This design comes from an exercise in tuning for small area, a short achievable clock period and few clock cycles per item on the open sky130 flow, not from production work. Where RTL was checked, it was by simulation tests only, not by an equivalence proof against the original. Some runs may be left out. An edit can pass the tests and still lose a function that they never use. Function not checked in runs 2 to 9: the RTL went through the layout flow alone.

<file path="flow/design.v">
module hyperbolic_exp_cordic (
    input rstn,
    input clk,
    input signed [NUM_W - 1:0] z0,
    input in_valid,
    output reg in_ready,
    output reg signed [NUM_W - 1:0] w,
    output reg out_valid,
    input out_ready
);
    localparam NUM_W = 16;
    localparam ITERATION_COUNT = NUM_W;
    localparam NUM_W_BITS = $clog2(ITERATION_COUNT+1);
    localparam state_idle = 0;
    localparam state_iterating = 1;
    localparam state_done = 2;
    localparam signed CORDIC_FACTOR = 19784;
    reg [NUM_W_BITS-1:0] iteration_no;
    reg [1:0] state;
    reg signed [NUM_W-1:0] z;
    function [NUM_W - 1:0] STATE_INDEXES(input [NUM_W_BITS-1:0] k);
        case (k)
            0: STATE_INDEXES = 1;
            1: STATE_INDEXES = 2;
            2: STATE_INDEXES = 3;
            3: STATE_INDEXES = 4;
            4: STATE_INDEXES = 4;
            5: STATE_INDEXES = 5;
            6: STATE_INDEXES = 6;
            7: STATE_INDEXES = 7;
            8: STATE_INDEXES = 8;
            9: STATE_INDEXES = 9;
            10: STATE_INDEXES = 10;
            11: STATE_INDEXES = 11;
            12: STATE_INDEXES = 12;
            13: STATE_INDEXES = 13;
            14: STATE_INDEXES = 13;
            15: STATE_INDEXES = 14;
            default: STATE_INDEXES = 0;
        endcase
    endfunction
    function signed [NUM_W:1] ATANH_2_TO_THE_MINUS_I(input [NUM_W - 1:0] k);
        case (k)
            1: ATANH_2_TO_THE_MINUS_I = 9000;
            2: ATANH_2_TO_THE_MINUS_I = 4185;
            3: ATANH_2_TO_THE_MINUS_I = 2059;
            4: ATANH_2_TO_THE_MINUS_I = 1025;
            5: ATANH_2_TO_THE_MINUS_I = 512;
            6: ATANH_2_TO_THE_MINUS_I = 256;
            7: ATANH_2_TO_THE_MINUS_I = 128;
            8: ATANH_2_TO_THE_MINUS_I = 64;
            9: ATANH_2_TO_THE_MINUS_I = 32;
            10: ATANH_2_TO_THE_MINUS_I = 16;
            11: ATANH_2_TO_THE_MINUS_I = 8;
            12: ATANH_2_TO_THE_MINUS_I = 4;
            13: ATANH_2_TO_THE_MINUS_I = 2;
            14: ATANH_2_TO_THE_MINUS_I = 1;
            default: ATANH_2_TO_THE_MINUS_I = 0;
        endcase
    endfunction
    always @(posedge clk) begin
        if (!rstn) begin
            in_ready <= 1;
            out_valid <= 0;
            iteration_no <= 0;
            state <= state_idle;
            z <= 0;
            w <= 0;
        end else begin 
            if (state == state_idle) begin
                if (in_ready && in_valid) begin
                    z <= z0;
                    w <= CORDIC_FACTOR;
                    state <= state_iterating;
                    iteration_no <= 0;
                    in_ready <= 0;
                end
            end else if (state == state_iterating) begin
                iteration_no <= iteration_no + 1;
                z <= z - (({NUM_W{z[NUM_W-1]}} ^ ATANH_2_TO_THE_MINUS_I(STATE_INDEXES(iteration_no))) + z[NUM_W-1]);
                w <= w + ({NUM_W{z[NUM_W-1]}} ^ (w >> STATE_INDEXES(iteration_no))) + z[NUM_W-1];
                if (iteration_no == ITERATION_COUNT - 1) begin
                    state <= state_done;
                    out_valid <= 1;
                end
            end else if (state == state_done) begin
                if (out_ready && out_valid) begin
                    state <= state_idle;
                    out_valid <= 0;
                    in_ready <= 1;
                end
            end
        end
    end
endmodule
</file>
<file path="flow/run.sh">
#!/bin/bash
# synth_recipe.tcl (not shown) runs the flow's synth.tcl, then flattens the netlist and writes it again
# the make line also repeats each setting of config.mk as NAME=value (left out here)
make -C /OpenROAD-flow-scripts/flow DESIGN_CONFIG=/design/flow/config.mk WORK_HOME=/design/flow/orfs CLKGATE_MAP_FILE= SYNTH_SCRIPT=/design/flow/synth_recipe.tcl finish
</file>
<file path="flow/config.mk">
export PLATFORM = sky130hd
export DESIGN_NAME = hyperbolic_exp_cordic
export DESIGN_NICKNAME = hyperbolic_exp_cordic
export VERILOG_FILES = /design/flow/design.v
export SDC_FILE = /design/flow/constraint.sdc
export NUM_CORES = 4
export LEC_CHECK = 0
export CAP_MARGIN = 20
export CORE_MARGIN = 2
export CORE_UTILIZATION = 40
export SLEW_MARGIN = 20
</file>
<file path="flow/constraint.sdc">
create_clock -name core_clock -period 5.5 [get_ports {clk}]
set_input_delay 1.1000 -clock core_clock [delete_from_list [all_inputs] [get_ports {clk}]]
set_output_delay 1.1000 -clock core_clock [all_outputs]
set_load 0.01 [all_outputs]
</file>
run_1/util_map.png
The bar under the picture is 20 µm long. The die is cut into 11 by 11 equal tiles; dark purple is low, yellow is high, 0 to 100% covered.
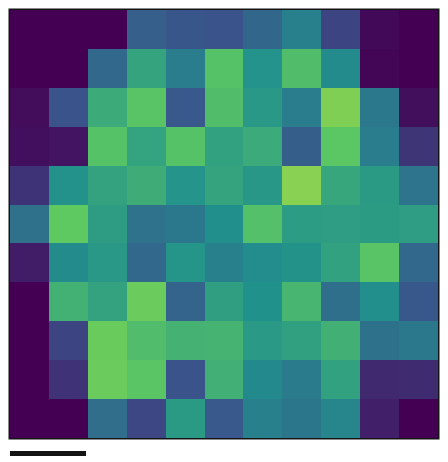
tiles over 75% full	5.0%
mean over tiles	41%
nearly empty tiles	12%
Layout Utilization: 46.8%
Floorplan Core Area: 11500 µm²

run_1/top_view.png
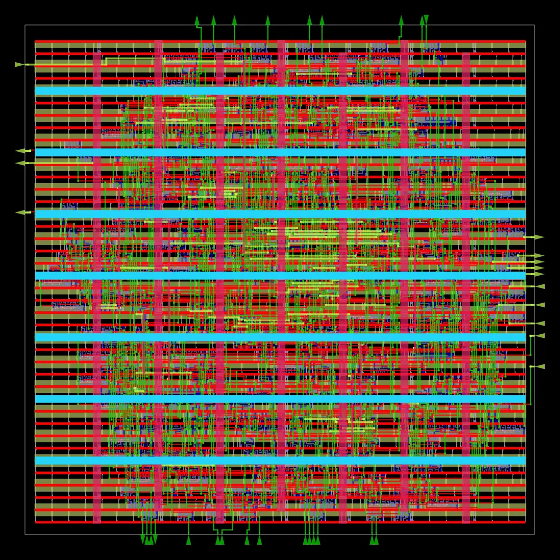
count of pins on the block boundary: 38
number of placement rows: 39
Non-Filler Cell Area, Final: 5370 µm²
Total Routed Length: 13.6 mm
vertical extent of the die: 112 µm

==> impl_summary.log, run 1 <==
[metrics] run status: timing/DRC/antenna clean
[metrics] most common library cells after synthesis: 66 x nand2_1, 58 x a21oi_1, 52 x nor2_1, 50 x inv_1, 49 x ha_1
[metrics] horizontal die dimension: 112 µm
[metrics] average cell area after synthesis: 7.53 µm²
[metrics] headroom to the max-slew limit: 34.5%
[metrics] total of buffers placed on input and output ports: 37
[metrics] Congestion Overflow GR: 0
[metrics] starting utilization of the core area: 41.0%
[metrics] vias after detailed routing: 4576
[metrics] number of sinks driven by the clock tree: 45
[metrics] CP arrival: 4770 ps
[metrics] number of different library cells in the post-synthesis netlist: 61
[metrics] fraction of layout instances using a drive strength above 1: 5.23%
[metrics] number of buffers inserted by post-CTS setup repair: 0
[metrics] Hold-fix buffers, CTS: 0
[metrics] maximum number of pins on one net before global-route repair: 35
[metrics] cell types occupying the most area after synthesis: dfxtp_1 19%, ha_1 13%, a21oi_1 6.2%, xnor2_1 5.6%, nand2_1 5.3%
[metrics] number of global-route vias before repair: 4367
[metrics] number of antenna violations at the first check in global routing: 0
[metrics] number of buffers on the longest clock path: 2
[metrics] type of the worst min-delay path: register to register
[metrics] die area: 12600 µm²
[metrics] Worst Hold Margin: 459 ps
[metrics] RSZ-0062 raised after global routing: false
[metrics] Post-Syn Area: 4700 µm²
[metrics] clock-pin slew on the worst setup and hold paths: 70 ps
[metrics] routed wire length per instance: 17.1 µm
[metrics] clock buffers created by TritonCTS: 5
[metrics] shortest clock period the worst path allows after layout: 4590 ps
[metrics] HPWL after detailed placement: 9.95 mm
[metrics] type of element capturing the critical path: register
[metrics] Avg Vias per Cell: 5.77
[metrics] number of optimization iterations in the first detailed-route pass: 5
[metrics] quantity of gates resized following cts: 0
[metrics] wire length of the first global-routing pass: 22.2 mm
[metrics] post-synthesis register bit count: 45
[metrics] Setup-failing EPs final: 0
[metrics] fmax: 218 MHz
[metrics] signed area change from the synthesized netlist to the final layout: 14.1%
[metrics] Setup TNS: 0 ps
[metrics] start-to-end type of the worst setup path: register to register
[metrics] gate count after technology mapping: 625
[metrics] total cell area at the placement stage: 5200 µm²
[metrics] GP Congestion: 0.945
[metrics] number of warnings printed during yosys synthesis: 1
[metrics] clock tree skew after final layout: 6.70 ps
[metrics] number of diodes added for antenna fixing: 0
[metrics] overall fraction of global-route tracks in use: 21.8%
[metrics] number of flops mapped to enable cells by yosys: 0
[metrics] antenna-violating nets left: 0
[metrics] final-report hold violation count: 0
[metrics] Seq/Total Area, Yosys: 19.2%
[metrics] most used flip-flop cell after synthesis: dfxtp_1
[metrics] pre-CTS setup slack: 998 ps
[metrics] number of design rule violations left after detail routing: 0
[metrics] most frequent cell after synthesis: nand2_1
[metrics] pins over their slew limit: 0
[metrics] post-route fraction of the period consumed by the critical path: 83.5%
[metrics] kind of start point of the critical path: register
[metrics] slew at the pin with the worst max-slew slack: 980 ps
[metrics] number of H-tree levels: 2
[metrics] post-synthesis net count: 696
[metrics] leading area contributor after synthesis: dfxtp_1
[metrics] worst-path maximum fanout: 16
[metrics] post-synth top area share: 19.2%
[metrics] crit path setup slack, layout: 907 ps
[metrics] maxcap violations: 0
[metrics] final net count: 720
[metrics] latest clock arrival within the worst-skew pair: 310 ps
[metrics] filler cell count: 1158
[metrics] fraction of registers with async set or reset after synthesis: 0%
[metrics] required time at the worst-slack endpoint: 5680 ps
[metrics] clock root cell: clkbuf_16
[metrics] initial drt markers: 341
[metrics] CTS tree: built
Testbench counts for the RTL of run 1, summed over its fixed seeds: cycles 18,432, items 1,024.
run_1/class_map.png
The bar under the picture is 20 µm long.
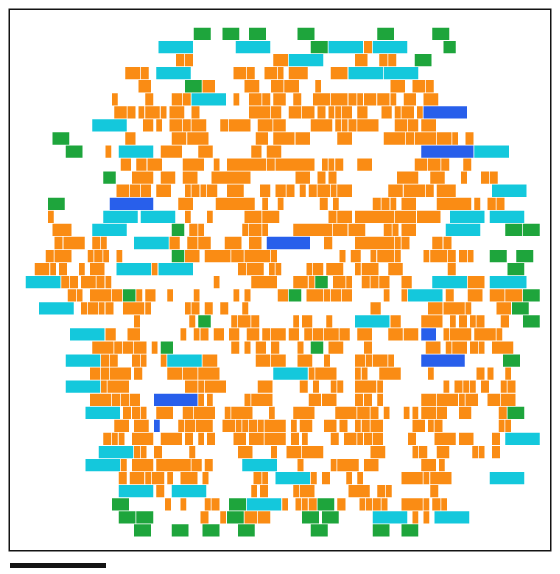
class	colour	cells	share of their area
clock drivers and dummy loads	blue	8	3.2%
remaining logic cells	orange	550	71%
registers	cyan	45	17%
remaining buffers and delay cells	green	47	8.6%
share of cell area taken by flip-flops and latches: 16.8%

run_1/ff_map.png
Other sequential cells in the stronger grey, the rest of the logic in the fainter grey.
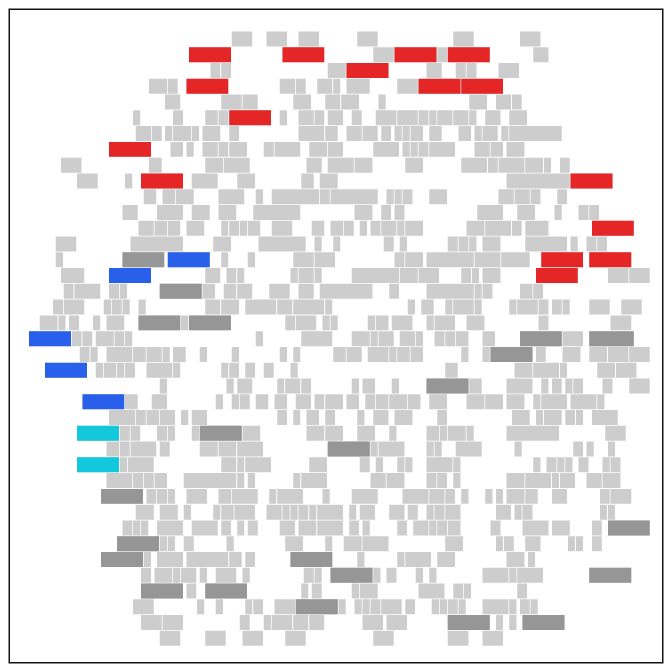
name in the netlist	colour	placed flops
`iteration_no`	blue	5
`w`	red	16
`state`	cyan	2
total area of sequential cells: 902 µm²

==> run 1: layout make-up <==
cell class	count	area (µm²)	area share (%)
sequential	45	902	16.8
tap	143	179	3.33
clock buffer	6	129	2.40
multi-input combinational	496	3470	64.6
timing repair buffer	47	445	8.30
inverter	54	203	3.78
clock inverter	2	38.8	0.723
==> run 1: cells by family (layout without fill, tap and decap cells) <==
| family | Yosys count | after routing | share of synthesized area, % |
|---|---|---|---|
| flip-flops | 45 | 45 | 19.2 |
| adder cells (fa/ha/maj) | 51 | 51 | 13.9 |
| AND/OR/NAND/NOR | 190 | 190 | 18.6 |
| XOR/XNOR | 54 | 54 | 10.1 |
| AO/OA/AOI/OAI | 175 | 175 | 23.7 |
| buffers and inverters | 84 | 109 | 7.10 |
| multiplexers | 26 | 26 | 7.55 |
==> run 1: state kept, by name, summed over array words and instances (netlist names), named ones only <==
register and flops:
in_ready 1, state 2, w 16, iteration_no 5
z 16, out_valid 1
==> run 1: final timing paths <==
kind,start,to,slack [ps],cells after the start
hold reg to reg,z[0],z[0],460,2
hold / removal,z[0],z[0],460,2
setup reg to reg,register,w[12],910,17
setup / recovery,register,w[12],910,17
==> run 1: metrics by stage <==
stage          cells  util, %
6_report         793     46.8
3_5_place_dp     785     45.3
2_1_floorplan    625        -
5_1_grt          793     46.8
3_3_place_gp     785     45.3
4_1_cts          793     46.8
==> run 1: critical path: stages, from the launching register on <==
cell	delay [ps]
dfxtp_1	690
nor2b_1	290
buf_4	290
mux4_2	560
nand2_1	90
o31ai_1	100
a221oi_1	380
xnor2_1	110
ha_1	370
a21o_1	200
a21oi_1	230
nor2b_1	80
o21a_1	210
o211ai_1	290
nand3b_1	130
a21oi_1	200
xor2_1	160
o32ai_1	90
==> run 1: cell usage in the layout (no fill, tap or decap), drive strengths merged, types with 5 or more instances in the layout <==
master	n
a21oi	58
o21ai	36
a211oi	7
nand3	15
nand2	66
a31oi	11
o31ai	5
and3	10
nor4	6
mux2i	16
inv	52
nor3	14
xor2	24
nor2	52
o21bai	5
clkbuf	6
a221oi	6
xnor2	30
buf	10
nand2b	5
a21o	16
ha	49
clkdlybuf4s50	37
mux4	7
dfxtp	45
==> run 1: routing by layer <==
layer / wire (µm) / vias to the layer above / track usage (%)
met5: 0 / - / 0
met4: 226 / 0 / 6.67
met3: 688 / 22 / 3.24
met2: 6250 / 128 / 35.0
met1: 6420 / 2154 / 30.4
li1: - / 2272 / -
run_1/layers.png
The bar under the picture is 20 µm long. Two of the layers only.
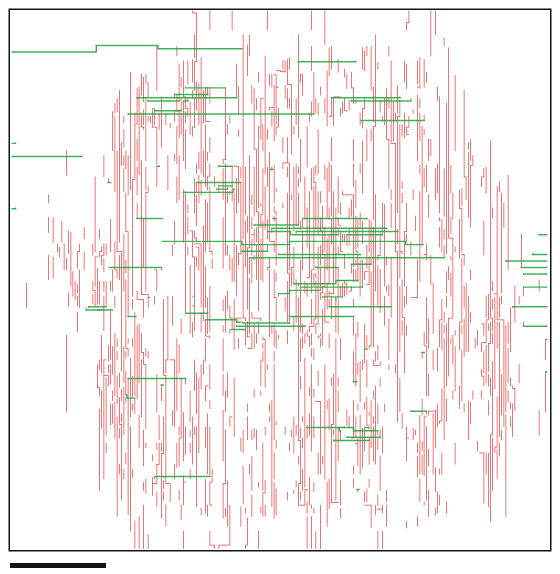

--- run 2 (changed files replaced; the others as in run 1) ---
==> flow/design.v <==
module hyperbolic_exp_cordic (
    input rstn,
    input clk,
    input signed [NUM_W - 1:0] z0,
    input in_valid,
    output in_ready,
    output reg signed [NUM_W - 1:0] w,
    output reg out_valid,
    input out_ready
);
    localparam NUM_W = 16;
    function [15:0] w_init(input [5:0] d);
        case (d)
            6'd0: w_init = 16'd48582;
            6'd1: w_init = 16'd16192;
            6'd2: w_init = 16'd29148;
            6'd3: w_init = 16'd9715;
            6'd4: w_init = 16'd37787;
            6'd5: w_init = 16'd12595;
            6'd6: w_init = 16'd22672;
            6'd7: w_init = 16'd7557;
            6'd8: w_init = 16'd42867;
            6'd9: w_init = 16'd14289;
            6'd10: w_init = 16'd25721;
            6'd11: w_init = 16'd8573;
            6'd12: w_init = 16'd33342;
            6'd13: w_init = 16'd11114;
            6'd14: w_init = 16'd20005;
            6'd15: w_init = 16'd6669;
            6'd16: w_init = 16'd42867;
            6'd17: w_init = 16'd14289;
            6'd18: w_init = 16'd25720;
            6'd19: w_init = 16'd8572;
            6'd20: w_init = 16'd33342;
            6'd21: w_init = 16'd11114;
            6'd22: w_init = 16'd20005;
            6'd23: w_init = 16'd6668;
            6'd24: w_init = 16'd37824;
            6'd25: w_init = 16'd12608;
            6'd26: w_init = 16'd22695;
            6'd27: w_init = 16'd7565;
            6'd28: w_init = 16'd29421;
            6'd29: w_init = 16'd9807;
            6'd30: w_init = 16'd17651;
            6'd31: w_init = 16'd5885;
            6'd32: w_init = 16'd45638;
            6'd33: w_init = 16'd15212;
            6'd34: w_init = 16'd27382;
            6'd35: w_init = 16'd9127;
            6'd36: w_init = 16'd35497;
            6'd37: w_init = 16'd11833;
            6'd38: w_init = 16'd21298;
            6'd39: w_init = 16'd7099;
            6'd40: w_init = 16'd40269;
            6'd41: w_init = 16'd13423;
            6'd42: w_init = 16'd24163;
            6'd43: w_init = 16'd8055;
            6'd44: w_init = 16'd31322;
            6'd45: w_init = 16'd10442;
            6'd46: w_init = 16'd18793;
            6'd47: w_init = 16'd6265;
            6'd48: w_init = 16'd40269;
            6'd49: w_init = 16'd13423;
            6'd50: w_init = 16'd24162;
            6'd51: w_init = 16'd8054;
            6'd52: w_init = 16'd31322;
            6'd53: w_init = 16'd10442;
            6'd54: w_init = 16'd18793;
            6'd55: w_init = 16'd6264;
            6'd56: w_init = 16'd35532;
            6'd57: w_init = 16'd11844;
            6'd58: w_init = 16'd21321;
            6'd59: w_init = 16'd7107;
            6'd60: w_init = 16'd27639;
            6'd61: w_init = 16'd9213;
            6'd62: w_init = 16'd16583;
            6'd63: w_init = 16'd5529;
            default: w_init = 16'd0;
        endcase
    endfunction
    wire adv = !out_valid || out_ready;
    assign in_ready = adv;
    wire s0_d0 = z0[15];
    wire [15:0] s0_z1 = s0_d0 ? z0 + 16'd9000 : z0 - 16'd9000;
    reg v_0;
    always @(posedge clk) if (!rstn) v_0 <= 1'b0; else if (adv) v_0 <= in_valid;
    reg [14:0] z_0;
    wire s0_ovf = s0_z1[15:14] != {2{s0_z1[15]}};
    wire [14:0] s0_zs = s0_ovf ? {s0_z1[15], {14{~s0_z1[15]}}} : s0_z1[14:0];
    always @(posedge clk) if (adv) z_0 <= s0_zs;
    reg [0:0] d_0;
    always @(posedge clk) if (adv) d_0 <= {s0_d0};
    wire s1_d1 = z_0[14];
    wire [14:0] s1_z2 = s1_d1 ? z_0 + 15'd4185 : z_0 - 15'd4185;
    reg v_1;
    always @(posedge clk) if (!rstn) v_1 <= 1'b0; else if (adv) v_1 <= v_0;
    reg [13:0] z_1;
    wire s1_ovf = s1_z2[14:13] != {2{s1_z2[14]}};
    wire [13:0] s1_zs = s1_ovf ? {s1_z2[14], {13{~s1_z2[14]}}} : s1_z2[13:0];
    always @(posedge clk) if (adv) z_1 <= s1_zs;
    reg [1:0] d_1;
    always @(posedge clk) if (adv) d_1 <= {s1_d1,d_0[0]};
    wire s2_d2 = z_1[13];
    wire [13:0] s2_z3 = s2_d2 ? z_1 + 14'd2059 : z_1 - 14'd2059;
    reg v_2;
    always @(posedge clk) if (!rstn) v_2 <= 1'b0; else if (adv) v_2 <= v_1;
    reg [12:0] z_2;
    wire s2_ovf = s2_z3[13:12] != {2{s2_z3[13]}};
    wire [12:0] s2_zs = s2_ovf ? {s2_z3[13], {12{~s2_z3[13]}}} : s2_z3[12:0];
    always @(posedge clk) if (adv) z_2 <= s2_zs;
    reg [2:0] d_2;
    always @(posedge clk) if (adv) d_2 <= {s2_d2,d_1[1],d_1[0]};
    wire s3_d3 = z_2[12];
    wire [12:0] s3_z4 = s3_d3 ? z_2 + 13'd1025 : z_2 - 13'd1025;
    reg v_3;
    always @(posedge clk) if (!rstn) v_3 <= 1'b0; else if (adv) v_3 <= v_2;
    reg [12:0] z_3;
    always @(posedge clk) if (adv) z_3 <= s3_z4;
    reg [3:0] d_3;
    always @(posedge clk) if (adv) d_3 <= {s3_d3,d_2[2],d_2[1],d_2[0]};
    wire s4_d4 = z_3[12];
    wire [12:0] s4_z5 = s4_d4 ? z_3 + 13'd1025 : z_3 - 13'd1025;
    wire s4_ok = s4_z5[12:10] == {3{s4_z5[12]}};
    wire s4_d5 = s4_z5[12];
    wire s4_d6 = s4_ok ? ~s4_z5[9] : s4_z5[12];
    wire s4_d7 = s4_ok ? ~s4_z5[8] : s4_z5[12];
    wire s4_d8 = s4_ok ? ~s4_z5[7] : s4_z5[12];
    wire s4_d9 = s4_ok ? ~s4_z5[6] : s4_z5[12];
    wire s4_d10 = s4_ok ? ~s4_z5[5] : s4_z5[12];
    wire s4_d11 = s4_ok ? ~s4_z5[4] : s4_z5[12];
    wire s4_d12 = s4_ok ? ~s4_z5[3] : s4_z5[12];
    wire s4_d13 = s4_ok ? ~s4_z5[2] : s4_z5[12];
    wire s4_d14 = s4_ok ? ~s4_z5[1] : s4_z5[12];
    wire s4_d15 = s4_ok ? s4_z5[1] : s4_z5[12];
    reg v_4;
    always @(posedge clk) if (!rstn) v_4 <= 1'b0; else if (adv) v_4 <= v_3;
    reg [15:0] d_4;
    always @(posedge clk) if (adv) d_4 <= {s4_d15,s4_d14,s4_d13,s4_d12,s4_d11,s4_d10,s4_d9,s4_d8,s4_d7,s4_d6,s4_d5,s4_d4,d_3[3],d_3[2],d_3[1],d_3[0]};
    wire [15:0] s5_w6 = w_init({d_4[5],d_4[4],d_4[3],d_4[2],d_4[1],d_4[0]});
    reg v_5;
    always @(posedge clk) if (!rstn) v_5 <= 1'b0; else if (adv) v_5 <= v_4;
    reg [9:0] d_5;
    always @(posedge clk) if (adv) d_5 <= {d_4[15],d_4[14],d_4[13],d_4[12],d_4[11],d_4[10],d_4[9],d_4[8],d_4[7],d_4[6]};
    reg [15:0] w_5;
    always @(posedge clk) if (adv) w_5 <= s5_w6;
    wire [15:0] s6_w7 = w_5 + ({16{d_5[0]}} ^ (w_5 >> 6)) + d_5[0];
    reg v_6;
    always @(posedge clk) if (!rstn) v_6 <= 1'b0; else if (adv) v_6 <= v_5;
    reg [8:0] d_6;
    always @(posedge clk) if (adv) d_6 <= {d_5[9],d_5[8],d_5[7],d_5[6],d_5[5],d_5[4],d_5[3],d_5[2],d_5[1]};
    reg [15:0] w_6;
    always @(posedge clk) if (adv) w_6 <= s6_w7;
    wire [15:0] s7_w8 = w_6 + ({16{d_6[0]}} ^ (w_6 >> 7)) + d_6[0];
    reg v_7;
    always @(posedge clk) if (!rstn) v_7 <= 1'b0; else if (adv) v_7 <= v_6;
    reg [7:0] d_7;
    always @(posedge clk) if (adv) d_7 <= {d_6[8],d_6[7],d_6[6],d_6[5],d_6[4],d_6[3],d_6[2],d_6[1]};
    reg [15:0] w_7;
    always @(posedge clk) if (adv) w_7 <= s7_w8;
    wire [15:0] s8_w9 = w_7 + ({16{d_7[0]}} ^ (w_7 >> 8)) + d_7[0];
    reg v_8;
    always @(posedge clk) if (!rstn) v_8 <= 1'b0; else if (adv) v_8 <= v_7;
    reg [6:0] d_8;
    always @(posedge clk) if (adv) d_8 <= {d_7[7],d_7[6],d_7[5],d_7[4],d_7[3],d_7[2],d_7[1]};
    reg [15:0] w_8;
    always @(posedge clk) if (adv) w_8 <= s8_w9;
    wire [15:0] s9_w10 = w_8 + ({16{d_8[0]}} ^ (w_8 >> 9)) + d_8[0];
    reg v_9;
    always @(posedge clk) if (!rstn) v_9 <= 1'b0; else if (adv) v_9 <= v_8;
    reg [5:0] d_9;
    always @(posedge clk) if (adv) d_9 <= {d_8[6],d_8[5],d_8[4],d_8[3],d_8[2],d_8[1]};
    reg [15:0] w_9;
    always @(posedge clk) if (adv) w_9 <= s9_w10;
    wire [15:0] s10_w11 = w_9 + ({16{d_9[0]}} ^ (w_9 >> 10)) + d_9[0];
    reg v_10;
    always @(posedge clk) if (!rstn) v_10 <= 1'b0; else if (adv) v_10 <= v_9;
    reg [4:0] d_10;
    always @(posedge clk) if (adv) d_10 <= {d_9[5],d_9[4],d_9[3],d_9[2],d_9[1]};
    reg [15:0] w_10;
    always @(posedge clk) if (adv) w_10 <= s10_w11;
    wire [15:0] s11_w12 = w_10 + ({16{d_10[0]}} ^ (w_10 >> 11)) + d_10[0];
    reg v_11;
    always @(posedge clk) if (!rstn) v_11 <= 1'b0; else if (adv) v_11 <= v_10;
    reg [3:0] d_11;
    always @(posedge clk) if (adv) d_11 <= {d_10[4],d_10[3],d_10[2],d_10[1]};
    reg [15:0] w_11;
    always @(posedge clk) if (adv) w_11 <= s11_w12;
    wire [15:0] s12_w13 = w_11 + ({16{d_11[0]}} ^ (w_11 >> 12)) + d_11[0];
    reg v_12;
    always @(posedge clk) if (!rstn) v_12 <= 1'b0; else if (adv) v_12 <= v_11;
    reg [2:0] d_12;
    always @(posedge clk) if (adv) d_12 <= {d_11[3],d_11[2],d_11[1]};
    reg [15:0] w_12;
    always @(posedge clk) if (adv) w_12 <= s12_w13;
    wire [15:0] s13_w14 = w_12 + ({16{d_12[0]}} ^ (w_12 >> 13)) + d_12[0];
    reg v_13;
    always @(posedge clk) if (!rstn) v_13 <= 1'b0; else if (adv) v_13 <= v_12;
    reg [1:0] d_13;
    always @(posedge clk) if (adv) d_13 <= {d_12[2],d_12[1]};
    reg [15:0] w_13;
    always @(posedge clk) if (adv) w_13 <= s13_w14;
    wire [15:0] s14_w15 = w_13 + ({16{d_13[0]}} ^ (w_13 >> 13)) + d_13[0];
    reg v_14;
    always @(posedge clk) if (!rstn) v_14 <= 1'b0; else if (adv) v_14 <= v_13;
    reg [0:0] d_14;
    always @(posedge clk) if (adv) d_14 <= {d_13[1]};
    reg [15:0] w_14;
    always @(posedge clk) if (adv) w_14 <= s14_w15;
    wire [15:0] s15_w16 = w_14 + ({16{d_14[0]}} ^ (w_14 >> 14)) + d_14[0];
    always @(posedge clk) if (adv) w <= s15_w16;
    always @(posedge clk) if (!rstn) out_valid <= 1'b0; else if (adv) out_valid <= v_14;
endmodule
run_2/layers.png
The bar under the picture is 50 µm long. Two of the layers only.
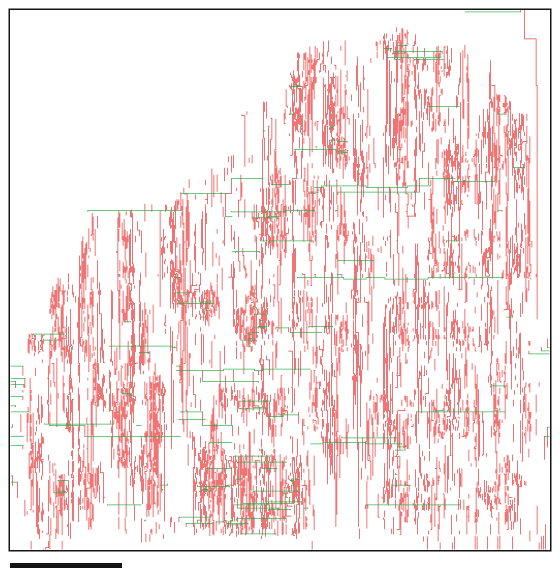
layer	colour	wire length
M2	red	22.8 mm
M3	green	1590 µm
routed wire length per instance: 15.4 µm
vias after detailed routing: 16600
Total Routed Length: 46.4 mm
overall fraction of global-route tracks in use: 16.1%

==> impl_summary.log, run 2 <==
[metrics] vertical extent of the die: 241 µm
[metrics] signed area change from the synthesized netlist to the final layout: 10.8%
[metrics] most frequent standard cell in the layout excluding fill and tap cells: edfxtp_1
[metrics] total cell area at the placement stage: 23600 µm²
[metrics] kind of start point of the critical path: primary input
[metrics] placed cells: 2938
[metrics] final instance count without filler cells: 3010
[metrics] GP Congestion: 0.850
[metrics] top library cells by usage in the layout, fill and taps aside: 312 x edfxtp_1, 212 x ha_1, 195 x nor2_1
[metrics] HPWL after detailed placement: 33.9 mm
[metrics] pins over their slew limit: 0
[metrics] leading area contributor after synthesis: edfxtp_1
[metrics] slew at the pin with the worst max-slew slack: 953 ps
[metrics] Setup-failing EPs final: 0
[metrics] final net count: 2479
[metrics] number of sinks driven by the clock tree: 328
[metrics] start-to-end type of the worst setup path: primary input to register
[metrics] number of design rule violations left after detail routing: 0
[metrics] die area: 57900 µm²
[metrics] fraction of layout instances using a drive strength above 1: 4.47%
[metrics] post-synthesis net count: 2446
[metrics] most frequent cell after synthesis: edfxtp_1
[metrics] CP arrival: 4580 ps
[metrics] number of placement rows: 86
[metrics] post-synthesis register bit count: 328
[metrics] cell count of the worst hold path: 0
[metrics] shortest clock period the worst path allows after layout: 4280 ps
[metrics] Layout Utilization: 44.9%
[metrics] antenna-violating nets left: 0
[metrics] clock buffers created by TritonCTS: 40
[metrics] Setup TNS: 0 ps
[metrics] count of pins on the block boundary: 38
[metrics] Congestion Overflow GR: 0
[metrics] number of buffers inserted by post-CTS setup repair: 0
[metrics] maxcap violations: 0
[metrics] type of the worst min-delay path: register to register
[metrics] number of different library cells in the post-synthesis netlist: 73
[metrics] Avg Vias per Cell: 5.52
[metrics] initial drt markers: 1022
[metrics] run status: timing/DRC/antenna clean
[metrics] gate count after technology mapping: 2199
[metrics] number of global-route vias before repair: 16000
[metrics] fraction of registers with async set or reset after synthesis: 0%
[metrics] wire length of the first global-routing pass: 77.0 mm
[metrics] Hold-fix buffers, CTS: 0
[metrics] number of diodes added for antenna fixing: 0
[metrics] number of buffers on the longest clock path: 3
[metrics] most common library cells after synthesis: 312 x edfxtp_1, 212 x ha_1, 195 x nor2_1, 183 x a21oi_1, 155 x nand2_1
[metrics] Seq/Total Area, Yosys: 43.3%
[metrics] final-report hold violation count: 0
[metrics] RSZ-0062 raised after global routing: false
[metrics] horizontal die dimension: 241 µm
[metrics] post-synth top area share: 41.9%
[metrics] clock root cell: clkbuf_16
[metrics] post-route fraction of the period consumed by the critical path: 77.7%
[metrics] number of flops mapped to enable cells by yosys: 312
[metrics] fmax: 234 MHz
[metrics] quantity of gates resized following cts: 0
[metrics] cell types occupying the most area after synthesis: edfxtp_1 42%, ha_1 12%, xnor2_1 4.7%, a21oi_1 4.1%, o21ai_0 3.4%
[metrics] number of H-tree levels: 2
[metrics] number of warnings printed during yosys synthesis: 1
[metrics] Post-Syn Area: 22400 µm²
[metrics] total of buffers placed on input and output ports: 37
[metrics] CTS tree: built
[metrics] clock tree skew after final layout: 28.6 ps
[metrics] most used flip-flop cell after synthesis: edfxtp_1
[metrics] average cell area after synthesis: 10.2 µm²
[metrics] number of antenna violations at the first check in global routing: 0
[metrics] Non-Filler Cell Area, Final: 24800 µm²
[metrics] headroom to the max-slew limit: 36.0%
[metrics] maximum number of pins on one net before global-route repair: 177
[metrics] Worst Reg2Reg Path Length in Cells: 10
[metrics] required time at the worst-slack endpoint: 5810 ps
[metrics] Floorplan Core Area: 55200 µm²
[metrics] worst-path maximum fanout: 13
[metrics] number of optimization iterations in the first detailed-route pass: 6
[metrics] starting utilization of the core area: 40.6%
[metrics] type of element capturing the critical path: register
[metrics] clock-pin slew on the worst setup and hold paths: 60 ps
run_2/clock_wires.png
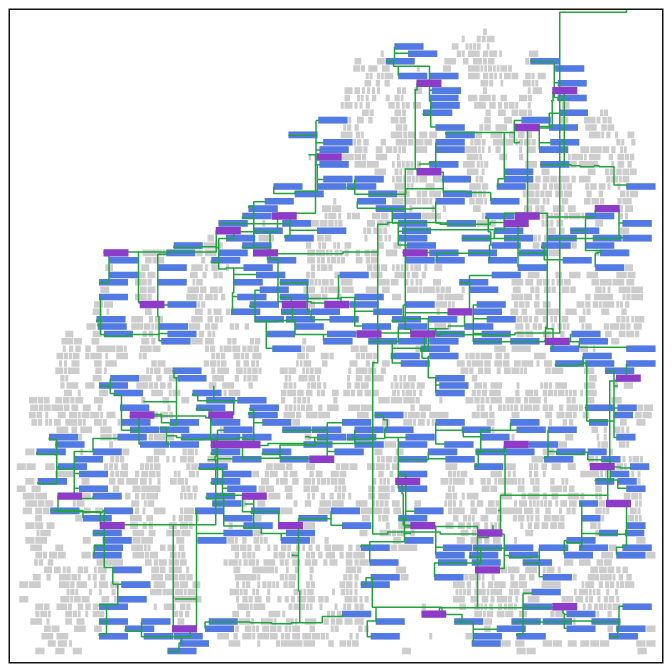
[flip-flops] blue | count: 328
[clock wires] green | length: 4500 µm
[clock-net drivers] purple | count: 40
flops lie	spread over the die
latest clock arrival within the worst-skew pair: 560 ps

==> run 2: cell count changes after synthesis, moves of 116 or more <==
cell,delta
ha_1,+163
nor2_1,+143
a21oi_1,+125
edfxtp_1,+312
o21ai_0,+116
==> run 2: layout make-up <==
type | count | area [µm²]
clock inverters | 22 | 156
flip-flops and latches | 328 | 9690
multi-input cells | 1707 | 12100
well taps | 748 | 936
repair buffers | 44 | 435
inverters | 111 | 424
clock buffers | 50 | 1080
fillers | 5121 | 30400
==> run 2: worst paths after layout <==
path                              start        to  slack [ps]
worst max-delay path             z0[15]   z_0[12]        1220
worst min-delay path             d_8[4]    d_9[3]         400
worst max register to register  d_11[0]  w_12[14]        1810
worst min register to register   d_8[4]    d_9[3]         400
==> run 2: metrics by stage <==
step	setup WS, ps	hold WS (ps)
after floorplan	633	400
after global placement	686	401
after detailed placement	608	405
after CTS	1200	396
after global routing	980	416
final	1220	399
==> run 2: cells by family (layout without fill, tap and decap cells) <==
| kind of cell | after synthesis | count (layout) | synth area share, % |
|---|---|---|---|
| flops | 328 | 328 | 43.3 |
| mux | 28 | 28 | 1.44 |
| buf+inv | 164 | 227 | 2.76 |
| xor+xnor | 157 | 157 | 6.14 |
| compound gates | 698 | 698 | 20.4 |
| fa+ha+maj | 244 | 244 | 14.0 |
| simple gates | 580 | 580 | 12.0 |
==> run 2: metal layers <==
layer | vias up | GRT usage [%] | share of wire, %
li1 | 8388 | - | -
met1 | 7881 | 20.4 | 45
met2 | 278 | 28.3 | 49
met3 | 72 | 2.44 | 3.4
met4 | 0 | 4.74 | 2.2
met5 | - | 0 | 0
==> run 2: worst max-delay path, stage by stage <==
cell             delay [ps]
clkdlybuf4s50_1         610
inv_1                   240
ha_1                    330
a21o_1                  150
a21o_1                  200
a2111o_1                490
a211o_2                 360
a2111oi_0               550
a31oi_2                 250
a31o_1                  300
run_2/top_view.png
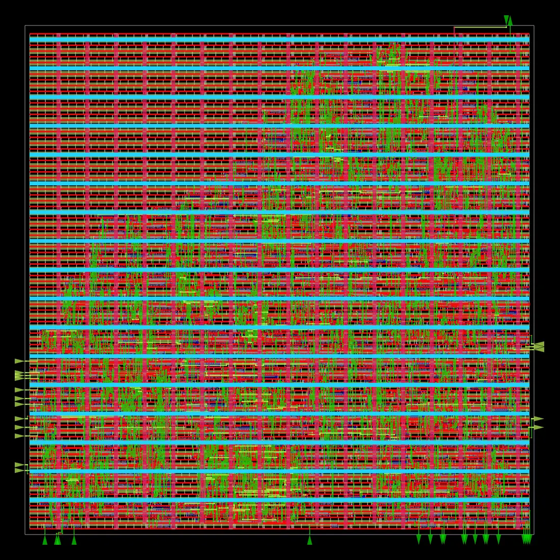

==> run 3, diff against run 2 <==
--- a/flow/config.mk
+++ b/flow/config.mk
@@ -8,4 +8,5 @@
 export CAP_MARGIN = 20
 export CORE_MARGIN = 2
 export CORE_UTILIZATION = 40
+export SETUP_SLACK_MARGIN = 2.0
 export SLEW_MARGIN = 20
run_3/top_view.png
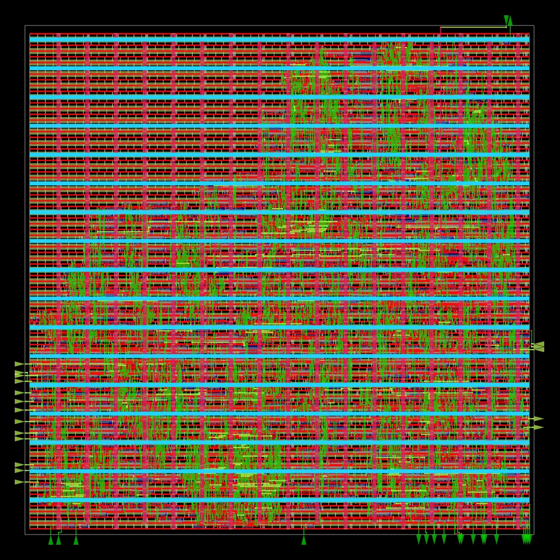
number of placement rows: 86
Total Routed Length: 48.2 mm
Layout Utilization: 45.9%

run_3/util_map.png
The bar under the picture is 50 µm long. The die is cut into 24 by 24 equal tiles; dark purple is low, yellow is high, 0 to 100% covered.
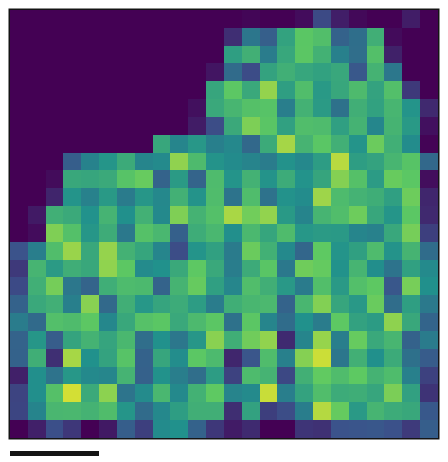
emptiest ninth of the die	top left
mean over tiles	42%
tiles over 75% full	8.0%
fullest tile	93%
nearly empty tiles	20%
Floorplan Core Area: 55200 µm²
starting utilization of the core area: 40.6%

==> impl_summary.log, run 3 <==
[metrics] CP dominant cell by count: a2111o_1
[metrics] share of synthesized cell area in full adder, half adder and majority cells: 14.0%
[metrics] number of diodes added for antenna fixing: 0
[metrics] most common library cells after synthesis: 312 x edfxtp_1, 212 x ha_1, 195 x nor2_1, 183 x a21oi_1, 155 x nand2_1
[metrics] fmax: 296 MHz
[metrics] leading area contributor after synthesis: edfxtp_1
[metrics] post-route fraction of the period consumed by the critical path: 61.5%
[metrics] simple-gate area share of the yosys netlist: 12.0%
[metrics] overall fraction of global-route tracks in use: 16.4%
[metrics] wire length of the first global-routing pass: 78.1 mm
[metrics] Avg Vias per Cell: 5.51
[metrics] clock buffers created by TritonCTS: 39
[metrics] latest clock arrival within the worst-skew pair: 560 ps
[metrics] maximum number of pins on one net before global-route repair: 134
[metrics] number of warnings printed during yosys synthesis: 1
[metrics] count of pins on the block boundary: 38
[metrics] fraction of the mapped netlist area in compound gates: 20.4%
[metrics] number of global-route vias before repair: 15900
[metrics] number of different library cells in the post-synthesis netlist: 73
[metrics] number of optimization iterations in the first detailed-route pass: 6
[metrics] horizontal die dimension: 241 µm
[metrics] number of antenna violations at the first check in global routing: 0
[metrics] fraction of layout instances using a drive strength above 1: 7.36%
[metrics] headroom to the max-slew limit: 38.5%
[metrics] total of buffers placed on input and output ports: 37
[metrics] GP Congestion: 0.850
[metrics] start-to-end type of the worst setup path: primary input to register
[metrics] cell-by-cell listing of the critical path: clkdlybuf4s50_1, ha_1, a21o_1, a2111o_1, a2111o_1, and3_4, a2111oi_4, buf_6, o21a_1
[metrics] shortest clock period the worst path allows after layout: 3380 ps
[metrics] number of flops mapped to enable cells by yosys: 312
[metrics] top library cells by usage in the layout, fill and taps aside: 312 x edfxtp_1, 207 x ha_1, 194 x nor2_1
[metrics] Crit path largest cell delay: 480 ps
[metrics] post-synth top area share: 41.9%
[metrics] die area: 57900 µm²
[metrics] clock-pin slew on the worst setup and hold paths: 60 ps
[metrics] vias after detailed routing: 16800
[metrics] CTS tree: built
[metrics] total area of sequential cells: 9690 µm²
[metrics] post-synthesis net count: 2446
[metrics] number of design rule violations left after detail routing: 0
[metrics] Setup TNS: 0 ps
[metrics] routed wire length per instance: 15.8 µm
[metrics] initial drt markers: 1049
[metrics] Seq/Total Area, Yosys: 43.3%
[metrics] mux contribution to synthesized area: 1.44%
[metrics] Non-Filler Cell Area, Final: 25400 µm²
[metrics] Bufs and invs on worst path: 2
[metrics] fraction of registers with async set or reset after synthesis: 0%
[metrics] worst-path maximum fanout: 8
[metrics] clock root cell: clkbuf_16
[metrics] CP top delay family: compound AO/OA/AOI/OAI gates
[metrics] number of buffers on the longest clock path: 3
[metrics] CP arrival: 3810 ps
[metrics] filler cell count: 5099
[metrics] run status: timing/DRC/antenna clean
[metrics] post-synthesis xor/xnor area fraction: 6.14%
[metrics] signed area change from the synthesized netlist to the final layout: 13.3%
[metrics] type of element capturing the critical path: register
[metrics] gate count after technology mapping: 2199
[metrics] vertical extent of the die: 241 µm
[metrics] Congestion Overflow GR: 0
[metrics] Post-Syn Area: 22400 µm²
[metrics] cell types occupying the most area after synthesis: edfxtp_1 42%, ha_1 12%, xnor2_1 4.7%, a21oi_1 4.1%, o21ai_0 3.4%
[metrics] total cell area at the placement stage: 23600 µm²
[metrics] Setup-failing EPs final: 0
[metrics] final-report hold violation count: 0
[metrics] post-synthesis register bit count: 328
[metrics] number of sinks driven by the clock tree: 328
[metrics] main combinational cell family by area after synthesis: compound AO/OA/AOI/OAI gates
[metrics] Crit-path slowest cell: a2111o_1
run 3: kinds of logic after synthesis:
group | Yosys count
adders and majority gates | 244
muxes | 28
buffers and inverters | 164
AOI/OAI and AO/OA | 698
xor gates and xnor gates | 157
DFF | 328
and+or+nand+nor | 580
run 3: worst paths after layout:
check	from	to	slack [ps]	depth (start not counted)
worst max-delay path	z0[5]	z_0[3]	2120	9
worst min-delay path	d_7[2]	d_8[1]	390	0
worst max register to register	d_7[0]	w_8[12]	2160	10
worst min register to register	d_7[2]	d_8[1]	390	0
run 3: worst reg2reg max path, stage by stage (launching register included):
cell and delay [ps]:
edfxtp_1 510, ha_2 470, inv_1 70, fa_1 400
nor2b_1 130, o21ai_0 120, a21boi_0 270, o21ai_0 210
a211oi_2 400, nor2_1 110, o311ai_0 400
run 3: what timing repair did:
action	CTS	global route
gates cloned	2	0
endpoints found under the setup margin	40	62
pin swaps	1	4
buffers inserted	10	22
resized for setup	22	26
hold endpoints to repair	0	0
run 3: per-stage QoR:
step           instances  worst slack (ps)  hold slack (ps)
6_report            3044              2120              392
5_1_grt             3044              1910              399
4_1_cts             3022              1970              384
3_5_place_dp        2938               497              405
3_3_place_gp        2938               623              402
2_1_floorplan       2199              1940              400
run 3: layer usage:
metal,wire [µm],up-vias,global-route usage [%]
met2,23800,334,28.7
met4,1020,0,4.95
li1,-,8417,-
met1,21700,7950,21.1
met5,0,-,0
met3,1710,59,2.07
run 3: layout make-up:
cell class              count  area share [%]
flip-flops and latches    328            38.2
clock buffers              47            4.13
well taps                 748            3.69
multi-input cells        1707            48.4
inverters                 111            1.78
clock inverters            25            1.10
repair buffers             76            2.66
repair inverters            2          0.0691
run_3/layers.png
The bar under the picture is 50 µm long. Two of the layers only.
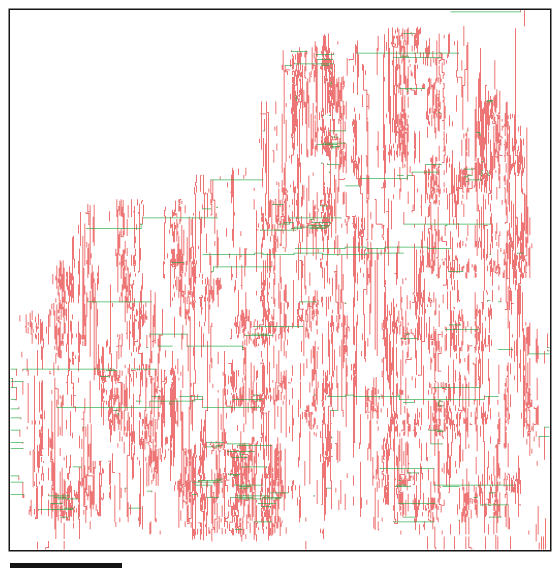

==> run 4: a larger rewrite; changed files in full <==
==> flow/design.v <==
module hyperbolic_exp_cordic (
    input rstn,
    input clk,
    input signed [NUM_W - 1:0] z0,
    input in_valid,
    output in_ready,
    output reg signed [NUM_W - 1:0] w,
    output reg out_valid,
    input out_ready
);
    localparam NUM_W = 16;
    function [15:0] w_init(input [5:0] d);
        case (d)
            6'd0: w_init = 16'd48582;
            6'd1: w_init = 16'd16192;
            6'd2: w_init = 16'd29148;
            6'd3: w_init = 16'd9715;
            6'd4: w_init = 16'd37787;
            6'd5: w_init = 16'd12595;
            6'd6: w_init = 16'd22672;
            6'd7: w_init = 16'd7557;
            6'd8: w_init = 16'd42867;
            6'd9: w_init = 16'd14289;
            6'd10: w_init = 16'd25721;
            6'd11: w_init = 16'd8573;
            6'd12: w_init = 16'd33342;
            6'd13: w_init = 16'd11114;
            6'd14: w_init = 16'd20005;
            6'd15: w_init = 16'd6669;
            6'd16: w_init = 16'd42867;
            6'd17: w_init = 16'd14289;
            6'd18: w_init = 16'd25720;
            6'd19: w_init = 16'd8572;
            6'd20: w_init = 16'd33342;
            6'd21: w_init = 16'd11114;
            6'd22: w_init = 16'd20005;
            6'd23: w_init = 16'd6668;
            6'd24: w_init = 16'd37824;
            6'd25: w_init = 16'd12608;
            6'd26: w_init = 16'd22695;
            6'd27: w_init = 16'd7565;
            6'd28: w_init = 16'd29421;
            6'd29: w_init = 16'd9807;
            6'd30: w_init = 16'd17651;
            6'd31: w_init = 16'd5885;
            6'd32: w_init = 16'd45638;
            6'd33: w_init = 16'd15212;
            6'd34: w_init = 16'd27382;
            6'd35: w_init = 16'd9127;
            6'd36: w_init = 16'd35497;
            6'd37: w_init = 16'd11833;
            6'd38: w_init = 16'd21298;
            6'd39: w_init = 16'd7099;
            6'd40: w_init = 16'd40269;
            6'd41: w_init = 16'd13423;
            6'd42: w_init = 16'd24163;
            6'd43: w_init = 16'd8055;
            6'd44: w_init = 16'd31322;
            6'd45: w_init = 16'd10442;
            6'd46: w_init = 16'd18793;
            6'd47: w_init = 16'd6265;
            6'd48: w_init = 16'd40269;
            6'd49: w_init = 16'd13423;
            6'd50: w_init = 16'd24162;
            6'd51: w_init = 16'd8054;
            6'd52: w_init = 16'd31322;
            6'd53: w_init = 16'd10442;
            6'd54: w_init = 16'd18793;
            6'd55: w_init = 16'd6264;
            6'd56: w_init = 16'd35532;
            6'd57: w_init = 16'd11844;
            6'd58: w_init = 16'd21321;
            6'd59: w_init = 16'd7107;
            6'd60: w_init = 16'd27639;
            6'd61: w_init = 16'd9213;
            6'd62: w_init = 16'd16583;
            6'd63: w_init = 16'd5529;
            default: w_init = 16'd0;
        endcase
    endfunction
    wire adv = !out_valid || out_ready;
    assign in_ready = adv;
    reg v_0;
    always @(posedge clk) if (!rstn) v_0 <= 1'b0; else if (adv) v_0 <= in_valid;
    reg [15:0] z_0;
    always @(posedge clk) if (adv) z_0 <= z0;
    wire s1_d0 = z_0[15];
    wire [15:0] s1_z1 = s1_d0 ? z_0 + 16'd9000 : z_0 - 16'd9000;
    reg v_1;
    always @(posedge clk) if (!rstn) v_1 <= 1'b0; else if (adv) v_1 <= v_0;
    reg [14:0] z_1;
    wire s1_ovf = s1_z1[15:14] != {2{s1_z1[15]}};
    wire [14:0] s1_zs = s1_ovf ? {s1_z1[15], {14{~s1_z1[15]}}} : s1_z1[14:0];
    always @(posedge clk) if (adv) z_1 <= s1_zs;
    reg [0:0] d_1;
    always @(posedge clk) if (adv) d_1 <= {s1_d0};
    wire s2_d1 = z_1[14];
    wire [14:0] s2_z2 = s2_d1 ? z_1 + 15'd4185 : z_1 - 15'd4185;
    reg v_2;
    always @(posedge clk) if (!rstn) v_2 <= 1'b0; else if (adv) v_2 <= v_1;
    reg [13:0] z_2;
    wire s2_ovf = s2_z2[14:13] != {2{s2_z2[14]}};
    wire [13:0] s2_zs = s2_ovf ? {s2_z2[14], {13{~s2_z2[14]}}} : s2_z2[13:0];
    always @(posedge clk) if (adv) z_2 <= s2_zs;
    reg [1:0] d_2;
    always @(posedge clk) if (adv) d_2 <= {s2_d1,d_1[0]};
    wire s3_d2 = z_2[13];
    wire [13:0] s3_z3 = s3_d2 ? z_2 + 14'd2059 : z_2 - 14'd2059;
    reg v_3;
    always @(posedge clk) if (!rstn) v_3 <= 1'b0; else if (adv) v_3 <= v_2;
    reg [12:0] z_3;
    wire s3_ovf = s3_z3[13:12] != {2{s3_z3[13]}};
    wire [12:0] s3_zs = s3_ovf ? {s3_z3[13], {12{~s3_z3[13]}}} : s3_z3[12:0];
    always @(posedge clk) if (adv) z_3 <= s3_zs;
    reg [2:0] d_3;
    always @(posedge clk) if (adv) d_3 <= {s3_d2,d_2[1],d_2[0]};
    wire s4_d3 = z_3[12];
    wire [12:0] s4_z4 = s4_d3 ? z_3 + 13'd1025 : z_3 - 13'd1025;
    reg v_4;
    always @(posedge clk) if (!rstn) v_4 <= 1'b0; else if (adv) v_4 <= v_3;
    reg [12:0] z_4;
    always @(posedge clk) if (adv) z_4 <= s4_z4;
    reg [3:0] d_4;
    always @(posedge clk) if (adv) d_4 <= {s4_d3,d_3[2],d_3[1],d_3[0]};
    wire s5_d4 = z_4[12];
    wire [12:0] s5_z5 = s5_d4 ? z_4 + 13'd1025 : z_4 - 13'd1025;
    wire s5_ok = s5_z5[12:10] == {3{s5_z5[12]}};
    wire s5_d5 = s5_z5[12];
    wire s5_d6 = s5_ok ? ~s5_z5[9] : s5_z5[12];
    wire s5_d7 = s5_ok ? ~s5_z5[8] : s5_z5[12];
    wire s5_d8 = s5_ok ? ~s5_z5[7] : s5_z5[12];
    wire s5_d9 = s5_ok ? ~s5_z5[6] : s5_z5[12];
    wire s5_d10 = s5_ok ? ~s5_z5[5] : s5_z5[12];
    wire s5_d11 = s5_ok ? ~s5_z5[4] : s5_z5[12];
    wire s5_d12 = s5_ok ? ~s5_z5[3] : s5_z5[12];
    wire s5_d13 = s5_ok ? ~s5_z5[2] : s5_z5[12];
    wire s5_d14 = s5_ok ? ~s5_z5[1] : s5_z5[12];
    wire s5_d15 = s5_ok ? s5_z5[1] : s5_z5[12];
    reg v_5;
    always @(posedge clk) if (!rstn) v_5 <= 1'b0; else if (adv) v_5 <= v_4;
    reg [15:0] d_5;
    always @(posedge clk) if (adv) d_5 <= {s5_d15,s5_d14,s5_d13,s5_d12,s5_d11,s5_d10,s5_d9,s5_d8,s5_d7,s5_d6,s5_d5,s5_d4,d_4[3],d_4[2],d_4[1],d_4[0]};
    wire [15:0] s6_w6 = w_init({d_5[5],d_5[4],d_5[3],d_5[2],d_5[1],d_5[0]});
    reg v_6;
    always @(posedge clk) if (!rstn) v_6 <= 1'b0; else if (adv) v_6 <= v_5;
    reg [9:0] d_6;
    always @(posedge clk) if (adv) d_6 <= {d_5[15],d_5[14],d_5[13],d_5[12],d_5[11],d_5[10],d_5[9],d_5[8],d_5[7],d_5[6]};
    reg [15:0] w_6;
    always @(posedge clk) if (adv) w_6 <= s6_w6;
    wire [15:0] s7_w7 = w_6 + ({16{d_6[0]}} ^ (w_6 >> 6)) + d_6[0];
    reg v_7;
    always @(posedge clk) if (!rstn) v_7 <= 1'b0; else if (adv) v_7 <= v_6;
    reg [8:0] d_7;
    always @(posedge clk) if (adv) d_7 <= {d_6[9],d_6[8],d_6[7],d_6[6],d_6[5],d_6[4],d_6[3],d_6[2],d_6[1]};
    reg [15:0] w_7;
    always @(posedge clk) if (adv) w_7 <= s7_w7;
    wire [15:0] s8_w8 = w_7 + ({16{d_7[0]}} ^ (w_7 >> 7)) + d_7[0];
    reg v_8;
    always @(posedge clk) if (!rstn) v_8 <= 1'b0; else if (adv) v_8 <= v_7;
    reg [7:0] d_8;
    always @(posedge clk) if (adv) d_8 <= {d_7[8],d_7[7],d_7[6],d_7[5],d_7[4],d_7[3],d_7[2],d_7[1]};
    reg [15:0] w_8;
    always @(posedge clk) if (adv) w_8 <= s8_w8;
    wire [15:0] s9_w9 = w_8 + ({16{d_8[0]}} ^ (w_8 >> 8)) + d_8[0];
    reg v_9;
    always @(posedge clk) if (!rstn) v_9 <= 1'b0; else if (adv) v_9 <= v_8;
    reg [6:0] d_9;
    always @(posedge clk) if (adv) d_9 <= {d_8[7],d_8[6],d_8[5],d_8[4],d_8[3],d_8[2],d_8[1]};
    reg [15:0] w_9;
    always @(posedge clk) if (adv) w_9 <= s9_w9;
    wire [15:0] s10_w10 = w_9 + ({16{d_9[0]}} ^ (w_9 >> 9)) + d_9[0];
    reg v_10;
    always @(posedge clk) if (!rstn) v_10 <= 1'b0; else if (adv) v_10 <= v_9;
    reg [5:0] d_10;
    always @(posedge clk) if (adv) d_10 <= {d_9[6],d_9[5],d_9[4],d_9[3],d_9[2],d_9[1]};
    reg [15:0] w_10;
    always @(posedge clk) if (adv) w_10 <= s10_w10;
    wire [15:0] s11_w11 = w_10 + ({16{d_10[0]}} ^ (w_10 >> 10)) + d_10[0];
    reg v_11;
    always @(posedge clk) if (!rstn) v_11 <= 1'b0; else if (adv) v_11 <= v_10;
    reg [4:0] d_11;
    always @(posedge clk) if (adv) d_11 <= {d_10[5],d_10[4],d_10[3],d_10[2],d_10[1]};
    reg [15:0] w_11;
    always @(posedge clk) if (adv) w_11 <= s11_w11;
    wire [15:0] s12_w12 = w_11 + ({16{d_11[0]}} ^ (w_11 >> 11)) + d_11[0];
    reg v_12;
    always @(posedge clk) if (!rstn) v_12 <= 1'b0; else if (adv) v_12 <= v_11;
    reg [3:0] d_12;
    always @(posedge clk) if (adv) d_12 <= {d_11[4],d_11[3],d_11[2],d_11[1]};
    reg [15:0] w_12;
    always @(posedge clk) if (adv) w_12 <= s12_w12;
    wire [15:0] s13_w13 = w_12 + ({16{d_12[0]}} ^ (w_12 >> 12)) + d_12[0];
    reg v_13;
    always @(posedge clk) if (!rstn) v_13 <= 1'b0; else if (adv) v_13 <= v_12;
    reg [2:0] d_13;
    always @(posedge clk) if (adv) d_13 <= {d_12[3],d_12[2],d_12[1]};
    reg [15:0] w_13;
    always @(posedge clk) if (adv) w_13 <= s13_w13;
    wire [15:0] s14_w14 = w_13 + ({16{d_13[0]}} ^ (w_13 >> 13)) + d_13[0];
    reg v_14;
    always @(posedge clk) if (!rstn) v_14 <= 1'b0; else if (adv) v_14 <= v_13;
    reg [1:0] d_14;
    always @(posedge clk) if (adv) d_14 <= {d_13[2],d_13[1]};
    reg [15:0] w_14;
    always @(posedge clk) if (adv) w_14 <= s14_w14;
    wire [15:0] s15_w15 = w_14 + ({16{d_14[0]}} ^ (w_14 >> 13)) + d_14[0];
    reg v_15;
    always @(posedge clk) if (!rstn) v_15 <= 1'b0; else if (adv) v_15 <= v_14;
    reg [0:0] d_15;
    always @(posedge clk) if (adv) d_15 <= {d_14[1]};
    reg [15:0] w_15;
    always @(posedge clk) if (adv) w_15 <= s15_w15;
    wire [15:0] s16_w16 = w_15 + ({16{d_15[0]}} ^ (w_15 >> 14)) + d_15[0];
    always @(posedge clk) if (adv) w <= s16_w16;
    always @(posedge clk) if (!rstn) out_valid <= 1'b0; else if (adv) out_valid <= v_15;
endmodule
==> flow/config.mk <==
export PLATFORM = sky130hd
export DESIGN_NAME = hyperbolic_exp_cordic
export DESIGN_NICKNAME = hyperbolic_exp_cordic
export VERILOG_FILES = /design/flow/design.v
export SDC_FILE = /design/flow/constraint.sdc
export NUM_CORES = 4
export LEC_CHECK = 0
export CAP_MARGIN = 20
export CORE_MARGIN = 2
export CORE_UTILIZATION = 40
export SETUP_SLACK_MARGIN = 2.5
export SLEW_MARGIN = 20
run_4/layers.png
The bar under the picture is 50 µm long. Two of the layers only.
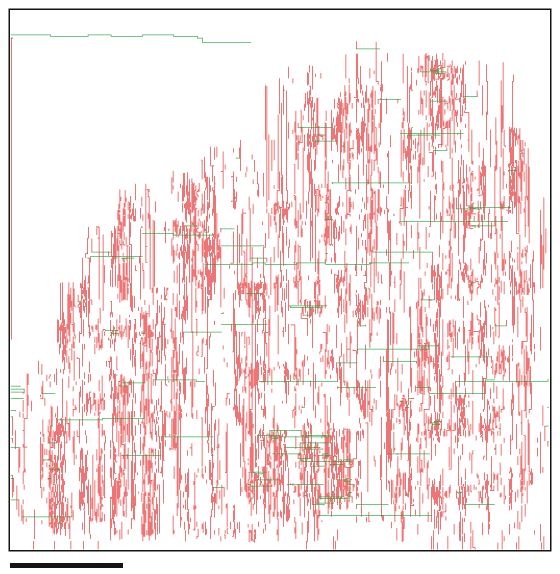
layer	colour	wire length
M3	green	1500 µm
M2	red	22.7 mm
routed wire length per instance: 16.3 µm
overall fraction of global-route tracks in use: 16.0%
vias after detailed routing: 15600
Total Routed Length: 46.5 mm

run_4/class_map.png
The bar under the picture is 50 µm long.
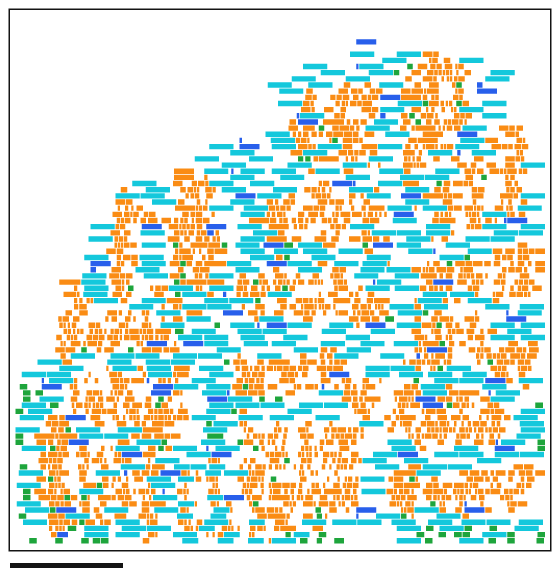
class	colour	cells	share of their area
clock drivers and dummy loads	blue	73	5.0%
registers	cyan	345	41%
remaining logic cells	orange	1637	50%
remaining buffers and delay cells	green	108	3.8%
Layout Utilization: 47.4%
share of cell area taken by flip-flops and latches: 39.7%
Non-Filler Cell Area, Final: 25600 µm²

==> impl_summary.log, run 4 <==
[metrics] fraction of layout instances using a drive strength above 1: 12.5%
[metrics] Most Used Layer, Global Route: met2
[metrics] clock tree skew after final layout: 23.5 ps
[metrics] initial drt markers: 1003
[metrics] number of global-route vias before repair: 15200
[metrics] shortest clock period the worst path allows after layout: 3040 ps
[metrics] number of warnings printed during yosys synthesis: 1
[metrics] HPWL after detailed placement: 31.4 mm
[metrics] Worst Reg2Reg Path Length in Cells: 9
[metrics] met3 usage: 2.16%
[metrics] post-synth top area share: 44.8%
[metrics] filler cell count: 4853
[metrics] type of the worst min-delay path: register to register
[metrics] met1 global-route usage: 20.9%
[metrics] cell types occupying the most area after synthesis: edfxtp_1 45%, ha_1 12%, xnor2_1 5.8%, a21oi_1 4.5%, nor2_1 2.5%
[metrics] fmax: 329 MHz
[metrics] met2 GRT Util: 27.7%
[metrics] final-report hold violation count: 0
[metrics] number of diodes added for antenna fixing: 0
[metrics] top library cells by usage in the layout, fill and taps aside: 328 x edfxtp_1, 186 x ha_1, 175 x a21oi_1
[metrics] Congestion Overflow GR: 0
[metrics] CTS tree: built
[metrics] main combinational cell family by area after synthesis: compound AO/OA/AOI/OAI gates
[metrics] worst-path maximum fanout: 8
[metrics] headroom to the max-slew limit: 28.6%
[metrics] number of antenna violations at the first check in global routing: 0
[metrics] antenna-violating nets left: 0
[metrics] clock-pin slew on the worst setup and hold paths: 60 ps
[metrics] GP Congestion: 0.825
[metrics] Setup-failing EPs final: 0
[metrics] clock root cell: clkbuf_16
[metrics] leading area contributor after synthesis: edfxtp_1
[metrics] Seq/Total Area, Yosys: 46.3%
[metrics] gate count after technology mapping: 2021
[metrics] share of synthesized cell area in full adder, half adder and majority cells: 14.1%
[metrics] CP arrival: 3340 ps
[metrics] kind of start point of the critical path: register
[metrics] maxcap violations: 0
[metrics] most common library cells after synthesis: 328 x edfxtp_1, 212 x ha_1, 199 x a21oi_1, 148 x nor2_1, 145 x xnor2_1
[metrics] run status: timing/DRC/antenna clean
[metrics] fraction of the mapped netlist area in compound gates: 18.2%
[metrics] number of flops mapped to enable cells by yosys: 328
[metrics] total of buffers placed on input and output ports: 37
[metrics] maximum number of pins on one net before global-route repair: 204
[metrics] slew at the pin with the worst max-slew slack: 1070 ps
[metrics] horizontal die dimension: 238 µm
[metrics] number of sinks driven by the clock tree: 345
[metrics] total cell area at the placement stage: 23100 µm²
[metrics] most used flip-flop cell after synthesis: edfxtp_1
[metrics] post-synthesis xor/xnor area fraction: 7.96%
[metrics] Avg Vias per Cell: 5.46
[metrics] required time at the worst-slack endpoint: 5790 ps
[metrics] post-synthesis net count: 2268
[metrics] number of different library cells in the post-synthesis netlist: 76
[metrics] vertical extent of the die: 238 µm
[metrics] average cell area after synthesis: 10.9 µm²
[metrics] RSZ-0062 raised after global routing: true
[metrics] number of H-tree levels: 2
[metrics] Setup TNS: 0 ps
[metrics] number of design rule violations left after detail routing: 0
[metrics] number of placement rows: 85
[metrics] Post-Syn Area: 22000 µm²
[metrics] signed area change from the synthesized netlist to the final layout: 16.6%
[metrics] wire length of the first global-routing pass: 75.2 mm
[metrics] type of element capturing the critical path: register
run 4: cell types whose count changed in the layout (fill, tap and decap cells not counted), sizes merged, moves of 17 or more:
cell,change
inv,-18
a21oi,+17
buf,+31
xnor2,+26
o21ai,-48
nor2,-47
nand2,-48
xor2,+17
a21o,+17
run 4: final timing paths:
kind | start | endpoint | slack [ps]
max | z_0[15] | z_1[11] | 2460
min | d_8[3] | d_9[2] | 410
max reg2reg | z_0[15] | z_1[11] | 2460
min reg2reg | d_8[3] | d_9[2] | 410
run 4: repair_timing:
item	4_1_cts	5_1_grt
endpoints found under the setup margin	85	81
buffers inserted	29	33
resized for setup	49	126
pin swaps	3	36
gates cloned	2	5
hold buffers	0	0
run 4: cells by family after synthesis:
| family | Yosys count |
|---|---|
| buffers and inverters | 141 |
| AO/OA/AOI/OAI | 618 |
| multiplexers | 25 |
| AND/OR/NAND/NOR | 450 |
| XOR/XNOR | 200 |
| flip-flops | 345 |
| adder cells (fa/ha/maj) | 242 |
run 4: critical path, cell delays in order (launching register included):
cell	delay, ps
edfxtp_1	540
clkinvlp_4	310
fa_2	440
a211o_1	320
a21oi_2	160
o21bai_1	110
o31a_1	340
or2_4	340
a21oi_4	170
nor3_2	50
run 4: through the flow:
| step | hold slack (ps) | worst slack (ps) | instances | util [%] |
|---|---|---|---|---|
| floorplan | 400 | 2150 | 2021 | - |
| global placement | 400 | 1320 | 2717 | 42.7 |
| detailed placement | 405 | 1330 | 2717 | 42.7 |
| CTS | 404 | 2290 | 2821 | 45.7 |
| global route | 413 | 2320 | 2859 | 47.4 |
| finish | 409 | 2460 | 2859 | 47.4 |
run 4: area by class of cell:
class | instances | area, µm² | area share [%]
Clock buffer | 56 | 1160 | 4.51
Timing Repair Buffer | 108 | 935 | 3.64
Inverter | 96 | 390 | 1.52
Multi-Input combinational cell | 1539 | 12000 | 46.8
Tap cell | 696 | 871 | 3.40
Clock inverter | 17 | 85.1 | 0.332
Timing Repair inverter | 2 | 17.5 | 0.0683
Sequential cell | 345 | 10200 | 39.7
run 4: routing by layer:
metal,share of wire [%],vias to the layer above
li1,-,7801
met1,46,7502
met2,49,238
met3,3.2,78
met4,2.1,0
met5,0,-
run_4/util_map.png
The bar under the picture is 50 µm long. The die is cut into 24 by 24 equal tiles; dark purple is low, yellow is high, 0 to 100% covered.
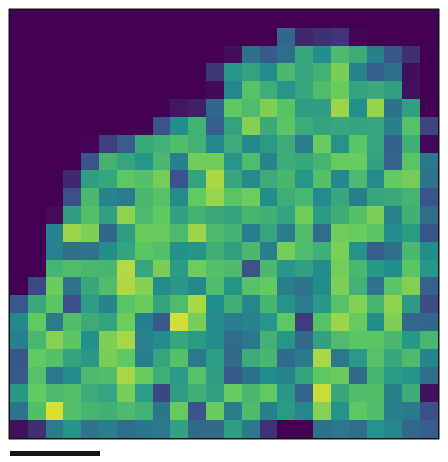

==> run 5, diff against run 4 <==
--- a/flow/config.mk
+++ b/flow/config.mk
@@ -8,5 +8,5 @@
 export CAP_MARGIN = 20
 export CORE_MARGIN = 2
 export CORE_UTILIZATION = 40
-export SETUP_SLACK_MARGIN = 2.5
+export SETUP_SLACK_MARGIN = 3.5
 export SLEW_MARGIN = 20
run_5/util_map.png
The bar under the picture is 50 µm long. The die is cut into 24 by 24 equal tiles; dark purple is low, yellow is high, 0 to 100% covered.
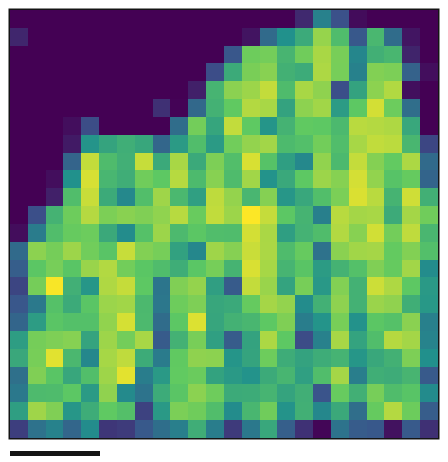
emptiest ninth of the die	top left
tiles over 75% full	33%
nearly empty tiles	17%
fullest tile	100%
mean over tiles	54%
Floorplan Core Area: 54100 µm²
starting utilization of the core area: 40.6%
Layout Utilization: 58.1%

run_5/layers.png
The bar under the picture is 50 µm long. Two of the layers only.
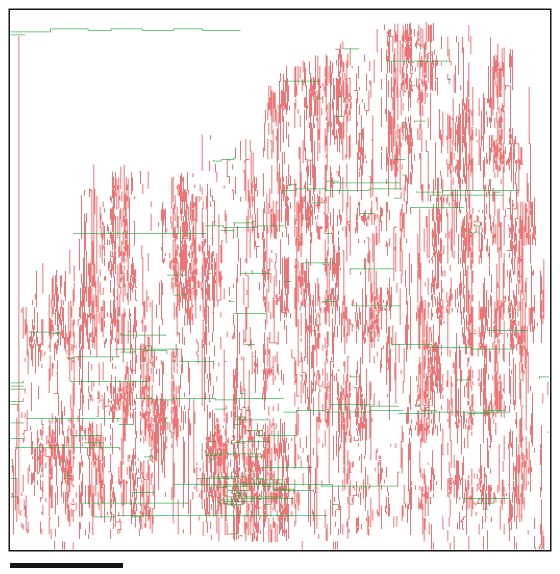
routed wire length per instance: 17.4 µm
vias after detailed routing: 17100
Total Routed Length: 54.6 mm

==> impl_summary.log, run 5 <==
[metrics] run status: timing/DRC/antenna clean
[metrics] cell-by-cell listing of the critical path: inv_4, fa_2, a211o_1, a21oi_2, o21bai_1, o31a_1, buf_4, or2_4, nor2_1, nor3_1
[metrics] CP arrival: 3110 ps
[metrics] Crit-path slowest cell: edfxtp_1
[metrics] number of placement rows: 85
[metrics] GP Congestion: 0.845
[metrics] pins over their slew limit: 0
[metrics] final-report hold violation count: 0
[metrics] number of different library cells in the post-synthesis netlist: 76
[metrics] placed cells: 2717
[metrics] horizontal die dimension: 238 µm
[metrics] post-synth top area share: 44.8%
[metrics] Bufs and invs on worst path: 2
[metrics] number of diodes added for antenna fixing: 0
[metrics] CTS tree: built
[metrics] start-to-end type of the worst setup path: register to register
[metrics] Worst Reg2Reg Path Length in Cells: 10
[metrics] post-synthesis register bit count: 345
[metrics] number of buffers on the longest clock path: 3
[metrics] maxcap violations: 0
[metrics] leading area contributor after synthesis: edfxtp_1
[metrics] number of flops mapped to enable cells by yosys: 328
[metrics] cell count of the worst hold path: 0
[metrics] Crit path largest cell delay: 540 ps
[metrics] Worst Hold End: d_5[0]
[metrics] post-route fraction of the period consumed by the critical path: 50.9%
[metrics] clock root cell: clkbuf_16
[metrics] end of the worst register-to-register path: z_1[9]
[metrics] shortest clock period the worst path allows after layout: 2800 ps
[metrics] type of the worst min-delay path: register to register
[metrics] gate count after technology mapping: 2021
[metrics] initial drt markers: 1057
[metrics] signed area change from the synthesized netlist to the final layout: 43.1%
[metrics] cell types occupying the most area after synthesis: edfxtp_1 45%, ha_1 12%, xnor2_1 5.8%, a21oi_1 4.5%, nor2_1 2.5%
[metrics] number of antenna violations at the first check in global routing: 0
[metrics] launch instance of the worst min-delay path: d_4[0]
[metrics] final instance count without filler cells: 3135
[metrics] FF-to-FF setup slack: 2700 ps
[metrics] RSZ-0062 raised after global routing: true
[metrics] clock tree skew after final layout: 28.7 ps
[metrics] average cell area after synthesis: 10.9 µm²
[metrics] required time at the worst-slack endpoint: 5810 ps
[metrics] die area: 56900 µm²
[metrics] antenna-violating nets left: 0
[metrics] clock buffers created by TritonCTS: 40
[metrics] kind of start point of the critical path: register
[metrics] number of global-route vias before repair: 17000
[metrics] HPWL after detailed placement: 31.8 mm
[metrics] number of warnings printed during yosys synthesis: 1
[metrics] CP top delay family: compound AO/OA/AOI/OAI gates
[metrics] count of pins on the block boundary: 38
[metrics] number of sinks driven by the clock tree: 345
[metrics] Setup TNS: 0 ps
[metrics] fmax: 357 MHz
[metrics] source of the worst register-to-register timing path: z_0[15]
[metrics] fraction of layout instances using a drive strength above 1: 40.1%
[metrics] wire length of the first global-routing pass: 84.4 mm
[metrics] top library cells by usage in the layout, fill and taps aside: 328 x edfxtp_1, 226 x buf_4, 130 x nor2_1
==> run 5: cell counts after synthesis <==
No cell type changed its count.
==> run 5: worst max path at each step <==
stage | start | endpoint | slack [ps] | cells after the start
after floorplan | out_ready | in_ready | 2150 | 4
after global placement | out_ready | in_ready | 1350 | 4
after detailed placement | out_ready | in_ready | 1350 | 4
after CTS | out_ready | in_ready | 2750 | 4
after global routing | z_0[15] | z_1[1] | 2630 | 10
final | z_0[15] | z_1[9] | 2700 | 10
==> run 5: metrics by stage <==
step           hold slack, ps  setup slack, ps  cell area (µm²)  util, %
3_3_place_gp              401             1350            24400     45.0
6_report                  411             2700            31500     58.1
5_1_grt                   419             2630            31500     58.1
2_1_floorplan             400             2150            23300        -
4_1_cts                   413             2750            29500     54.4
3_5_place_dp              405             1350            24400     45.0
==> run 5: worst register-to-register path, stage by stage (launching register included) <==
cell      delay, ps
edfxtp_1        540
inv_4           110
fa_2            380
a211o_1         310
a21oi_2         160
o21bai_1        110
o31a_1          360
buf_4           170
or2_4           270
nor2_1          110
nor3_1           50
==> run 5: layout make-up <==
type / count / area, µm² / share of cell area [%]
Clock inverter: 13 / 193 / 0.612
Timing Repair Buffer: 383 / 3540 / 11.3
Inverter: 96 / 427 / 1.36
Multi-Input combinational cell: 1540 / 15100 / 47.9
Sequential cell: 345 / 10200 / 32.4
Clock buffer: 57 / 1110 / 3.52
Tap cell: 696 / 871 / 2.77
Timing Repair inverter: 5 / 47.5 / 0.151
==> run 5: repair_timing <==
item,4_1_cts,5_1_grt
endpoints found under the hold margin,0,0
resized for setup,460,248
buffers inserted,231,102
endpoints found under the setup margin,568,319
pin swaps,236,197
gates cloned,14,1
hold buffers,0,0
==> run 5: logic make-up after synthesis <==
| family | Yosys count | synth area share [%] |
|---|---|---|
| AO/OA/AOI/OAI | 618 | 18.2 |
| XOR/XNOR | 200 | 7.96 |
| adder cells (fa/ha/maj) | 242 | 14.1 |
| buffers and inverters | 141 | 2.50 |
| flip-flops | 345 | 46.3 |
| multiplexers | 25 | 1.33 |
| AND/OR/NAND/NOR | 450 | 9.56 |
==> run 5: per-layer routing <==
metal  GRT usage (%)  vias up  part of all wire, %
met3            3.12      103                  3.6
met4            5.42        0                  2.8
met1            22.3     8337                   42
met2            32.6      288                   51
met5               0        -                    0
li1                -     8378                    -
run_5/top_view.png
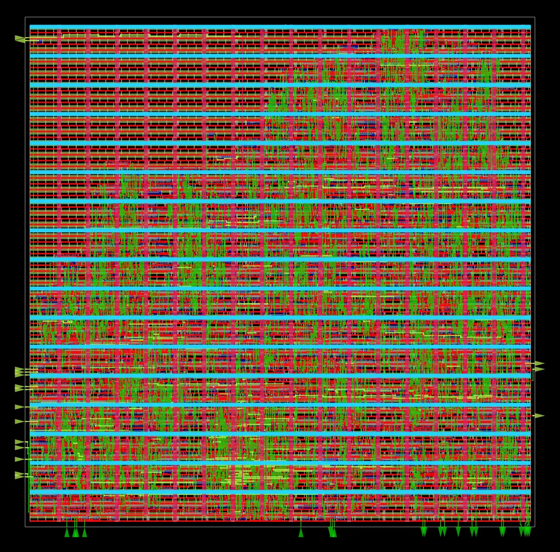

==> run 6, diff against run 5 <==
--- a/flow/config.mk
+++ b/flow/config.mk
@@ -8,5 +8,5 @@
 export CAP_MARGIN = 20
 export CORE_MARGIN = 2
 export CORE_UTILIZATION = 40
-export SETUP_SLACK_MARGIN = 3.5
+export SETUP_SLACK_MARGIN = 3.0
 export SLEW_MARGIN = 20
run_6/top_view.png
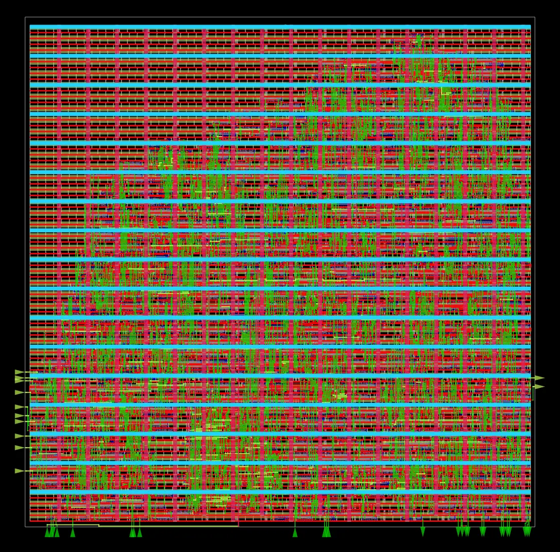
number of placement rows: 85
Layout Utilization: 55.3%
Non-Filler Cell Area, Final: 29900 µm²
vertical extent of the die: 238 µm
die area: 56900 µm²

run_6/layers.png
The bar under the picture is 50 µm long. Two of the layers only.
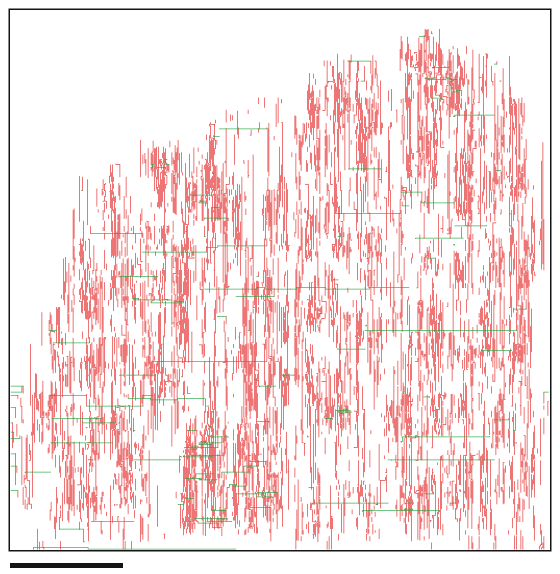
vias after detailed routing: 16600
overall fraction of global-route tracks in use: 17.5%
Total Routed Length: 52.4 mm

==> impl_summary.log, run 6 <==
[metrics] start-to-end type of the worst setup path: register to register
[metrics] number of H-tree levels: 2
[metrics] signed area change from the synthesized netlist to the final layout: 36.0%
[metrics] placed cells: 2717
[metrics] number of flops mapped to enable cells by yosys: 328
[metrics] GP Congestion: 0.841
[metrics] starting utilization of the core area: 40.6%
[metrics] number of global-route vias before repair: 16300
[metrics] maximum number of pins on one net before global-route repair: 169
[metrics] fraction of registers with async set or reset after synthesis: 0%
[metrics] most frequent cell after synthesis: edfxtp_1
[metrics] post-synthesis net count: 2268
[metrics] Post-Syn Area: 22000 µm²
[metrics] most common library cells after synthesis: 328 x edfxtp_1, 212 x ha_1, 199 x a21oi_1, 148 x nor2_1, 145 x xnor2_1
[metrics] final instance count without filler cells: 3046
[metrics] pins over their slew limit: 0
[metrics] HPWL after detailed placement: 31.5 mm
[metrics] horizontal die dimension: 238 µm
[metrics] headroom to the max-slew limit: 33.9%
[metrics] maxcap violations: 0
[metrics] most used flip-flop cell after synthesis: edfxtp_1
[metrics] routed wire length per instance: 17.2 µm
[metrics] type of the worst min-delay path: register to register
[metrics] CTS tree: built
[metrics] antenna-violating nets left: 0
[metrics] final-report hold violation count: 0
[metrics] Setup-failing EPs final: 0
[metrics] number of optimization iterations in the first detailed-route pass: 5
[metrics] Avg Vias per Cell: 5.45
[metrics] leading area contributor after synthesis: edfxtp_1
[metrics] required time at the worst-slack endpoint: 5920 ps
[metrics] count of pins on the block boundary: 38
[metrics] total of buffers placed on input and output ports: 37
[metrics] Seq/Total Area, Yosys: 46.3%
[metrics] clock buffers created by TritonCTS: 40
[metrics] Setup TNS: 0 ps
[metrics] CP arrival: 3190 ps
[metrics] number of different library cells in the post-synthesis netlist: 76
[metrics] wire length of the first global-routing pass: 81.8 mm
[metrics] number of warnings printed during yosys synthesis: 1
[metrics] fraction of layout instances using a drive strength above 1: 33.2%
[metrics] Congestion Overflow GR: 0
[metrics] number of design rule violations left after detail routing: 0
[metrics] clock-pin slew on the worst setup and hold paths: 70 ps
[metrics] clock tree skew after final layout: 24.2 ps
[metrics] gate count after technology mapping: 2021
[metrics] most frequent standard cell in the layout excluding fill and tap cells: edfxtp_1
[metrics] post-synthesis register bit count: 345
[metrics] Floorplan Core Area: 54100 µm²
[metrics] number of sinks driven by the clock tree: 345
[metrics] post-route fraction of the period consumed by the critical path: 50.5%
[metrics] number of diodes added for antenna fixing: 0
[metrics] fmax: 360 MHz
[metrics] number of antenna violations at the first check in global routing: 0
[metrics] clock root cell: clkbuf_16
[metrics] shortest clock period the worst path allows after layout: 2780 ps
[metrics] latest clock arrival within the worst-skew pair: 570 ps
[metrics] kind of start point of the critical path: register
[metrics] worst-path maximum fanout: 6
[metrics] cell types occupying the most area after synthesis: edfxtp_1 45%, ha_1 12%, xnor2_1 5.8%, a21oi_1 4.5%, nor2_1 2.5%
[metrics] type of element capturing the critical path: register
[metrics] run status: timing/DRC/antenna clean
[metrics] post-synth top area share: 44.8%
[metrics] Hold-fix buffers, CTS: 0
[metrics] slew at the pin with the worst max-slew slack: 991 ps
[metrics] initial drt markers: 1016
[metrics] total cell area at the placement stage: 23900 µm²
[metrics] top library cells by usage in the layout, fill and taps aside: 328 x edfxtp_1, 192 x buf_4, 136 x nor2_1
[metrics] average cell area after synthesis: 10.9 µm²
[metrics] RSZ-0062 raised after global routing: true
[metrics] final net count: 2566
[metrics] number of buffers on the longest clock path: 3
## run 6: worst paths after layout
path	slack [ps]	startpoint	to	cells after the start
worst max-delay path	2720	z_1[14]	z_2[0]	11
worst min-delay path	410	d_2[1]	d_3[1]	0
worst min register to register	410	d_2[1]	d_3[1]	0
worst max register to register	2720	z_1[14]	z_2[0]	11
## run 6: per-layer routing
metal	track usage, %	wire length, µm
met2	30.7	26800
met5	0	0
met1	22.2	22600
met4	6.17	1540
met3	2.23	1470
## run 6: cells by family after synthesis
logic type               after synthesis  share of synthesized area [%]
AO/OA/AOI/OAI                        618                           18.2
AND/OR/NAND/NOR                      450                           9.56
flip-flops                           345                           46.3
adder cells (fa/ha/maj)              242                           14.1
XOR/XNOR                             200                           7.96
buffers and inverters                141                           2.50
multiplexers                          25                           1.33
## run 6: worst max-delay path, cell delays in order, from the launching register on
cell,delay [ps]
edfxtp_1,480
buf_6,160
inv_8,40
ha_2,400
nand2_1,70
a21oi_1,340
a2111oi_4,130
o21bai_1,220
xor2_2,330
buf_4,210
nand2_8,80
a21oi_2,150
## run 6: stage by stage
stage               hold WS (ps)  setup WS [ps]  util (%)
floorplan                    400           2150         -
global placement             401           1330      44.1
detailed placement           405           1300      44.1
CTS                          411           2750      51.8
global route                 416           2550      55.3
finish                       411           2720      55.3
## run 6: repair_timing
action / CTS / global route
gates resized for setup: 311 / 242
buffers inserted: 155 / 87
pin swaps: 137 / 202
setup endpoints to repair: 418 / 185
cloned: 13 / 1
## run 6: cell type report
cell class,instances,area (µm²)
fillers,4415,24200
clock buffers,50,1130
repair inverters,5,41.3
inverters,96,415
clock inverters,23,194
repair buffers,290,2610
multi-input cells,1541,14500
flip-flops and latches,345,10200
well taps,696,871
run_6/clock_wires.png
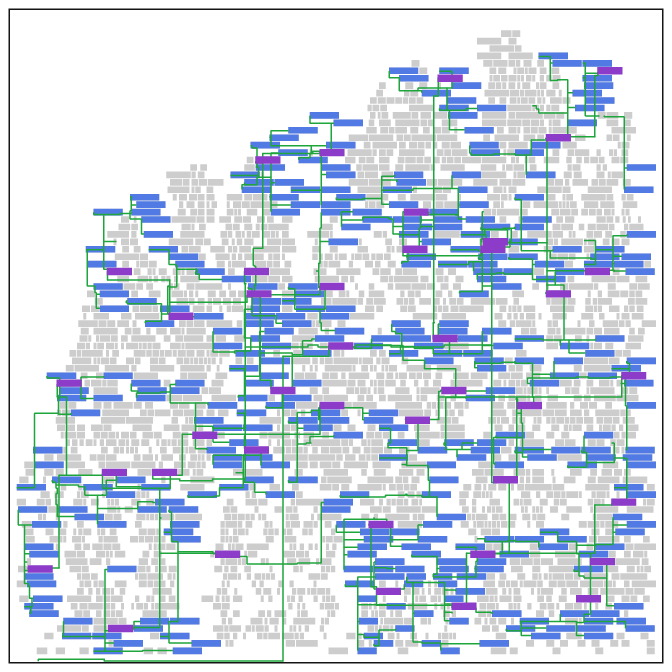

## Run 7: files that changed since run 6, shown whole
==> flow/design.v <==
module hyperbolic_exp_cordic (
    input rstn,
    input clk,
    input signed [NUM_W - 1:0] z0,
    input in_valid,
    output in_ready,
    output reg signed [NUM_W - 1:0] w,
    output reg out_valid,
    input out_ready
);
    localparam NUM_W = 16;
    wire adv = !out_valid || out_ready;
    assign in_ready = adv;
    function [15:0] w_init(input [5:0] d);
        case (d)
            6'd0: w_init = 16'd48582;
            6'd1: w_init = 16'd16192;
            6'd2: w_init = 16'd29148;
            6'd3: w_init = 16'd9715;
            6'd4: w_init = 16'd37787;
            6'd5: w_init = 16'd12595;
            6'd6: w_init = 16'd22672;
            6'd7: w_init = 16'd7557;
            6'd8: w_init = 16'd42867;
            6'd9: w_init = 16'd14289;
            6'd10: w_init = 16'd25721;
            6'd11: w_init = 16'd8573;
            6'd12: w_init = 16'd33342;
            6'd13: w_init = 16'd11114;
            6'd14: w_init = 16'd20005;
            6'd15: w_init = 16'd6669;
            6'd16: w_init = 16'd42867;
            6'd17: w_init = 16'd14289;
            6'd18: w_init = 16'd25720;
            6'd19: w_init = 16'd8572;
            6'd20: w_init = 16'd33342;
            6'd21: w_init = 16'd11114;
            6'd22: w_init = 16'd20005;
            6'd23: w_init = 16'd6668;
            6'd24: w_init = 16'd37824;
            6'd25: w_init = 16'd12608;
            6'd26: w_init = 16'd22695;
            6'd27: w_init = 16'd7565;
            6'd28: w_init = 16'd29421;
            6'd29: w_init = 16'd9807;
            6'd30: w_init = 16'd17651;
            6'd31: w_init = 16'd5885;
            6'd32: w_init = 16'd45638;
            6'd33: w_init = 16'd15212;
            6'd34: w_init = 16'd27382;
            6'd35: w_init = 16'd9127;
            6'd36: w_init = 16'd35497;
            6'd37: w_init = 16'd11833;
            6'd38: w_init = 16'd21298;
            6'd39: w_init = 16'd7099;
            6'd40: w_init = 16'd40269;
            6'd41: w_init = 16'd13423;
            6'd42: w_init = 16'd24163;
            6'd43: w_init = 16'd8055;
            6'd44: w_init = 16'd31322;
            6'd45: w_init = 16'd10442;
            6'd46: w_init = 16'd18793;
            6'd47: w_init = 16'd6265;
            6'd48: w_init = 16'd40269;
            6'd49: w_init = 16'd13423;
            6'd50: w_init = 16'd24162;
            6'd51: w_init = 16'd8054;
            6'd52: w_init = 16'd31322;
            6'd53: w_init = 16'd10442;
            6'd54: w_init = 16'd18793;
            6'd55: w_init = 16'd6264;
            6'd56: w_init = 16'd35532;
            6'd57: w_init = 16'd11844;
            6'd58: w_init = 16'd21321;
            6'd59: w_init = 16'd7107;
            6'd60: w_init = 16'd27639;
            6'd61: w_init = 16'd9213;
            6'd62: w_init = 16'd16583;
            6'd63: w_init = 16'd5529;
            default: w_init = 16'd0;
        endcase
    endfunction
    reg v0;
    reg [15:0] z_0;
    reg d1_0;
    wire s0_d1 = z0[15] ? ($signed(z0) < -16'sd9000) : ($signed(z0) < 16'sd9000);
    always @(posedge clk) if (!rstn) v0 <= 1'b0; else if (adv) v0 <= in_valid;
    always @(posedge clk) if (adv) begin z_0 <= z0; d1_0 <= s0_d1; end
    reg v1;
    reg [13:0] z_1;
    reg [1:0] d_1;
    wire s1_d0 = z_0[15];
    wire [15:0] s1_c = s1_d0 ? (d1_0 ? 16'd13185 : 16'd4815) : (d1_0 ? -16'd4815 : -16'd13185);
    wire [15:0] s1_z2 = z_0 + s1_c;
    wire s1_ovf = s1_z2[15:13] != {3{s1_z2[15]}};
    wire [13:0] s1_zs = s1_ovf ? {s1_z2[15], {13{~s1_z2[15]}}} : s1_z2[13:0];
    always @(posedge clk) if (!rstn) v1 <= 1'b0; else if (adv) v1 <= v0;
    always @(posedge clk) if (adv) begin z_1 <= s1_zs; d_1 <= {d1_0, s1_d0}; end
    reg v2;
    reg [12:0] z_2;
    reg [2:0] d_2;
    wire s2_d2 = z_1[13];
    wire [13:0] s2_z3 = s2_d2 ? z_1 + 14'd2059 : z_1 - 14'd2059;
    wire s2_ovf = s2_z3[13:12] != {2{s2_z3[13]}};
    wire [12:0] s2_zs = s2_ovf ? {s2_z3[13], {12{~s2_z3[13]}}} : s2_z3[12:0];
    always @(posedge clk) if (!rstn) v2 <= 1'b0; else if (adv) v2 <= v1;
    always @(posedge clk) if (adv) begin z_2 <= s2_zs; d_2 <= {s2_d2, d_1}; end
    reg v3;
    reg [12:0] z_3;
    reg [3:0] d_3;
    wire s3_d3 = z_2[12];
    wire [12:0] s3_z4 = s3_d3 ? z_2 + 13'd1025 : z_2 - 13'd1025;
    always @(posedge clk) if (!rstn) v3 <= 1'b0; else if (adv) v3 <= v2;
    always @(posedge clk) if (adv) begin z_3 <= s3_z4[12:0]; d_3 <= {s3_d3, d_2}; end
    reg v4;
    reg [15:0] w_4;
    reg [9:0] d_4;
    wire s4_d4 = z_3[12];
    wire [12:0] s4_z5 = s4_d4 ? z_3 + 13'd1025 : z_3 - 13'd1025;
    wire s4_sg = s4_z5[12];
    wire s4_ok = s4_z5[12:10] == {3{s4_sg}};
    wire [10:0] s4_d = s4_ok ? {s4_z5[1], ~s4_z5[1], ~s4_z5[2], ~s4_z5[3], ~s4_z5[4], ~s4_z5[5], ~s4_z5[6], ~s4_z5[7], ~s4_z5[8], ~s4_z5[9], s4_sg} : {11{s4_sg}};   
    always @(posedge clk) if (!rstn) v4 <= 1'b0; else if (adv) v4 <= v3;
    always @(posedge clk) if (adv) begin w_4 <= w_init({s4_d[0], s4_d4, d_3}); d_4 <= s4_d[10:1]; end
    reg v5;
    reg [15:0] w_5;
    reg [8:0] d_5;
    always @(posedge clk) if (!rstn) v5 <= 1'b0; else if (adv) v5 <= v4;
    always @(posedge clk) if (adv) begin w_5 <= w_4 + ({16{d_4[0]}} ^ (w_4 >> 6)) + d_4[0]; d_5 <= d_4[9:1]; end
    reg v6;
    reg [15:0] w_6;
    reg [7:0] d_6;
    always @(posedge clk) if (!rstn) v6 <= 1'b0; else if (adv) v6 <= v5;
    always @(posedge clk) if (adv) begin w_6 <= w_5 + ({16{d_5[0]}} ^ (w_5 >> 7)) + d_5[0]; d_6 <= d_5[8:1]; end
    reg v7;
    reg [15:0] w_7;
    reg [6:0] d_7;
    always @(posedge clk) if (!rstn) v7 <= 1'b0; else if (adv) v7 <= v6;
    always @(posedge clk) if (adv) begin w_7 <= w_6 + ({16{d_6[0]}} ^ (w_6 >> 8)) + d_6[0]; d_7 <= d_6[7:1]; end
    reg v8;
    reg [15:0] w_8;
    reg [5:0] d_8;
    always @(posedge clk) if (!rstn) v8 <= 1'b0; else if (adv) v8 <= v7;
    always @(posedge clk) if (adv) begin w_8 <= w_7 + ({16{d_7[0]}} ^ (w_7 >> 9)) + d_7[0]; d_8 <= d_7[6:1]; end
    reg v9;
    reg [15:0] w_9;
    reg [4:0] d_9;
    always @(posedge clk) if (!rstn) v9 <= 1'b0; else if (adv) v9 <= v8;
    always @(posedge clk) if (adv) begin w_9 <= w_8 + ({16{d_8[0]}} ^ (w_8 >> 10)) + d_8[0]; d_9 <= d_8[5:1]; end
    reg v10;
    reg [15:0] w_10;
    reg [3:0] d_10;
    always @(posedge clk) if (!rstn) v10 <= 1'b0; else if (adv) v10 <= v9;
    always @(posedge clk) if (adv) begin w_10 <= w_9 + ({16{d_9[0]}} ^ (w_9 >> 11)) + d_9[0]; d_10 <= d_9[4:1]; end
    reg v11;
    reg [15:0] w_11;
    reg [2:0] d_11;
    always @(posedge clk) if (!rstn) v11 <= 1'b0; else if (adv) v11 <= v10;
    always @(posedge clk) if (adv) begin w_11 <= w_10 + ({16{d_10[0]}} ^ (w_10 >> 12)) + d_10[0]; d_11 <= d_10[3:1]; end
    reg v12;
    reg [15:0] w_12;
    reg [1:0] d_12;
    always @(posedge clk) if (!rstn) v12 <= 1'b0; else if (adv) v12 <= v11;
    always @(posedge clk) if (adv) begin w_12 <= w_11 + ({16{d_11[0]}} ^ (w_11 >> 13)) + d_11[0]; d_12 <= d_11[2:1]; end
    reg v13;
    reg [15:0] w_13;
    reg [0:0] d_13;
    always @(posedge clk) if (!rstn) v13 <= 1'b0; else if (adv) v13 <= v12;
    always @(posedge clk) if (adv) begin w_13 <= w_12 + ({16{d_12[0]}} ^ (w_12 >> 13)) + d_12[0]; d_13 <= d_12[1:1]; end
    always @(posedge clk) if (!rstn) out_valid <= 1'b0; else if (adv) out_valid <= v13;
    always @(posedge clk) if (adv) w <= w_13 + ({16{d_13[0]}} ^ (w_13 >> 14)) + d_13[0];
endmodule
==> flow/config.mk <==
export PLATFORM = sky130hd
export DESIGN_NAME = hyperbolic_exp_cordic
export DESIGN_NICKNAME = hyperbolic_exp_cordic
export VERILOG_FILES = /design/flow/design.v
export SDC_FILE = /design/flow/constraint.sdc
export NUM_CORES = 4
export LEC_CHECK = 0
export CAP_MARGIN = 20
export CORE_MARGIN = 2
export CORE_UTILIZATION = 40
export SETUP_SLACK_MARGIN = 2.5
export SLEW_MARGIN = 20
run_7/clock_wires.png
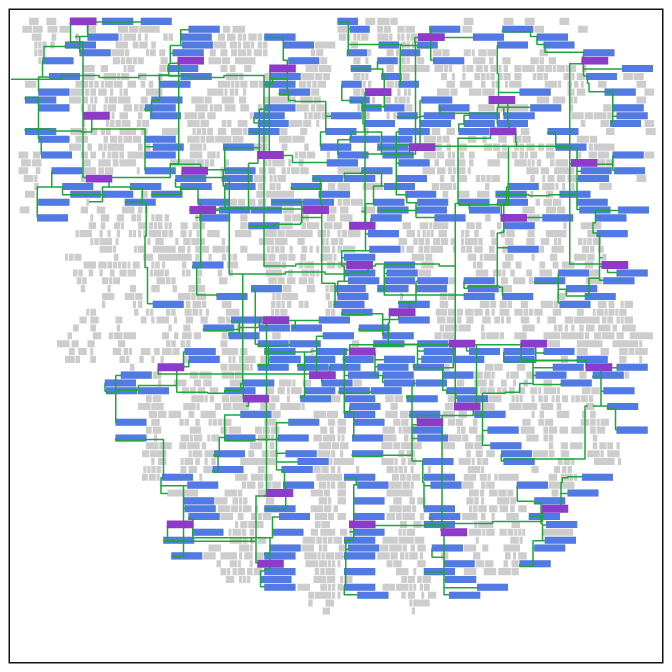
clock tree skew after final layout: 28.6 ps
latest clock arrival within the worst-skew pair: 550 ps

run_7/class_map.png
The bar under the picture is 50 µm long.
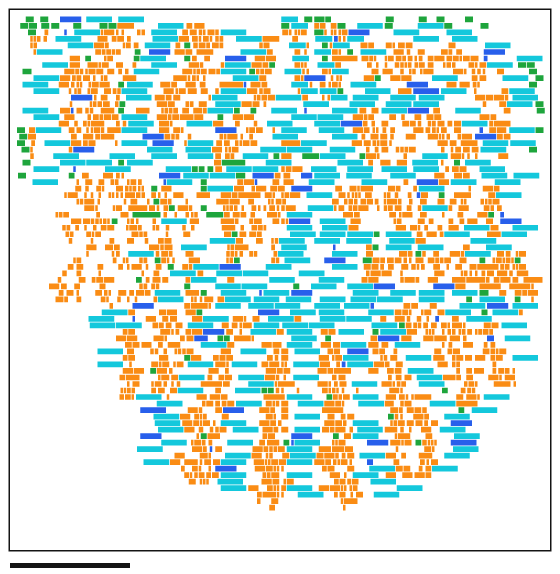
Floorplan Core Area: 48700 µm²
share of cell area taken by flip-flops and latches: 40.0%
Non-Filler Cell Area, Final: 23000 µm²

==> impl_summary.log, run 7 <==
[metrics] Seq/Total Area, Yosys: 46.9%
[metrics] post-synthesis register bit count: 312
[metrics] worst-path maximum fanout: 5
[metrics] total cell area at the placement stage: 20800 µm²
[metrics] leading area contributor after synthesis: edfxtp_1
[metrics] pre-CTS setup slack: 1470 ps
[metrics] number of placement rows: 81
[metrics] launch instance of the worst min-delay path: d_4[8]
[metrics] most frequent standard cell in the layout excluding fill and tap cells: edfxtp_1
[metrics] antenna-violating nets left: 0
[metrics] Setup-failing EPs final: 0
[metrics] met2 GRT Util: 25.9%
[metrics] Most Used Layer, Global Route: met2
[metrics] clock buffers created by TritonCTS: 37
[metrics] vias after detailed routing: 13400
[metrics] RSZ-0062 raised after global routing: true
[metrics] count of pins on the block boundary: 38
[metrics] final-report hold violation count: 0
[metrics] number of optimization iterations in the first detailed-route pass: 5
[metrics] Bufs and invs on worst path: 2
[metrics] Crit-path slowest cell: edfxtp_1
[metrics] headroom to the max-slew limit: 49.6%
[metrics] signed area change from the synthesized netlist to the final layout: 17.2%
[metrics] source of the worst register-to-register timing path: d_10[0]
[metrics] run status: timing/DRC/antenna clean
[metrics] number of antenna violations at the first check in global routing: 0
[metrics] average cell area after synthesis: 11.1 µm²
[metrics] initial drt markers: 676
[metrics] crit path setup slack, layout: 2590 ps
[metrics] post-synth top area share: 45.4%
[metrics] type of the worst min-delay path: register to register
[metrics] number of sinks driven by the clock tree: 312
[metrics] post-synthesis net count: 2002
[metrics] vertical extent of the die: 226 µm
[metrics] most used flip-flop cell after synthesis: edfxtp_1
[metrics] overall fraction of global-route tracks in use: 15.1%
[metrics] GP Congestion: 0.830
-- run 7: worst max-delay path by stage --
stage	start	end	slack, ps	cells past startpoint
after global routing	z_2[12]	z_3[11]	2440	10
after detailed placement	out_ready	in_ready	1470	5
final	d_10[0]	w_11[14]	2590	12
after global placement	out_ready	in_ready	1460	5
after floorplan	out_ready	in_ready	2220	4
after CTS	out_ready	in_ready	2390	5
-- run 7: cell families after synthesis --
logic type | Yosys count | share of synthesized area, %
mux | 15 | 0.866
simple gates | 380 | 9.05
fa+ha+maj | 221 | 14.6
compound gates | 508 | 16.9
flops | 312 | 46.9
xor+xnor | 206 | 9.22
buf+inv | 124 | 2.48
-- run 7: timing repair --
item	CTS	global route
setup buffers	32	38
resized for setup	48	54
pin swaps	7	29
endpoints found under the hold margin	0	0
setup endpoints to repair	77	64
gates cloned	4	1
-- run 7: area by class of cell --
| type | count | area, µm² |
|---|---|---|
| clock buffer | 44 | 983 |
| clock inverter | 21 | 189 |
| fill | 4387 | 25700 |
| inverter | 94 | 398 |
| multi-input combinational | 1331 | 10300 |
| sequential | 312 | 9220 |
| tap | 664 | 831 |
| timing repair buffer | 115 | 1040 |
| timing repair inverter | 3 | 48.8 |
-- run 7: through the flow --
step | hold WS (ps) | cells | utilization [%]
after floorplan | 400 | 1766 | -
after global placement | 402 | 2443 | 42.6
after detailed placement | 405 | 2443 | 42.6
after CTS | 415 | 2544 | 46.1
after global routing | 418 | 2584 | 47.2
final | 415 | 2584 | 47.2
-- run 7: per-layer routing --
metal,part of all wire (%),routed length (µm)
met5,0,0
met1,46,17600
met3,2.9,1120
met2,49,18900
met4,2.5,980
run_7/layers.png
The bar under the picture is 50 µm long. Two of the layers only.
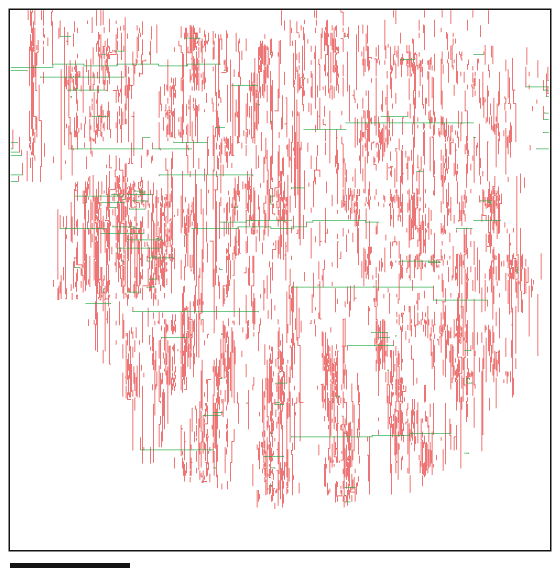

==> run 8, diff against run 7 <==
--- a/flow/config.mk
+++ b/flow/config.mk
@@ -8,5 +8,5 @@
 export CAP_MARGIN = 20
 export CORE_MARGIN = 2
 export CORE_UTILIZATION = 40
-export SETUP_SLACK_MARGIN = 2.5
+export SETUP_SLACK_MARGIN = 2.0
 export SLEW_MARGIN = 20
run_8/layers.png
The bar under the picture is 50 µm long. Two of the layers only.
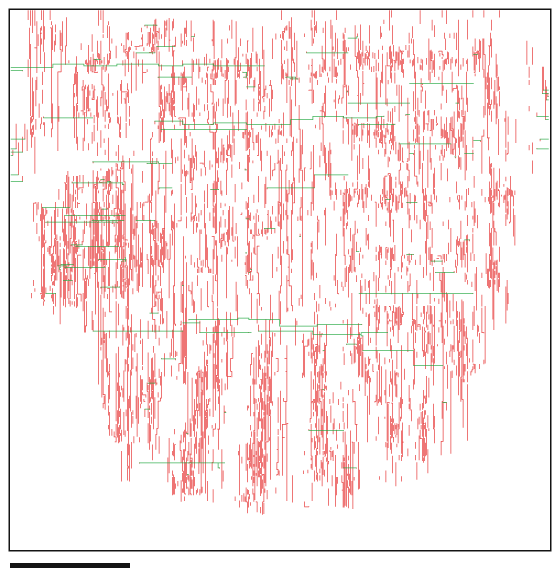
overall fraction of global-route tracks in use: 14.7%
vias after detailed routing: 13200
Total Routed Length: 36.9 mm

run_8/util_map.png
The bar under the picture is 50 µm long. The die is cut into 23 by 23 equal tiles; dark purple is low, yellow is high, 0 to 100% covered.
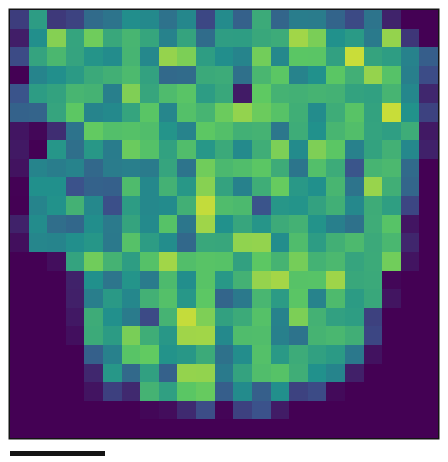
fullest tile	92%
mean over tiles	42%
nearly empty tiles	20%
tiles over 75% full	8.5%
Layout Utilization: 46.0%
starting utilization of the core area: 40.3%

==> impl_summary.log, run 8 <==
[metrics] Seq/Total Area, Yosys: 46.9%
[metrics] total of buffers placed on input and output ports: 37
[metrics] CP dominant cell by count: ha_1
[metrics] post-synthesis register bit count: 312
[metrics] Bufs and invs on worst path: 0
[metrics] number of design rule violations left after detail routing: 0
[metrics] fraction of registers with async set or reset after synthesis: 0%
[metrics] clock buffers created by TritonCTS: 38
[metrics] number of diodes added for antenna fixing: 0
[metrics] signed area change from the synthesized netlist to the final layout: 14.1%
[metrics] cell-by-cell listing of the critical path: ha_1, ha_1, nor2b_1, o21ai_1, nand2b_1, a21o_1, a31o_1, a221o_1, o41ai_2, xnor2_1
[metrics] headroom to the max-slew limit: 33.5%
[metrics] crit path setup slack, layout: 2240 ps
[metrics] Avg Vias per Cell: 5.21
[metrics] Crit-path slowest cell: edfxtp_1
[metrics] maxcap violations: 0
[metrics] post-synthesis net count: 2002
[metrics] run status: timing/DRC/antenna clean
[metrics] most common library cells after synthesis: 297 x edfxtp_1, 202 x ha_1, 152 x a21oi_1, 138 x xnor2_1, 114 x nor2_1
[metrics] shortest clock period the worst path allows after layout: 3260 ps
[metrics] CTS tree: built
[metrics] HPWL after detailed placement: 25.9 mm
[metrics] pins over their slew limit: 0
[metrics] met3 usage: 2.62%
[metrics] start-to-end type of the worst setup path: register to register
[metrics] fraction of layout instances using a drive strength above 1: 7.39%
[metrics] count of pins on the block boundary: 38
[metrics] horizontal die dimension: 226 µm
[metrics] most frequent cell after synthesis: edfxtp_1
[metrics] CP arrival: 3560 ps
[metrics] RSZ-0062 raised after global routing: false
[metrics] type of the worst min-delay path: register to register
[metrics] Congestion Overflow GR: 0
[metrics] Non-Filler Cell Area, Final: 22400 µm²
[metrics] number of warnings printed during yosys synthesis: 1
[metrics] type of element capturing the critical path: register
[metrics] Hold-fix buffers, CTS: 0
[metrics] post-synth top area share: 45.4%
[metrics] initial drt markers: 755
[metrics] die area: 50900 µm²
[metrics] met1 global-route usage: 19.2%
[metrics] Setup-failing EPs final: 0
[metrics] Most Used Layer, Global Route: met2
[metrics] routed wire length per instance: 14.6 µm
[metrics] required time at the worst-slack endpoint: 5790 ps
[metrics] number of global-route vias before repair: 12800
[metrics] wire length of the first global-routing pass: 61.9 mm
[metrics] number of different library cells in the post-synthesis netlist: 81
[metrics] worst-path maximum fanout: 14
[metrics] final-report hold violation count: 0
[metrics] leading area contributor after synthesis: edfxtp_1
[metrics] top library cells by usage in the layout, fill and taps aside: 297 x edfxtp_1, 202 x ha_1, 149 x a21oi_1
[metrics] vertical extent of the die: 226 µm
[metrics] most used flip-flop cell after synthesis: edfxtp_1
[metrics] Crit path largest cell delay: 620 ps
[metrics] post-route fraction of the period consumed by the critical path: 59.3%
[metrics] gate count after technology mapping: 1766
[metrics] most frequent standard cell in the layout excluding fill and tap cells: edfxtp_1
[metrics] number of buffers on the longest clock path: 3
[metrics] GP Congestion: 0.832
[metrics] fmax: 307 MHz
[metrics] Post-Syn Area: 19600 µm²
[metrics] number of placement rows: 81
[metrics] clock tree skew after final layout: 22.3 ps
[metrics] cell types occupying the most area after synthesis: edfxtp_1 45%, ha_1 13%, xnor2_1 6.2%, a21oi_1 3.9%, xor2_1 3.0%
[metrics] number of H-tree levels: 2
[metrics] number of optimization iterations in the first detailed-route pass: 5
[metrics] latest clock arrival within the worst-skew pair: 550 ps
[metrics] Floorplan Core Area: 48700 µm²
[metrics] average cell area after synthesis: 11.1 µm²
[metrics] number of flops mapped to enable cells by yosys: 297
[metrics] met2 GRT Util: 25.1%
[metrics] CP top delay family: compound AO/OA/AOI/OAI gates
[metrics] kind of start point of the critical path: register
[metrics] clock-pin slew on the worst setup and hold paths: 60 ps
[metrics] Setup TNS: 0 ps
[metrics] clock root cell: clkbuf_16
[metrics] slew at the pin with the worst max-slew slack: 997 ps
[metrics] maximum number of pins on one net before global-route repair: 198
[metrics] pre-CTS setup slack: 1350 ps
[metrics] number of sinks driven by the clock tree: 312
[metrics] antenna-violating nets left: 0
[metrics] final net count: 2074
[metrics] number of antenna violations at the first check in global routing: 0
[metrics] total cell area at the placement stage: 20800 µm²
[run 8: cell types whose count changed in the layout (fill, tap and decap cells not counted), moves of 5 or more]
cell,delta
a21oi_1,+7
o21ai_2,-9
a21oi_2,-5
bufinv_16,+8
ha_4,-7
buf_4,-50
ha_1,+10
o21ai_0,+11
[run 8: layout make-up]
type	instances	area, µm²
clock buffers	42	987
multi-input cells	1330	9970
inverters	94	380
clock inverters	27	437
repair buffers	60	566
fillers	4411	26300
well taps	664	831
flip-flops and latches	312	9220
repair inverters	2	17.5
[run 8: cells by family after synthesis]
family	count (synthesis)	synth area share, %
simple gates	380	9.05
fa+ha+maj	221	14.6
compound gates	508	16.9
mux	15	0.866
flops	312	46.9
buf+inv	124	2.48
xor+xnor	206	9.22
[run 8: stage by stage]
step | utilization [%] | hold slack (ps) | instances
CTS | 45.6 | 398 | 2516
global route | 46.0 | 413 | 2531
global placement | 42.6 | 402 | 2444
detailed placement | 42.6 | 405 | 2444
finish | 46.0 | 402 | 2531
floorplan | - | 400 | 1766
[run 8: repair_timing]
action                                  4_1_cts  5_1_grt
buffers inserted                              1       15
hold endpoints to repair                      0        0
endpoints found under the setup margin      216       43
gates cloned                                  2        0
resized for setup                             5       12
[run 8: worst reg2reg max path: cells and delay by family, from the launching register on]
family	cells	cell delay (ps)
compound gates	5	1220
flops	1	620
xor+xnor	1	110
simple gates	2	260
fa+ha+maj	2	810
[run 8: final timing paths]
check / startpoint / to / slack, ps / depth (start not counted)
max: d_10[0] / w_11[14] / 2240 / 10
min: d_5[6] / d_6[5] / 400 / 0
max reg2reg: d_10[0] / w_11[14] / 2240 / 10
min reg2reg: d_5[6] / d_6[5] / 400 / 0
[run 8: layer usage]
metal | share of wire [%] | up-vias
met5 | 0 | -
met4 | 2.2 | 0
met3 | 3.1 | 63
met2 | 48 | 157
met1 | 47 | 6270
li1 | - | 6704
run_8/top_view.png
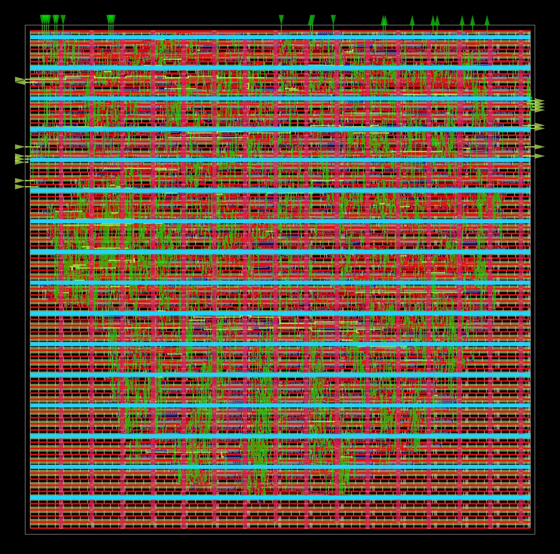

==> run 9, diff against run 8 <==
==> flow/flow/run.sh (new file) <==
#!/bin/bash
# Standard layout, logging each tool's output to its own file here.
set -euo pipefail
bash standard.sh > standard.log 2>&1
==> flow/standard.sh (new file) <==
#!/bin/bash
# synth_recipe.tcl (not shown) runs the flow's synth.tcl, then flattens the netlist and writes it again
# the make line also repeats each setting of config.mk as NAME=value (left out here)
make -C /OpenROAD-flow-scripts/flow DESIGN_CONFIG=/design/flow/config.mk WORK_HOME=/design/flow/orfs CLKGATE_MAP_FILE= SYNTH_SCRIPT=/design/flow/synth_recipe.tcl "${@:-finish}"
--- a/flow/config.mk
+++ b/flow/config.mk
@@ -8,5 +8,5 @@
 export CAP_MARGIN = 20
 export CORE_MARGIN = 2
 export CORE_UTILIZATION = 40
-export SETUP_SLACK_MARGIN = 2.0
+export SETUP_SLACK_MARGIN = 2.5
 export SLEW_MARGIN = 20
removed: flow/run.sh
run_9/top_view.png
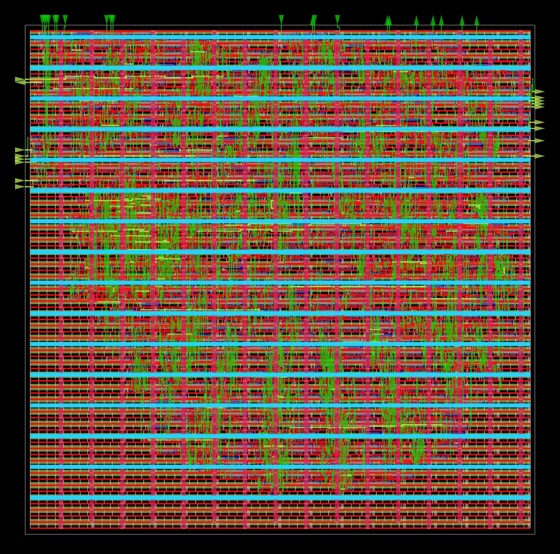
Layout Utilization: 47.2%
final instance count without filler cells: 2584
Total Routed Length: 38.6 mm

==> impl_summary.log, run 9 <==
[metrics] run status: timing/DRC/antenna clean
[metrics] initial drt markers: 676
[metrics] kind of start point of the critical path: register
[metrics] total of buffers placed on input and output ports: 37
[metrics] wire length of the first global-routing pass: 63.2 mm
[metrics] Crit path largest cell delay: 410 ps
[metrics] number of different library cells in the post-synthesis netlist: 81
[metrics] pre-CTS setup slack: 1470 ps
[metrics] number of antenna violations at the first check in global routing: 0
[metrics] Seq/Total Area, Yosys: 46.9%
[metrics] routed wire length per instance: 14.9 µm
[metrics] post-synthesis net count: 2002
[metrics] most frequent cell after synthesis: edfxtp_1
[metrics] Non-Filler Cell Area, Final: 23000 µm²
[metrics] maximum number of pins on one net before global-route repair: 209
[metrics] type of the worst min-delay path: register to register
[metrics] slew at the pin with the worst max-slew slack: 756 ps
[metrics] number of H-tree levels: 2
[metrics] number of diodes added for antenna fixing: 0
[metrics] number of placement rows: 81
[metrics] CTS tree: built
[metrics] post-synthesis register bit count: 312
[metrics] clock root cell: clkbuf_16
[metrics] starting utilization of the core area: 40.3%
[metrics] overall fraction of global-route tracks in use: 15.1%
[metrics] average cell area after synthesis: 11.1 µm²
[metrics] count of pins on the block boundary: 38
[metrics] Crit-path slowest cell: edfxtp_1
[metrics] placed cells: 2443
[metrics] most common library cells after synthesis: 297 x edfxtp_1, 202 x ha_1, 152 x a21oi_1, 138 x xnor2_1, 114 x nor2_1
[metrics] post-route fraction of the period consumed by the critical path: 53.0%
[metrics] fraction of registers with async set or reset after synthesis: 0%
[metrics] horizontal die dimension: 226 µm
[metrics] cell-by-cell listing of the critical path: buf_6, buf_6, ha_4, ha_4, nor2b_4, o21ai_2, nand2b_1, a21o_1, a31o_1, a221o_1, o41ai_2, xnor2_1
[metrics] clock-pin slew on the worst setup and hold paths: 60 ps
[metrics] fraction of layout instances using a drive strength above 1: 12.2%
[metrics] latest clock arrival within the worst-skew pair: 550 ps
[metrics] Post-Syn Area: 19600 µm²
[metrics] HPWL after detailed placement: 25.6 mm
[metrics] final net count: 2130
[metrics] CP arrival: 3210 ps
[metrics] number of design rule violations left after detail routing: 0
[metrics] most used flip-flop cell after synthesis: edfxtp_1
[metrics] total cell area at the placement stage: 20800 µm²
[metrics] launch instance of the worst min-delay path: d_4[8]
[metrics] post-synth top area share: 45.4%
[metrics] number of optimization iterations in the first detailed-route pass: 5
[metrics] pins over their slew limit: 0
[metrics] number of global-route vias before repair: 13200
[metrics] required time at the worst-slack endpoint: 5800 ps
[metrics] top library cells by usage in the layout, fill and taps aside: 297 x edfxtp_1, 192 x ha_1, 142 x a21oi_1
[metrics] vias after detailed routing: 13400
run_9/util_map.png
The bar under the picture is 50 µm long. The die is cut into 23 by 23 equal tiles; dark purple is low, yellow is high, 0 to 100% covered.
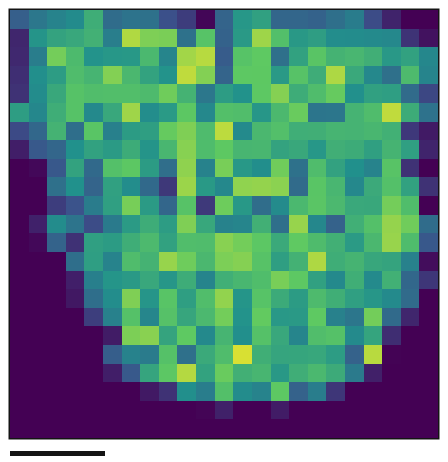
fullest tile	94%
tiles over 75% full	11%
nearly empty tiles	20%
mean over tiles	44%
emptiest ninth of the die	bottom left

## run 9: changes by cell type in the layout (fill, tap and decap cells not counted), moves of 5 or more
cell,delta
o21ai_0,-11
bufinv_16,-8
a21oi_1,-7
buf_4,+50
o21ai_2,+9
ha_4,+7
a21oi_2,+5
ha_1,-10
## run 9: final timing paths
path / endpoint / slack, ps / depth (start not counted)
max: w_11[14] / 2590 / 12
min: d_5[7] / 410 / 0
max reg2reg: w_11[14] / 2590 / 12
min reg2reg: d_5[7] / 410 / 0
## run 9: cell families (layout without fill, tap and decap cells)
kind of cell	Yosys count	count (layout)	synth area share [%]
AOI/OAI and AO/OA	508	509	16.9
and+or+nand+nor	380	380	9.05
DFF	312	312	46.9
adders and majority gates	221	221	14.6
xor gates and xnor gates	206	206	9.22
buffers and inverters	124	277	2.48
muxes	15	15	0.866
## run 9: final cells by class
cell class / count / area share (%)
multi-input cells: 1331 / 44.8
clock inverters: 21 / 0.821
well taps: 664 / 3.61
flip-flops and latches: 312 / 40.0
clock buffers: 44 / 4.27
repair inverters: 3 / 0.212
inverters: 94 / 1.73
repair buffers: 115 / 4.54
## run 9: critical path, delay by kind of cell (launching register included)
kind	cells	cell delay, ps
AND/OR/NAND/NOR	2	230
XOR/XNOR	1	110
flip-flops	1	410
adder cells (fa/ha/maj)	2	500
buffers and inverters	2	260
AO/OA/AOI/OAI	5	1160
## run 9: per-layer routing
| layer | up-vias | share of wire [%] | track usage [%] |
|---|---|---|---|
| met5 | - | 0 | 0 |
| met4 | 0 | 2.5 | 5.34 |
| met3 | 67 | 2.9 | 2.25 |
| met2 | 192 | 49 | 25.9 |
| met1 | 6360 | 46 | 19.3 |
| li1 | 6795 | - | - |
## run 9: what timing repair did
action                                  4_1_cts  5_1_grt
endpoints found under the setup margin       77       64
pin swaps                                     7       29
resized for setup                            48       54
gates cloned                                  4        1
buffers inserted                             32       38
## run 9: through the flow
step	hold slack, ps	util (%)
4_1_cts	415	46.1
6_report	415	47.2
3_3_place_gp	402	42.6
5_1_grt	418	47.2
3_5_place_dp	405	42.6
2_1_floorplan	400	-
==> run 10, diff against run 9 <==
--- a/flow/design.v
+++ b/flow/design.v
@@ -83,7 +83,7 @@
     reg v0;
     reg [15:0] z_0;
     reg d1_0;
-    wire s0_d1 = z0[15] ? ($signed(z0) < -16'sd9000) : ($signed(z0) < 16'sd9000);
+    wire s0_d1 = z0[15] ? (z0 < -16'sd9000) : (z0 < 16'sd9000);
     always @(posedge clk) if (!rstn) v0 <= 1'b0; else if (adv) v0 <= in_valid;
     always @(posedge clk) if (adv) begin z_0 <= z0; d1_0 <= s0_d1; end
     reg v1;
==> flow/run.sh (new file) <==
#!/bin/bash
# synth_recipe.tcl (not shown) runs the flow's synth.tcl, then flattens the netlist and writes it again
# the make line also repeats each setting of config.mk as NAME=value (left out here)
make -C /OpenROAD-flow-scripts/flow DESIGN_CONFIG=/design/flow/config.mk WORK_HOME=/design/flow/orfs CLKGATE_MAP_FILE= SYNTH_SCRIPT=/design/flow/synth_recipe.tcl finish
removed: flow/flow/run.sh
removed: flow/standard.sh
==> impl_summary.log, run 10 <==
[metrics] run status: timing/DRC/antenna clean
[metrics] gate count after technology mapping: 1766
[metrics] total cell area at the placement stage: 20800 µm²
[metrics] Avg Vias per Cell: 5.19
[metrics] pins over their slew limit: 0
[metrics] fraction of registers with async set or reset after synthesis: 0%
[metrics] most used flip-flop cell after synthesis: edfxtp_1
[metrics] required time at the worst-slack endpoint: 5800 ps
[metrics] kind of start point of the critical path: register
[metrics] maxcap violations: 0
[metrics] clock buffers created by TritonCTS: 37
[metrics] HPWL after detailed placement: 25.6 mm
[metrics] number of placement rows: 81
[metrics] number of antenna violations at the first check in global routing: 0
[metrics] Crit path largest cell delay: 410 ps
[metrics] clock tree skew after final layout: 28.6 ps
[metrics] routed wire length per instance: 14.9 µm
[metrics] Floorplan Core Area: 48700 µm²
[metrics] fraction of layout instances using a drive strength above 1: 12.2%
[metrics] number of flops mapped to enable cells by yosys: 297
[metrics] vertical extent of the die: 226 µm
[metrics] CTS tree: built
[metrics] starting utilization of the core area: 40.3%
[metrics] post-synth top area share: 45.4%
[metrics] final-report hold violation count: 0
[metrics] overall fraction of global-route tracks in use: 15.1%
[metrics] post-synthesis net count: 2002
[metrics] number of global-route vias before repair: 13200
[metrics] Setup TNS: 0 ps
[metrics] Total Routed Length: 38.6 mm
[metrics] antenna-violating nets left: 0
[metrics] average cell area after synthesis: 11.1 µm²
[metrics] post-synthesis register bit count: 312
[metrics] clock-pin slew on the worst setup and hold paths: 60 ps
[metrics] most frequent cell after synthesis: edfxtp_1
[metrics] number of different library cells in the post-synthesis netlist: 81
[metrics] Post-Syn Area: 19600 µm²
[metrics] horizontal die dimension: 226 µm
[metrics] post-route fraction of the period consumed by the critical path: 53.0%
[metrics] maximum number of pins on one net before global-route repair: 209
[metrics] number of optimization iterations in the first detailed-route pass: 5
[metrics] shortest clock period the worst path allows after layout: 2910 ps
[metrics] cell-by-cell listing of the critical path: buf_6, buf_6, ha_4, ha_4, nor2b_4, o21ai_2, nand2b_1, a21o_1, a31o_1, a221o_1, o41ai_2, xnor2_1
[metrics] leading area contributor after synthesis: edfxtp_1
[metrics] headroom to the max-slew limit: 49.6%
[metrics] most frequent standard cell in the layout excluding fill and tap cells: edfxtp_1
[metrics] number of H-tree levels: 2
[metrics] RSZ-0062 raised after global routing: true
[metrics] initial drt markers: 676
[metrics] count of pins on the block boundary: 38
[metrics] die area: 50900 µm²
Testbench counts for the RTL of run 10, summed over its fixed seeds: cycles 1,144, items 1,024.
[run 10: kinds of logic (layout without fill, tap and decap cells)]
kind of cell | after synthesis | count (layout) | share of synthesized area (%)
AOI/OAI and AO/OA | 508 | 509 | 16.9
xor gates and xnor gates | 206 | 206 | 9.22
adders and majority gates | 221 | 221 | 14.6
buffers and inverters | 124 | 277 | 2.48
DFF | 312 | 312 | 46.9
muxes | 15 | 15 | 0.866
and+or+nand+nor | 380 | 380 | 9.05
[run 10: per-stage QoR]
stage          hold slack (ps)  std cells  util, %  worst slack, ps
3_5_place_dp               405       2443     42.6             1470
2_1_floorplan              400       1766        -             2220
4_1_cts                    415       2544     46.1             2390
6_report                   415       2584     47.2             2590
3_3_place_gp               402       2443     42.6             1460
5_1_grt                    418       2584     47.2             2440
[run 10: worst paths after layout]
check | start | to | depth (start not counted) | slack, ps
worst max-delay path | d_10[0] | w_11[14] | 12 | 2590
worst min-delay path | d_4[8] | d_5[7] | 0 | 410
worst max register to register | d_10[0] | w_11[14] | 12 | 2590
worst min register to register | d_4[8] | d_5[7] | 0 | 410
[run 10: worst max-delay path, delay by kind of cell, from the launching register on]
kind                     cells  cell delay [ps]
AO/OA/AOI/OAI                5             1160
adder cells (fa/ha/maj)      2              500
AND/OR/NAND/NOR              2              230
XOR/XNOR                     1              110
flip-flops                   1              410
buffers and inverters        2              260
[run 10: cell type report]
cell class / instances / area [µm²]
fill: 4387 / 25700
multi-input combinational: 1331 / 10300
sequential: 312 / 9220
timing repair buffer: 115 / 1040
clock buffer: 44 / 983
tap: 664 / 831
inverter: 94 / 398
clock inverter: 21 / 189
timing repair inverter: 3 / 48.8
[run 10: layer usage]
metal  vias to the layer above  share of wire [%]  global-route usage, %
met4                         0                2.5                   5.34
met5                         -                  0                      0
met2                       192                 49                   25.9
met1                      6360                 46                   19.3
met3                        67                2.9                   2.25
li1                       6795                  -                      -
[run 10: repair_timing]
item / 4_1_cts / 5_1_grt
setup endpoints to repair: 77 / 64
pin swaps: 7 / 29
setup buffers: 32 / 38
hold endpoints to repair: 0 / 0
cloned: 4 / 1
gates resized for setup: 48 / 54

## afterwards: timing with drivers on the ports
How much do the figures lean on ideal ports? The routed layouts below were timed once more, with nothing changed but the port constraints. Step 1: set_driving_cell puts a clkbuf_16 on clk and a buf_2 on each other input, an assumption about the parent block. Step 2 also shifts input and output timing later by t, the mid clock arrival at the registers, as if the neighbouring blocks saw the same clock. Slacks: no drivers / after step 1 / after step 2; pairs: no drivers / after step 1.
run	shift t [ns]	setup slack, ns	hold WS [ns]	worst setup path at the end	slew at the worst register clock pin (ns)
run 1	0.342	0.907 / 0.907 / 0.907	0.459 / 0.459 / 0.459	register to register	0.07 / 0.07
run 2	0.595	1.225 / 1.255 / 0.661	0.399 / 0.399 / 0.399	input to register	0.06 / 0.06
run 3	0.604	2.117 / 2.109 / 1.548	0.392 / 0.392 / 0.392	input to register	0.06 / 0.06
run 4	0.595	2.459 / 2.459 / 2.459	0.409 / 0.409 / 0.409	register to register	0.06 / 0.06
run 5	0.599	2.699 / 2.699 / 2.699	0.411 / 0.411 / 0.411	register to register	0.06 / 0.06
run 6	0.615	2.724 / 2.724 / 2.489	0.411 / 0.411 / 0.411	input to register	0.07 / 0.07
run 7	0.589	2.587 / 2.587 / 2.301	0.415 / 0.415 / 0.415	input to register	0.06 / 0.06
run 8	0.591	2.239 / 2.239 / 1.721	0.402 / 0.402 / 0.402	input to register	0.06 / 0.06
run 9	0.589	2.587 / 2.587 / 2.301	0.415 / 0.415 / 0.415	input to register	0.06 / 0.06
run 10	0.589	2.587 / 2.587 / 2.301	0.415 / 0.415 / 0.415	input to register	0.06 / 0.06
After both steps setup and hold are still met in every run listed. The setup slack of run 3, which loses most, moves by -0.008 ns with the drivers and by -0.569 ns with both steps.
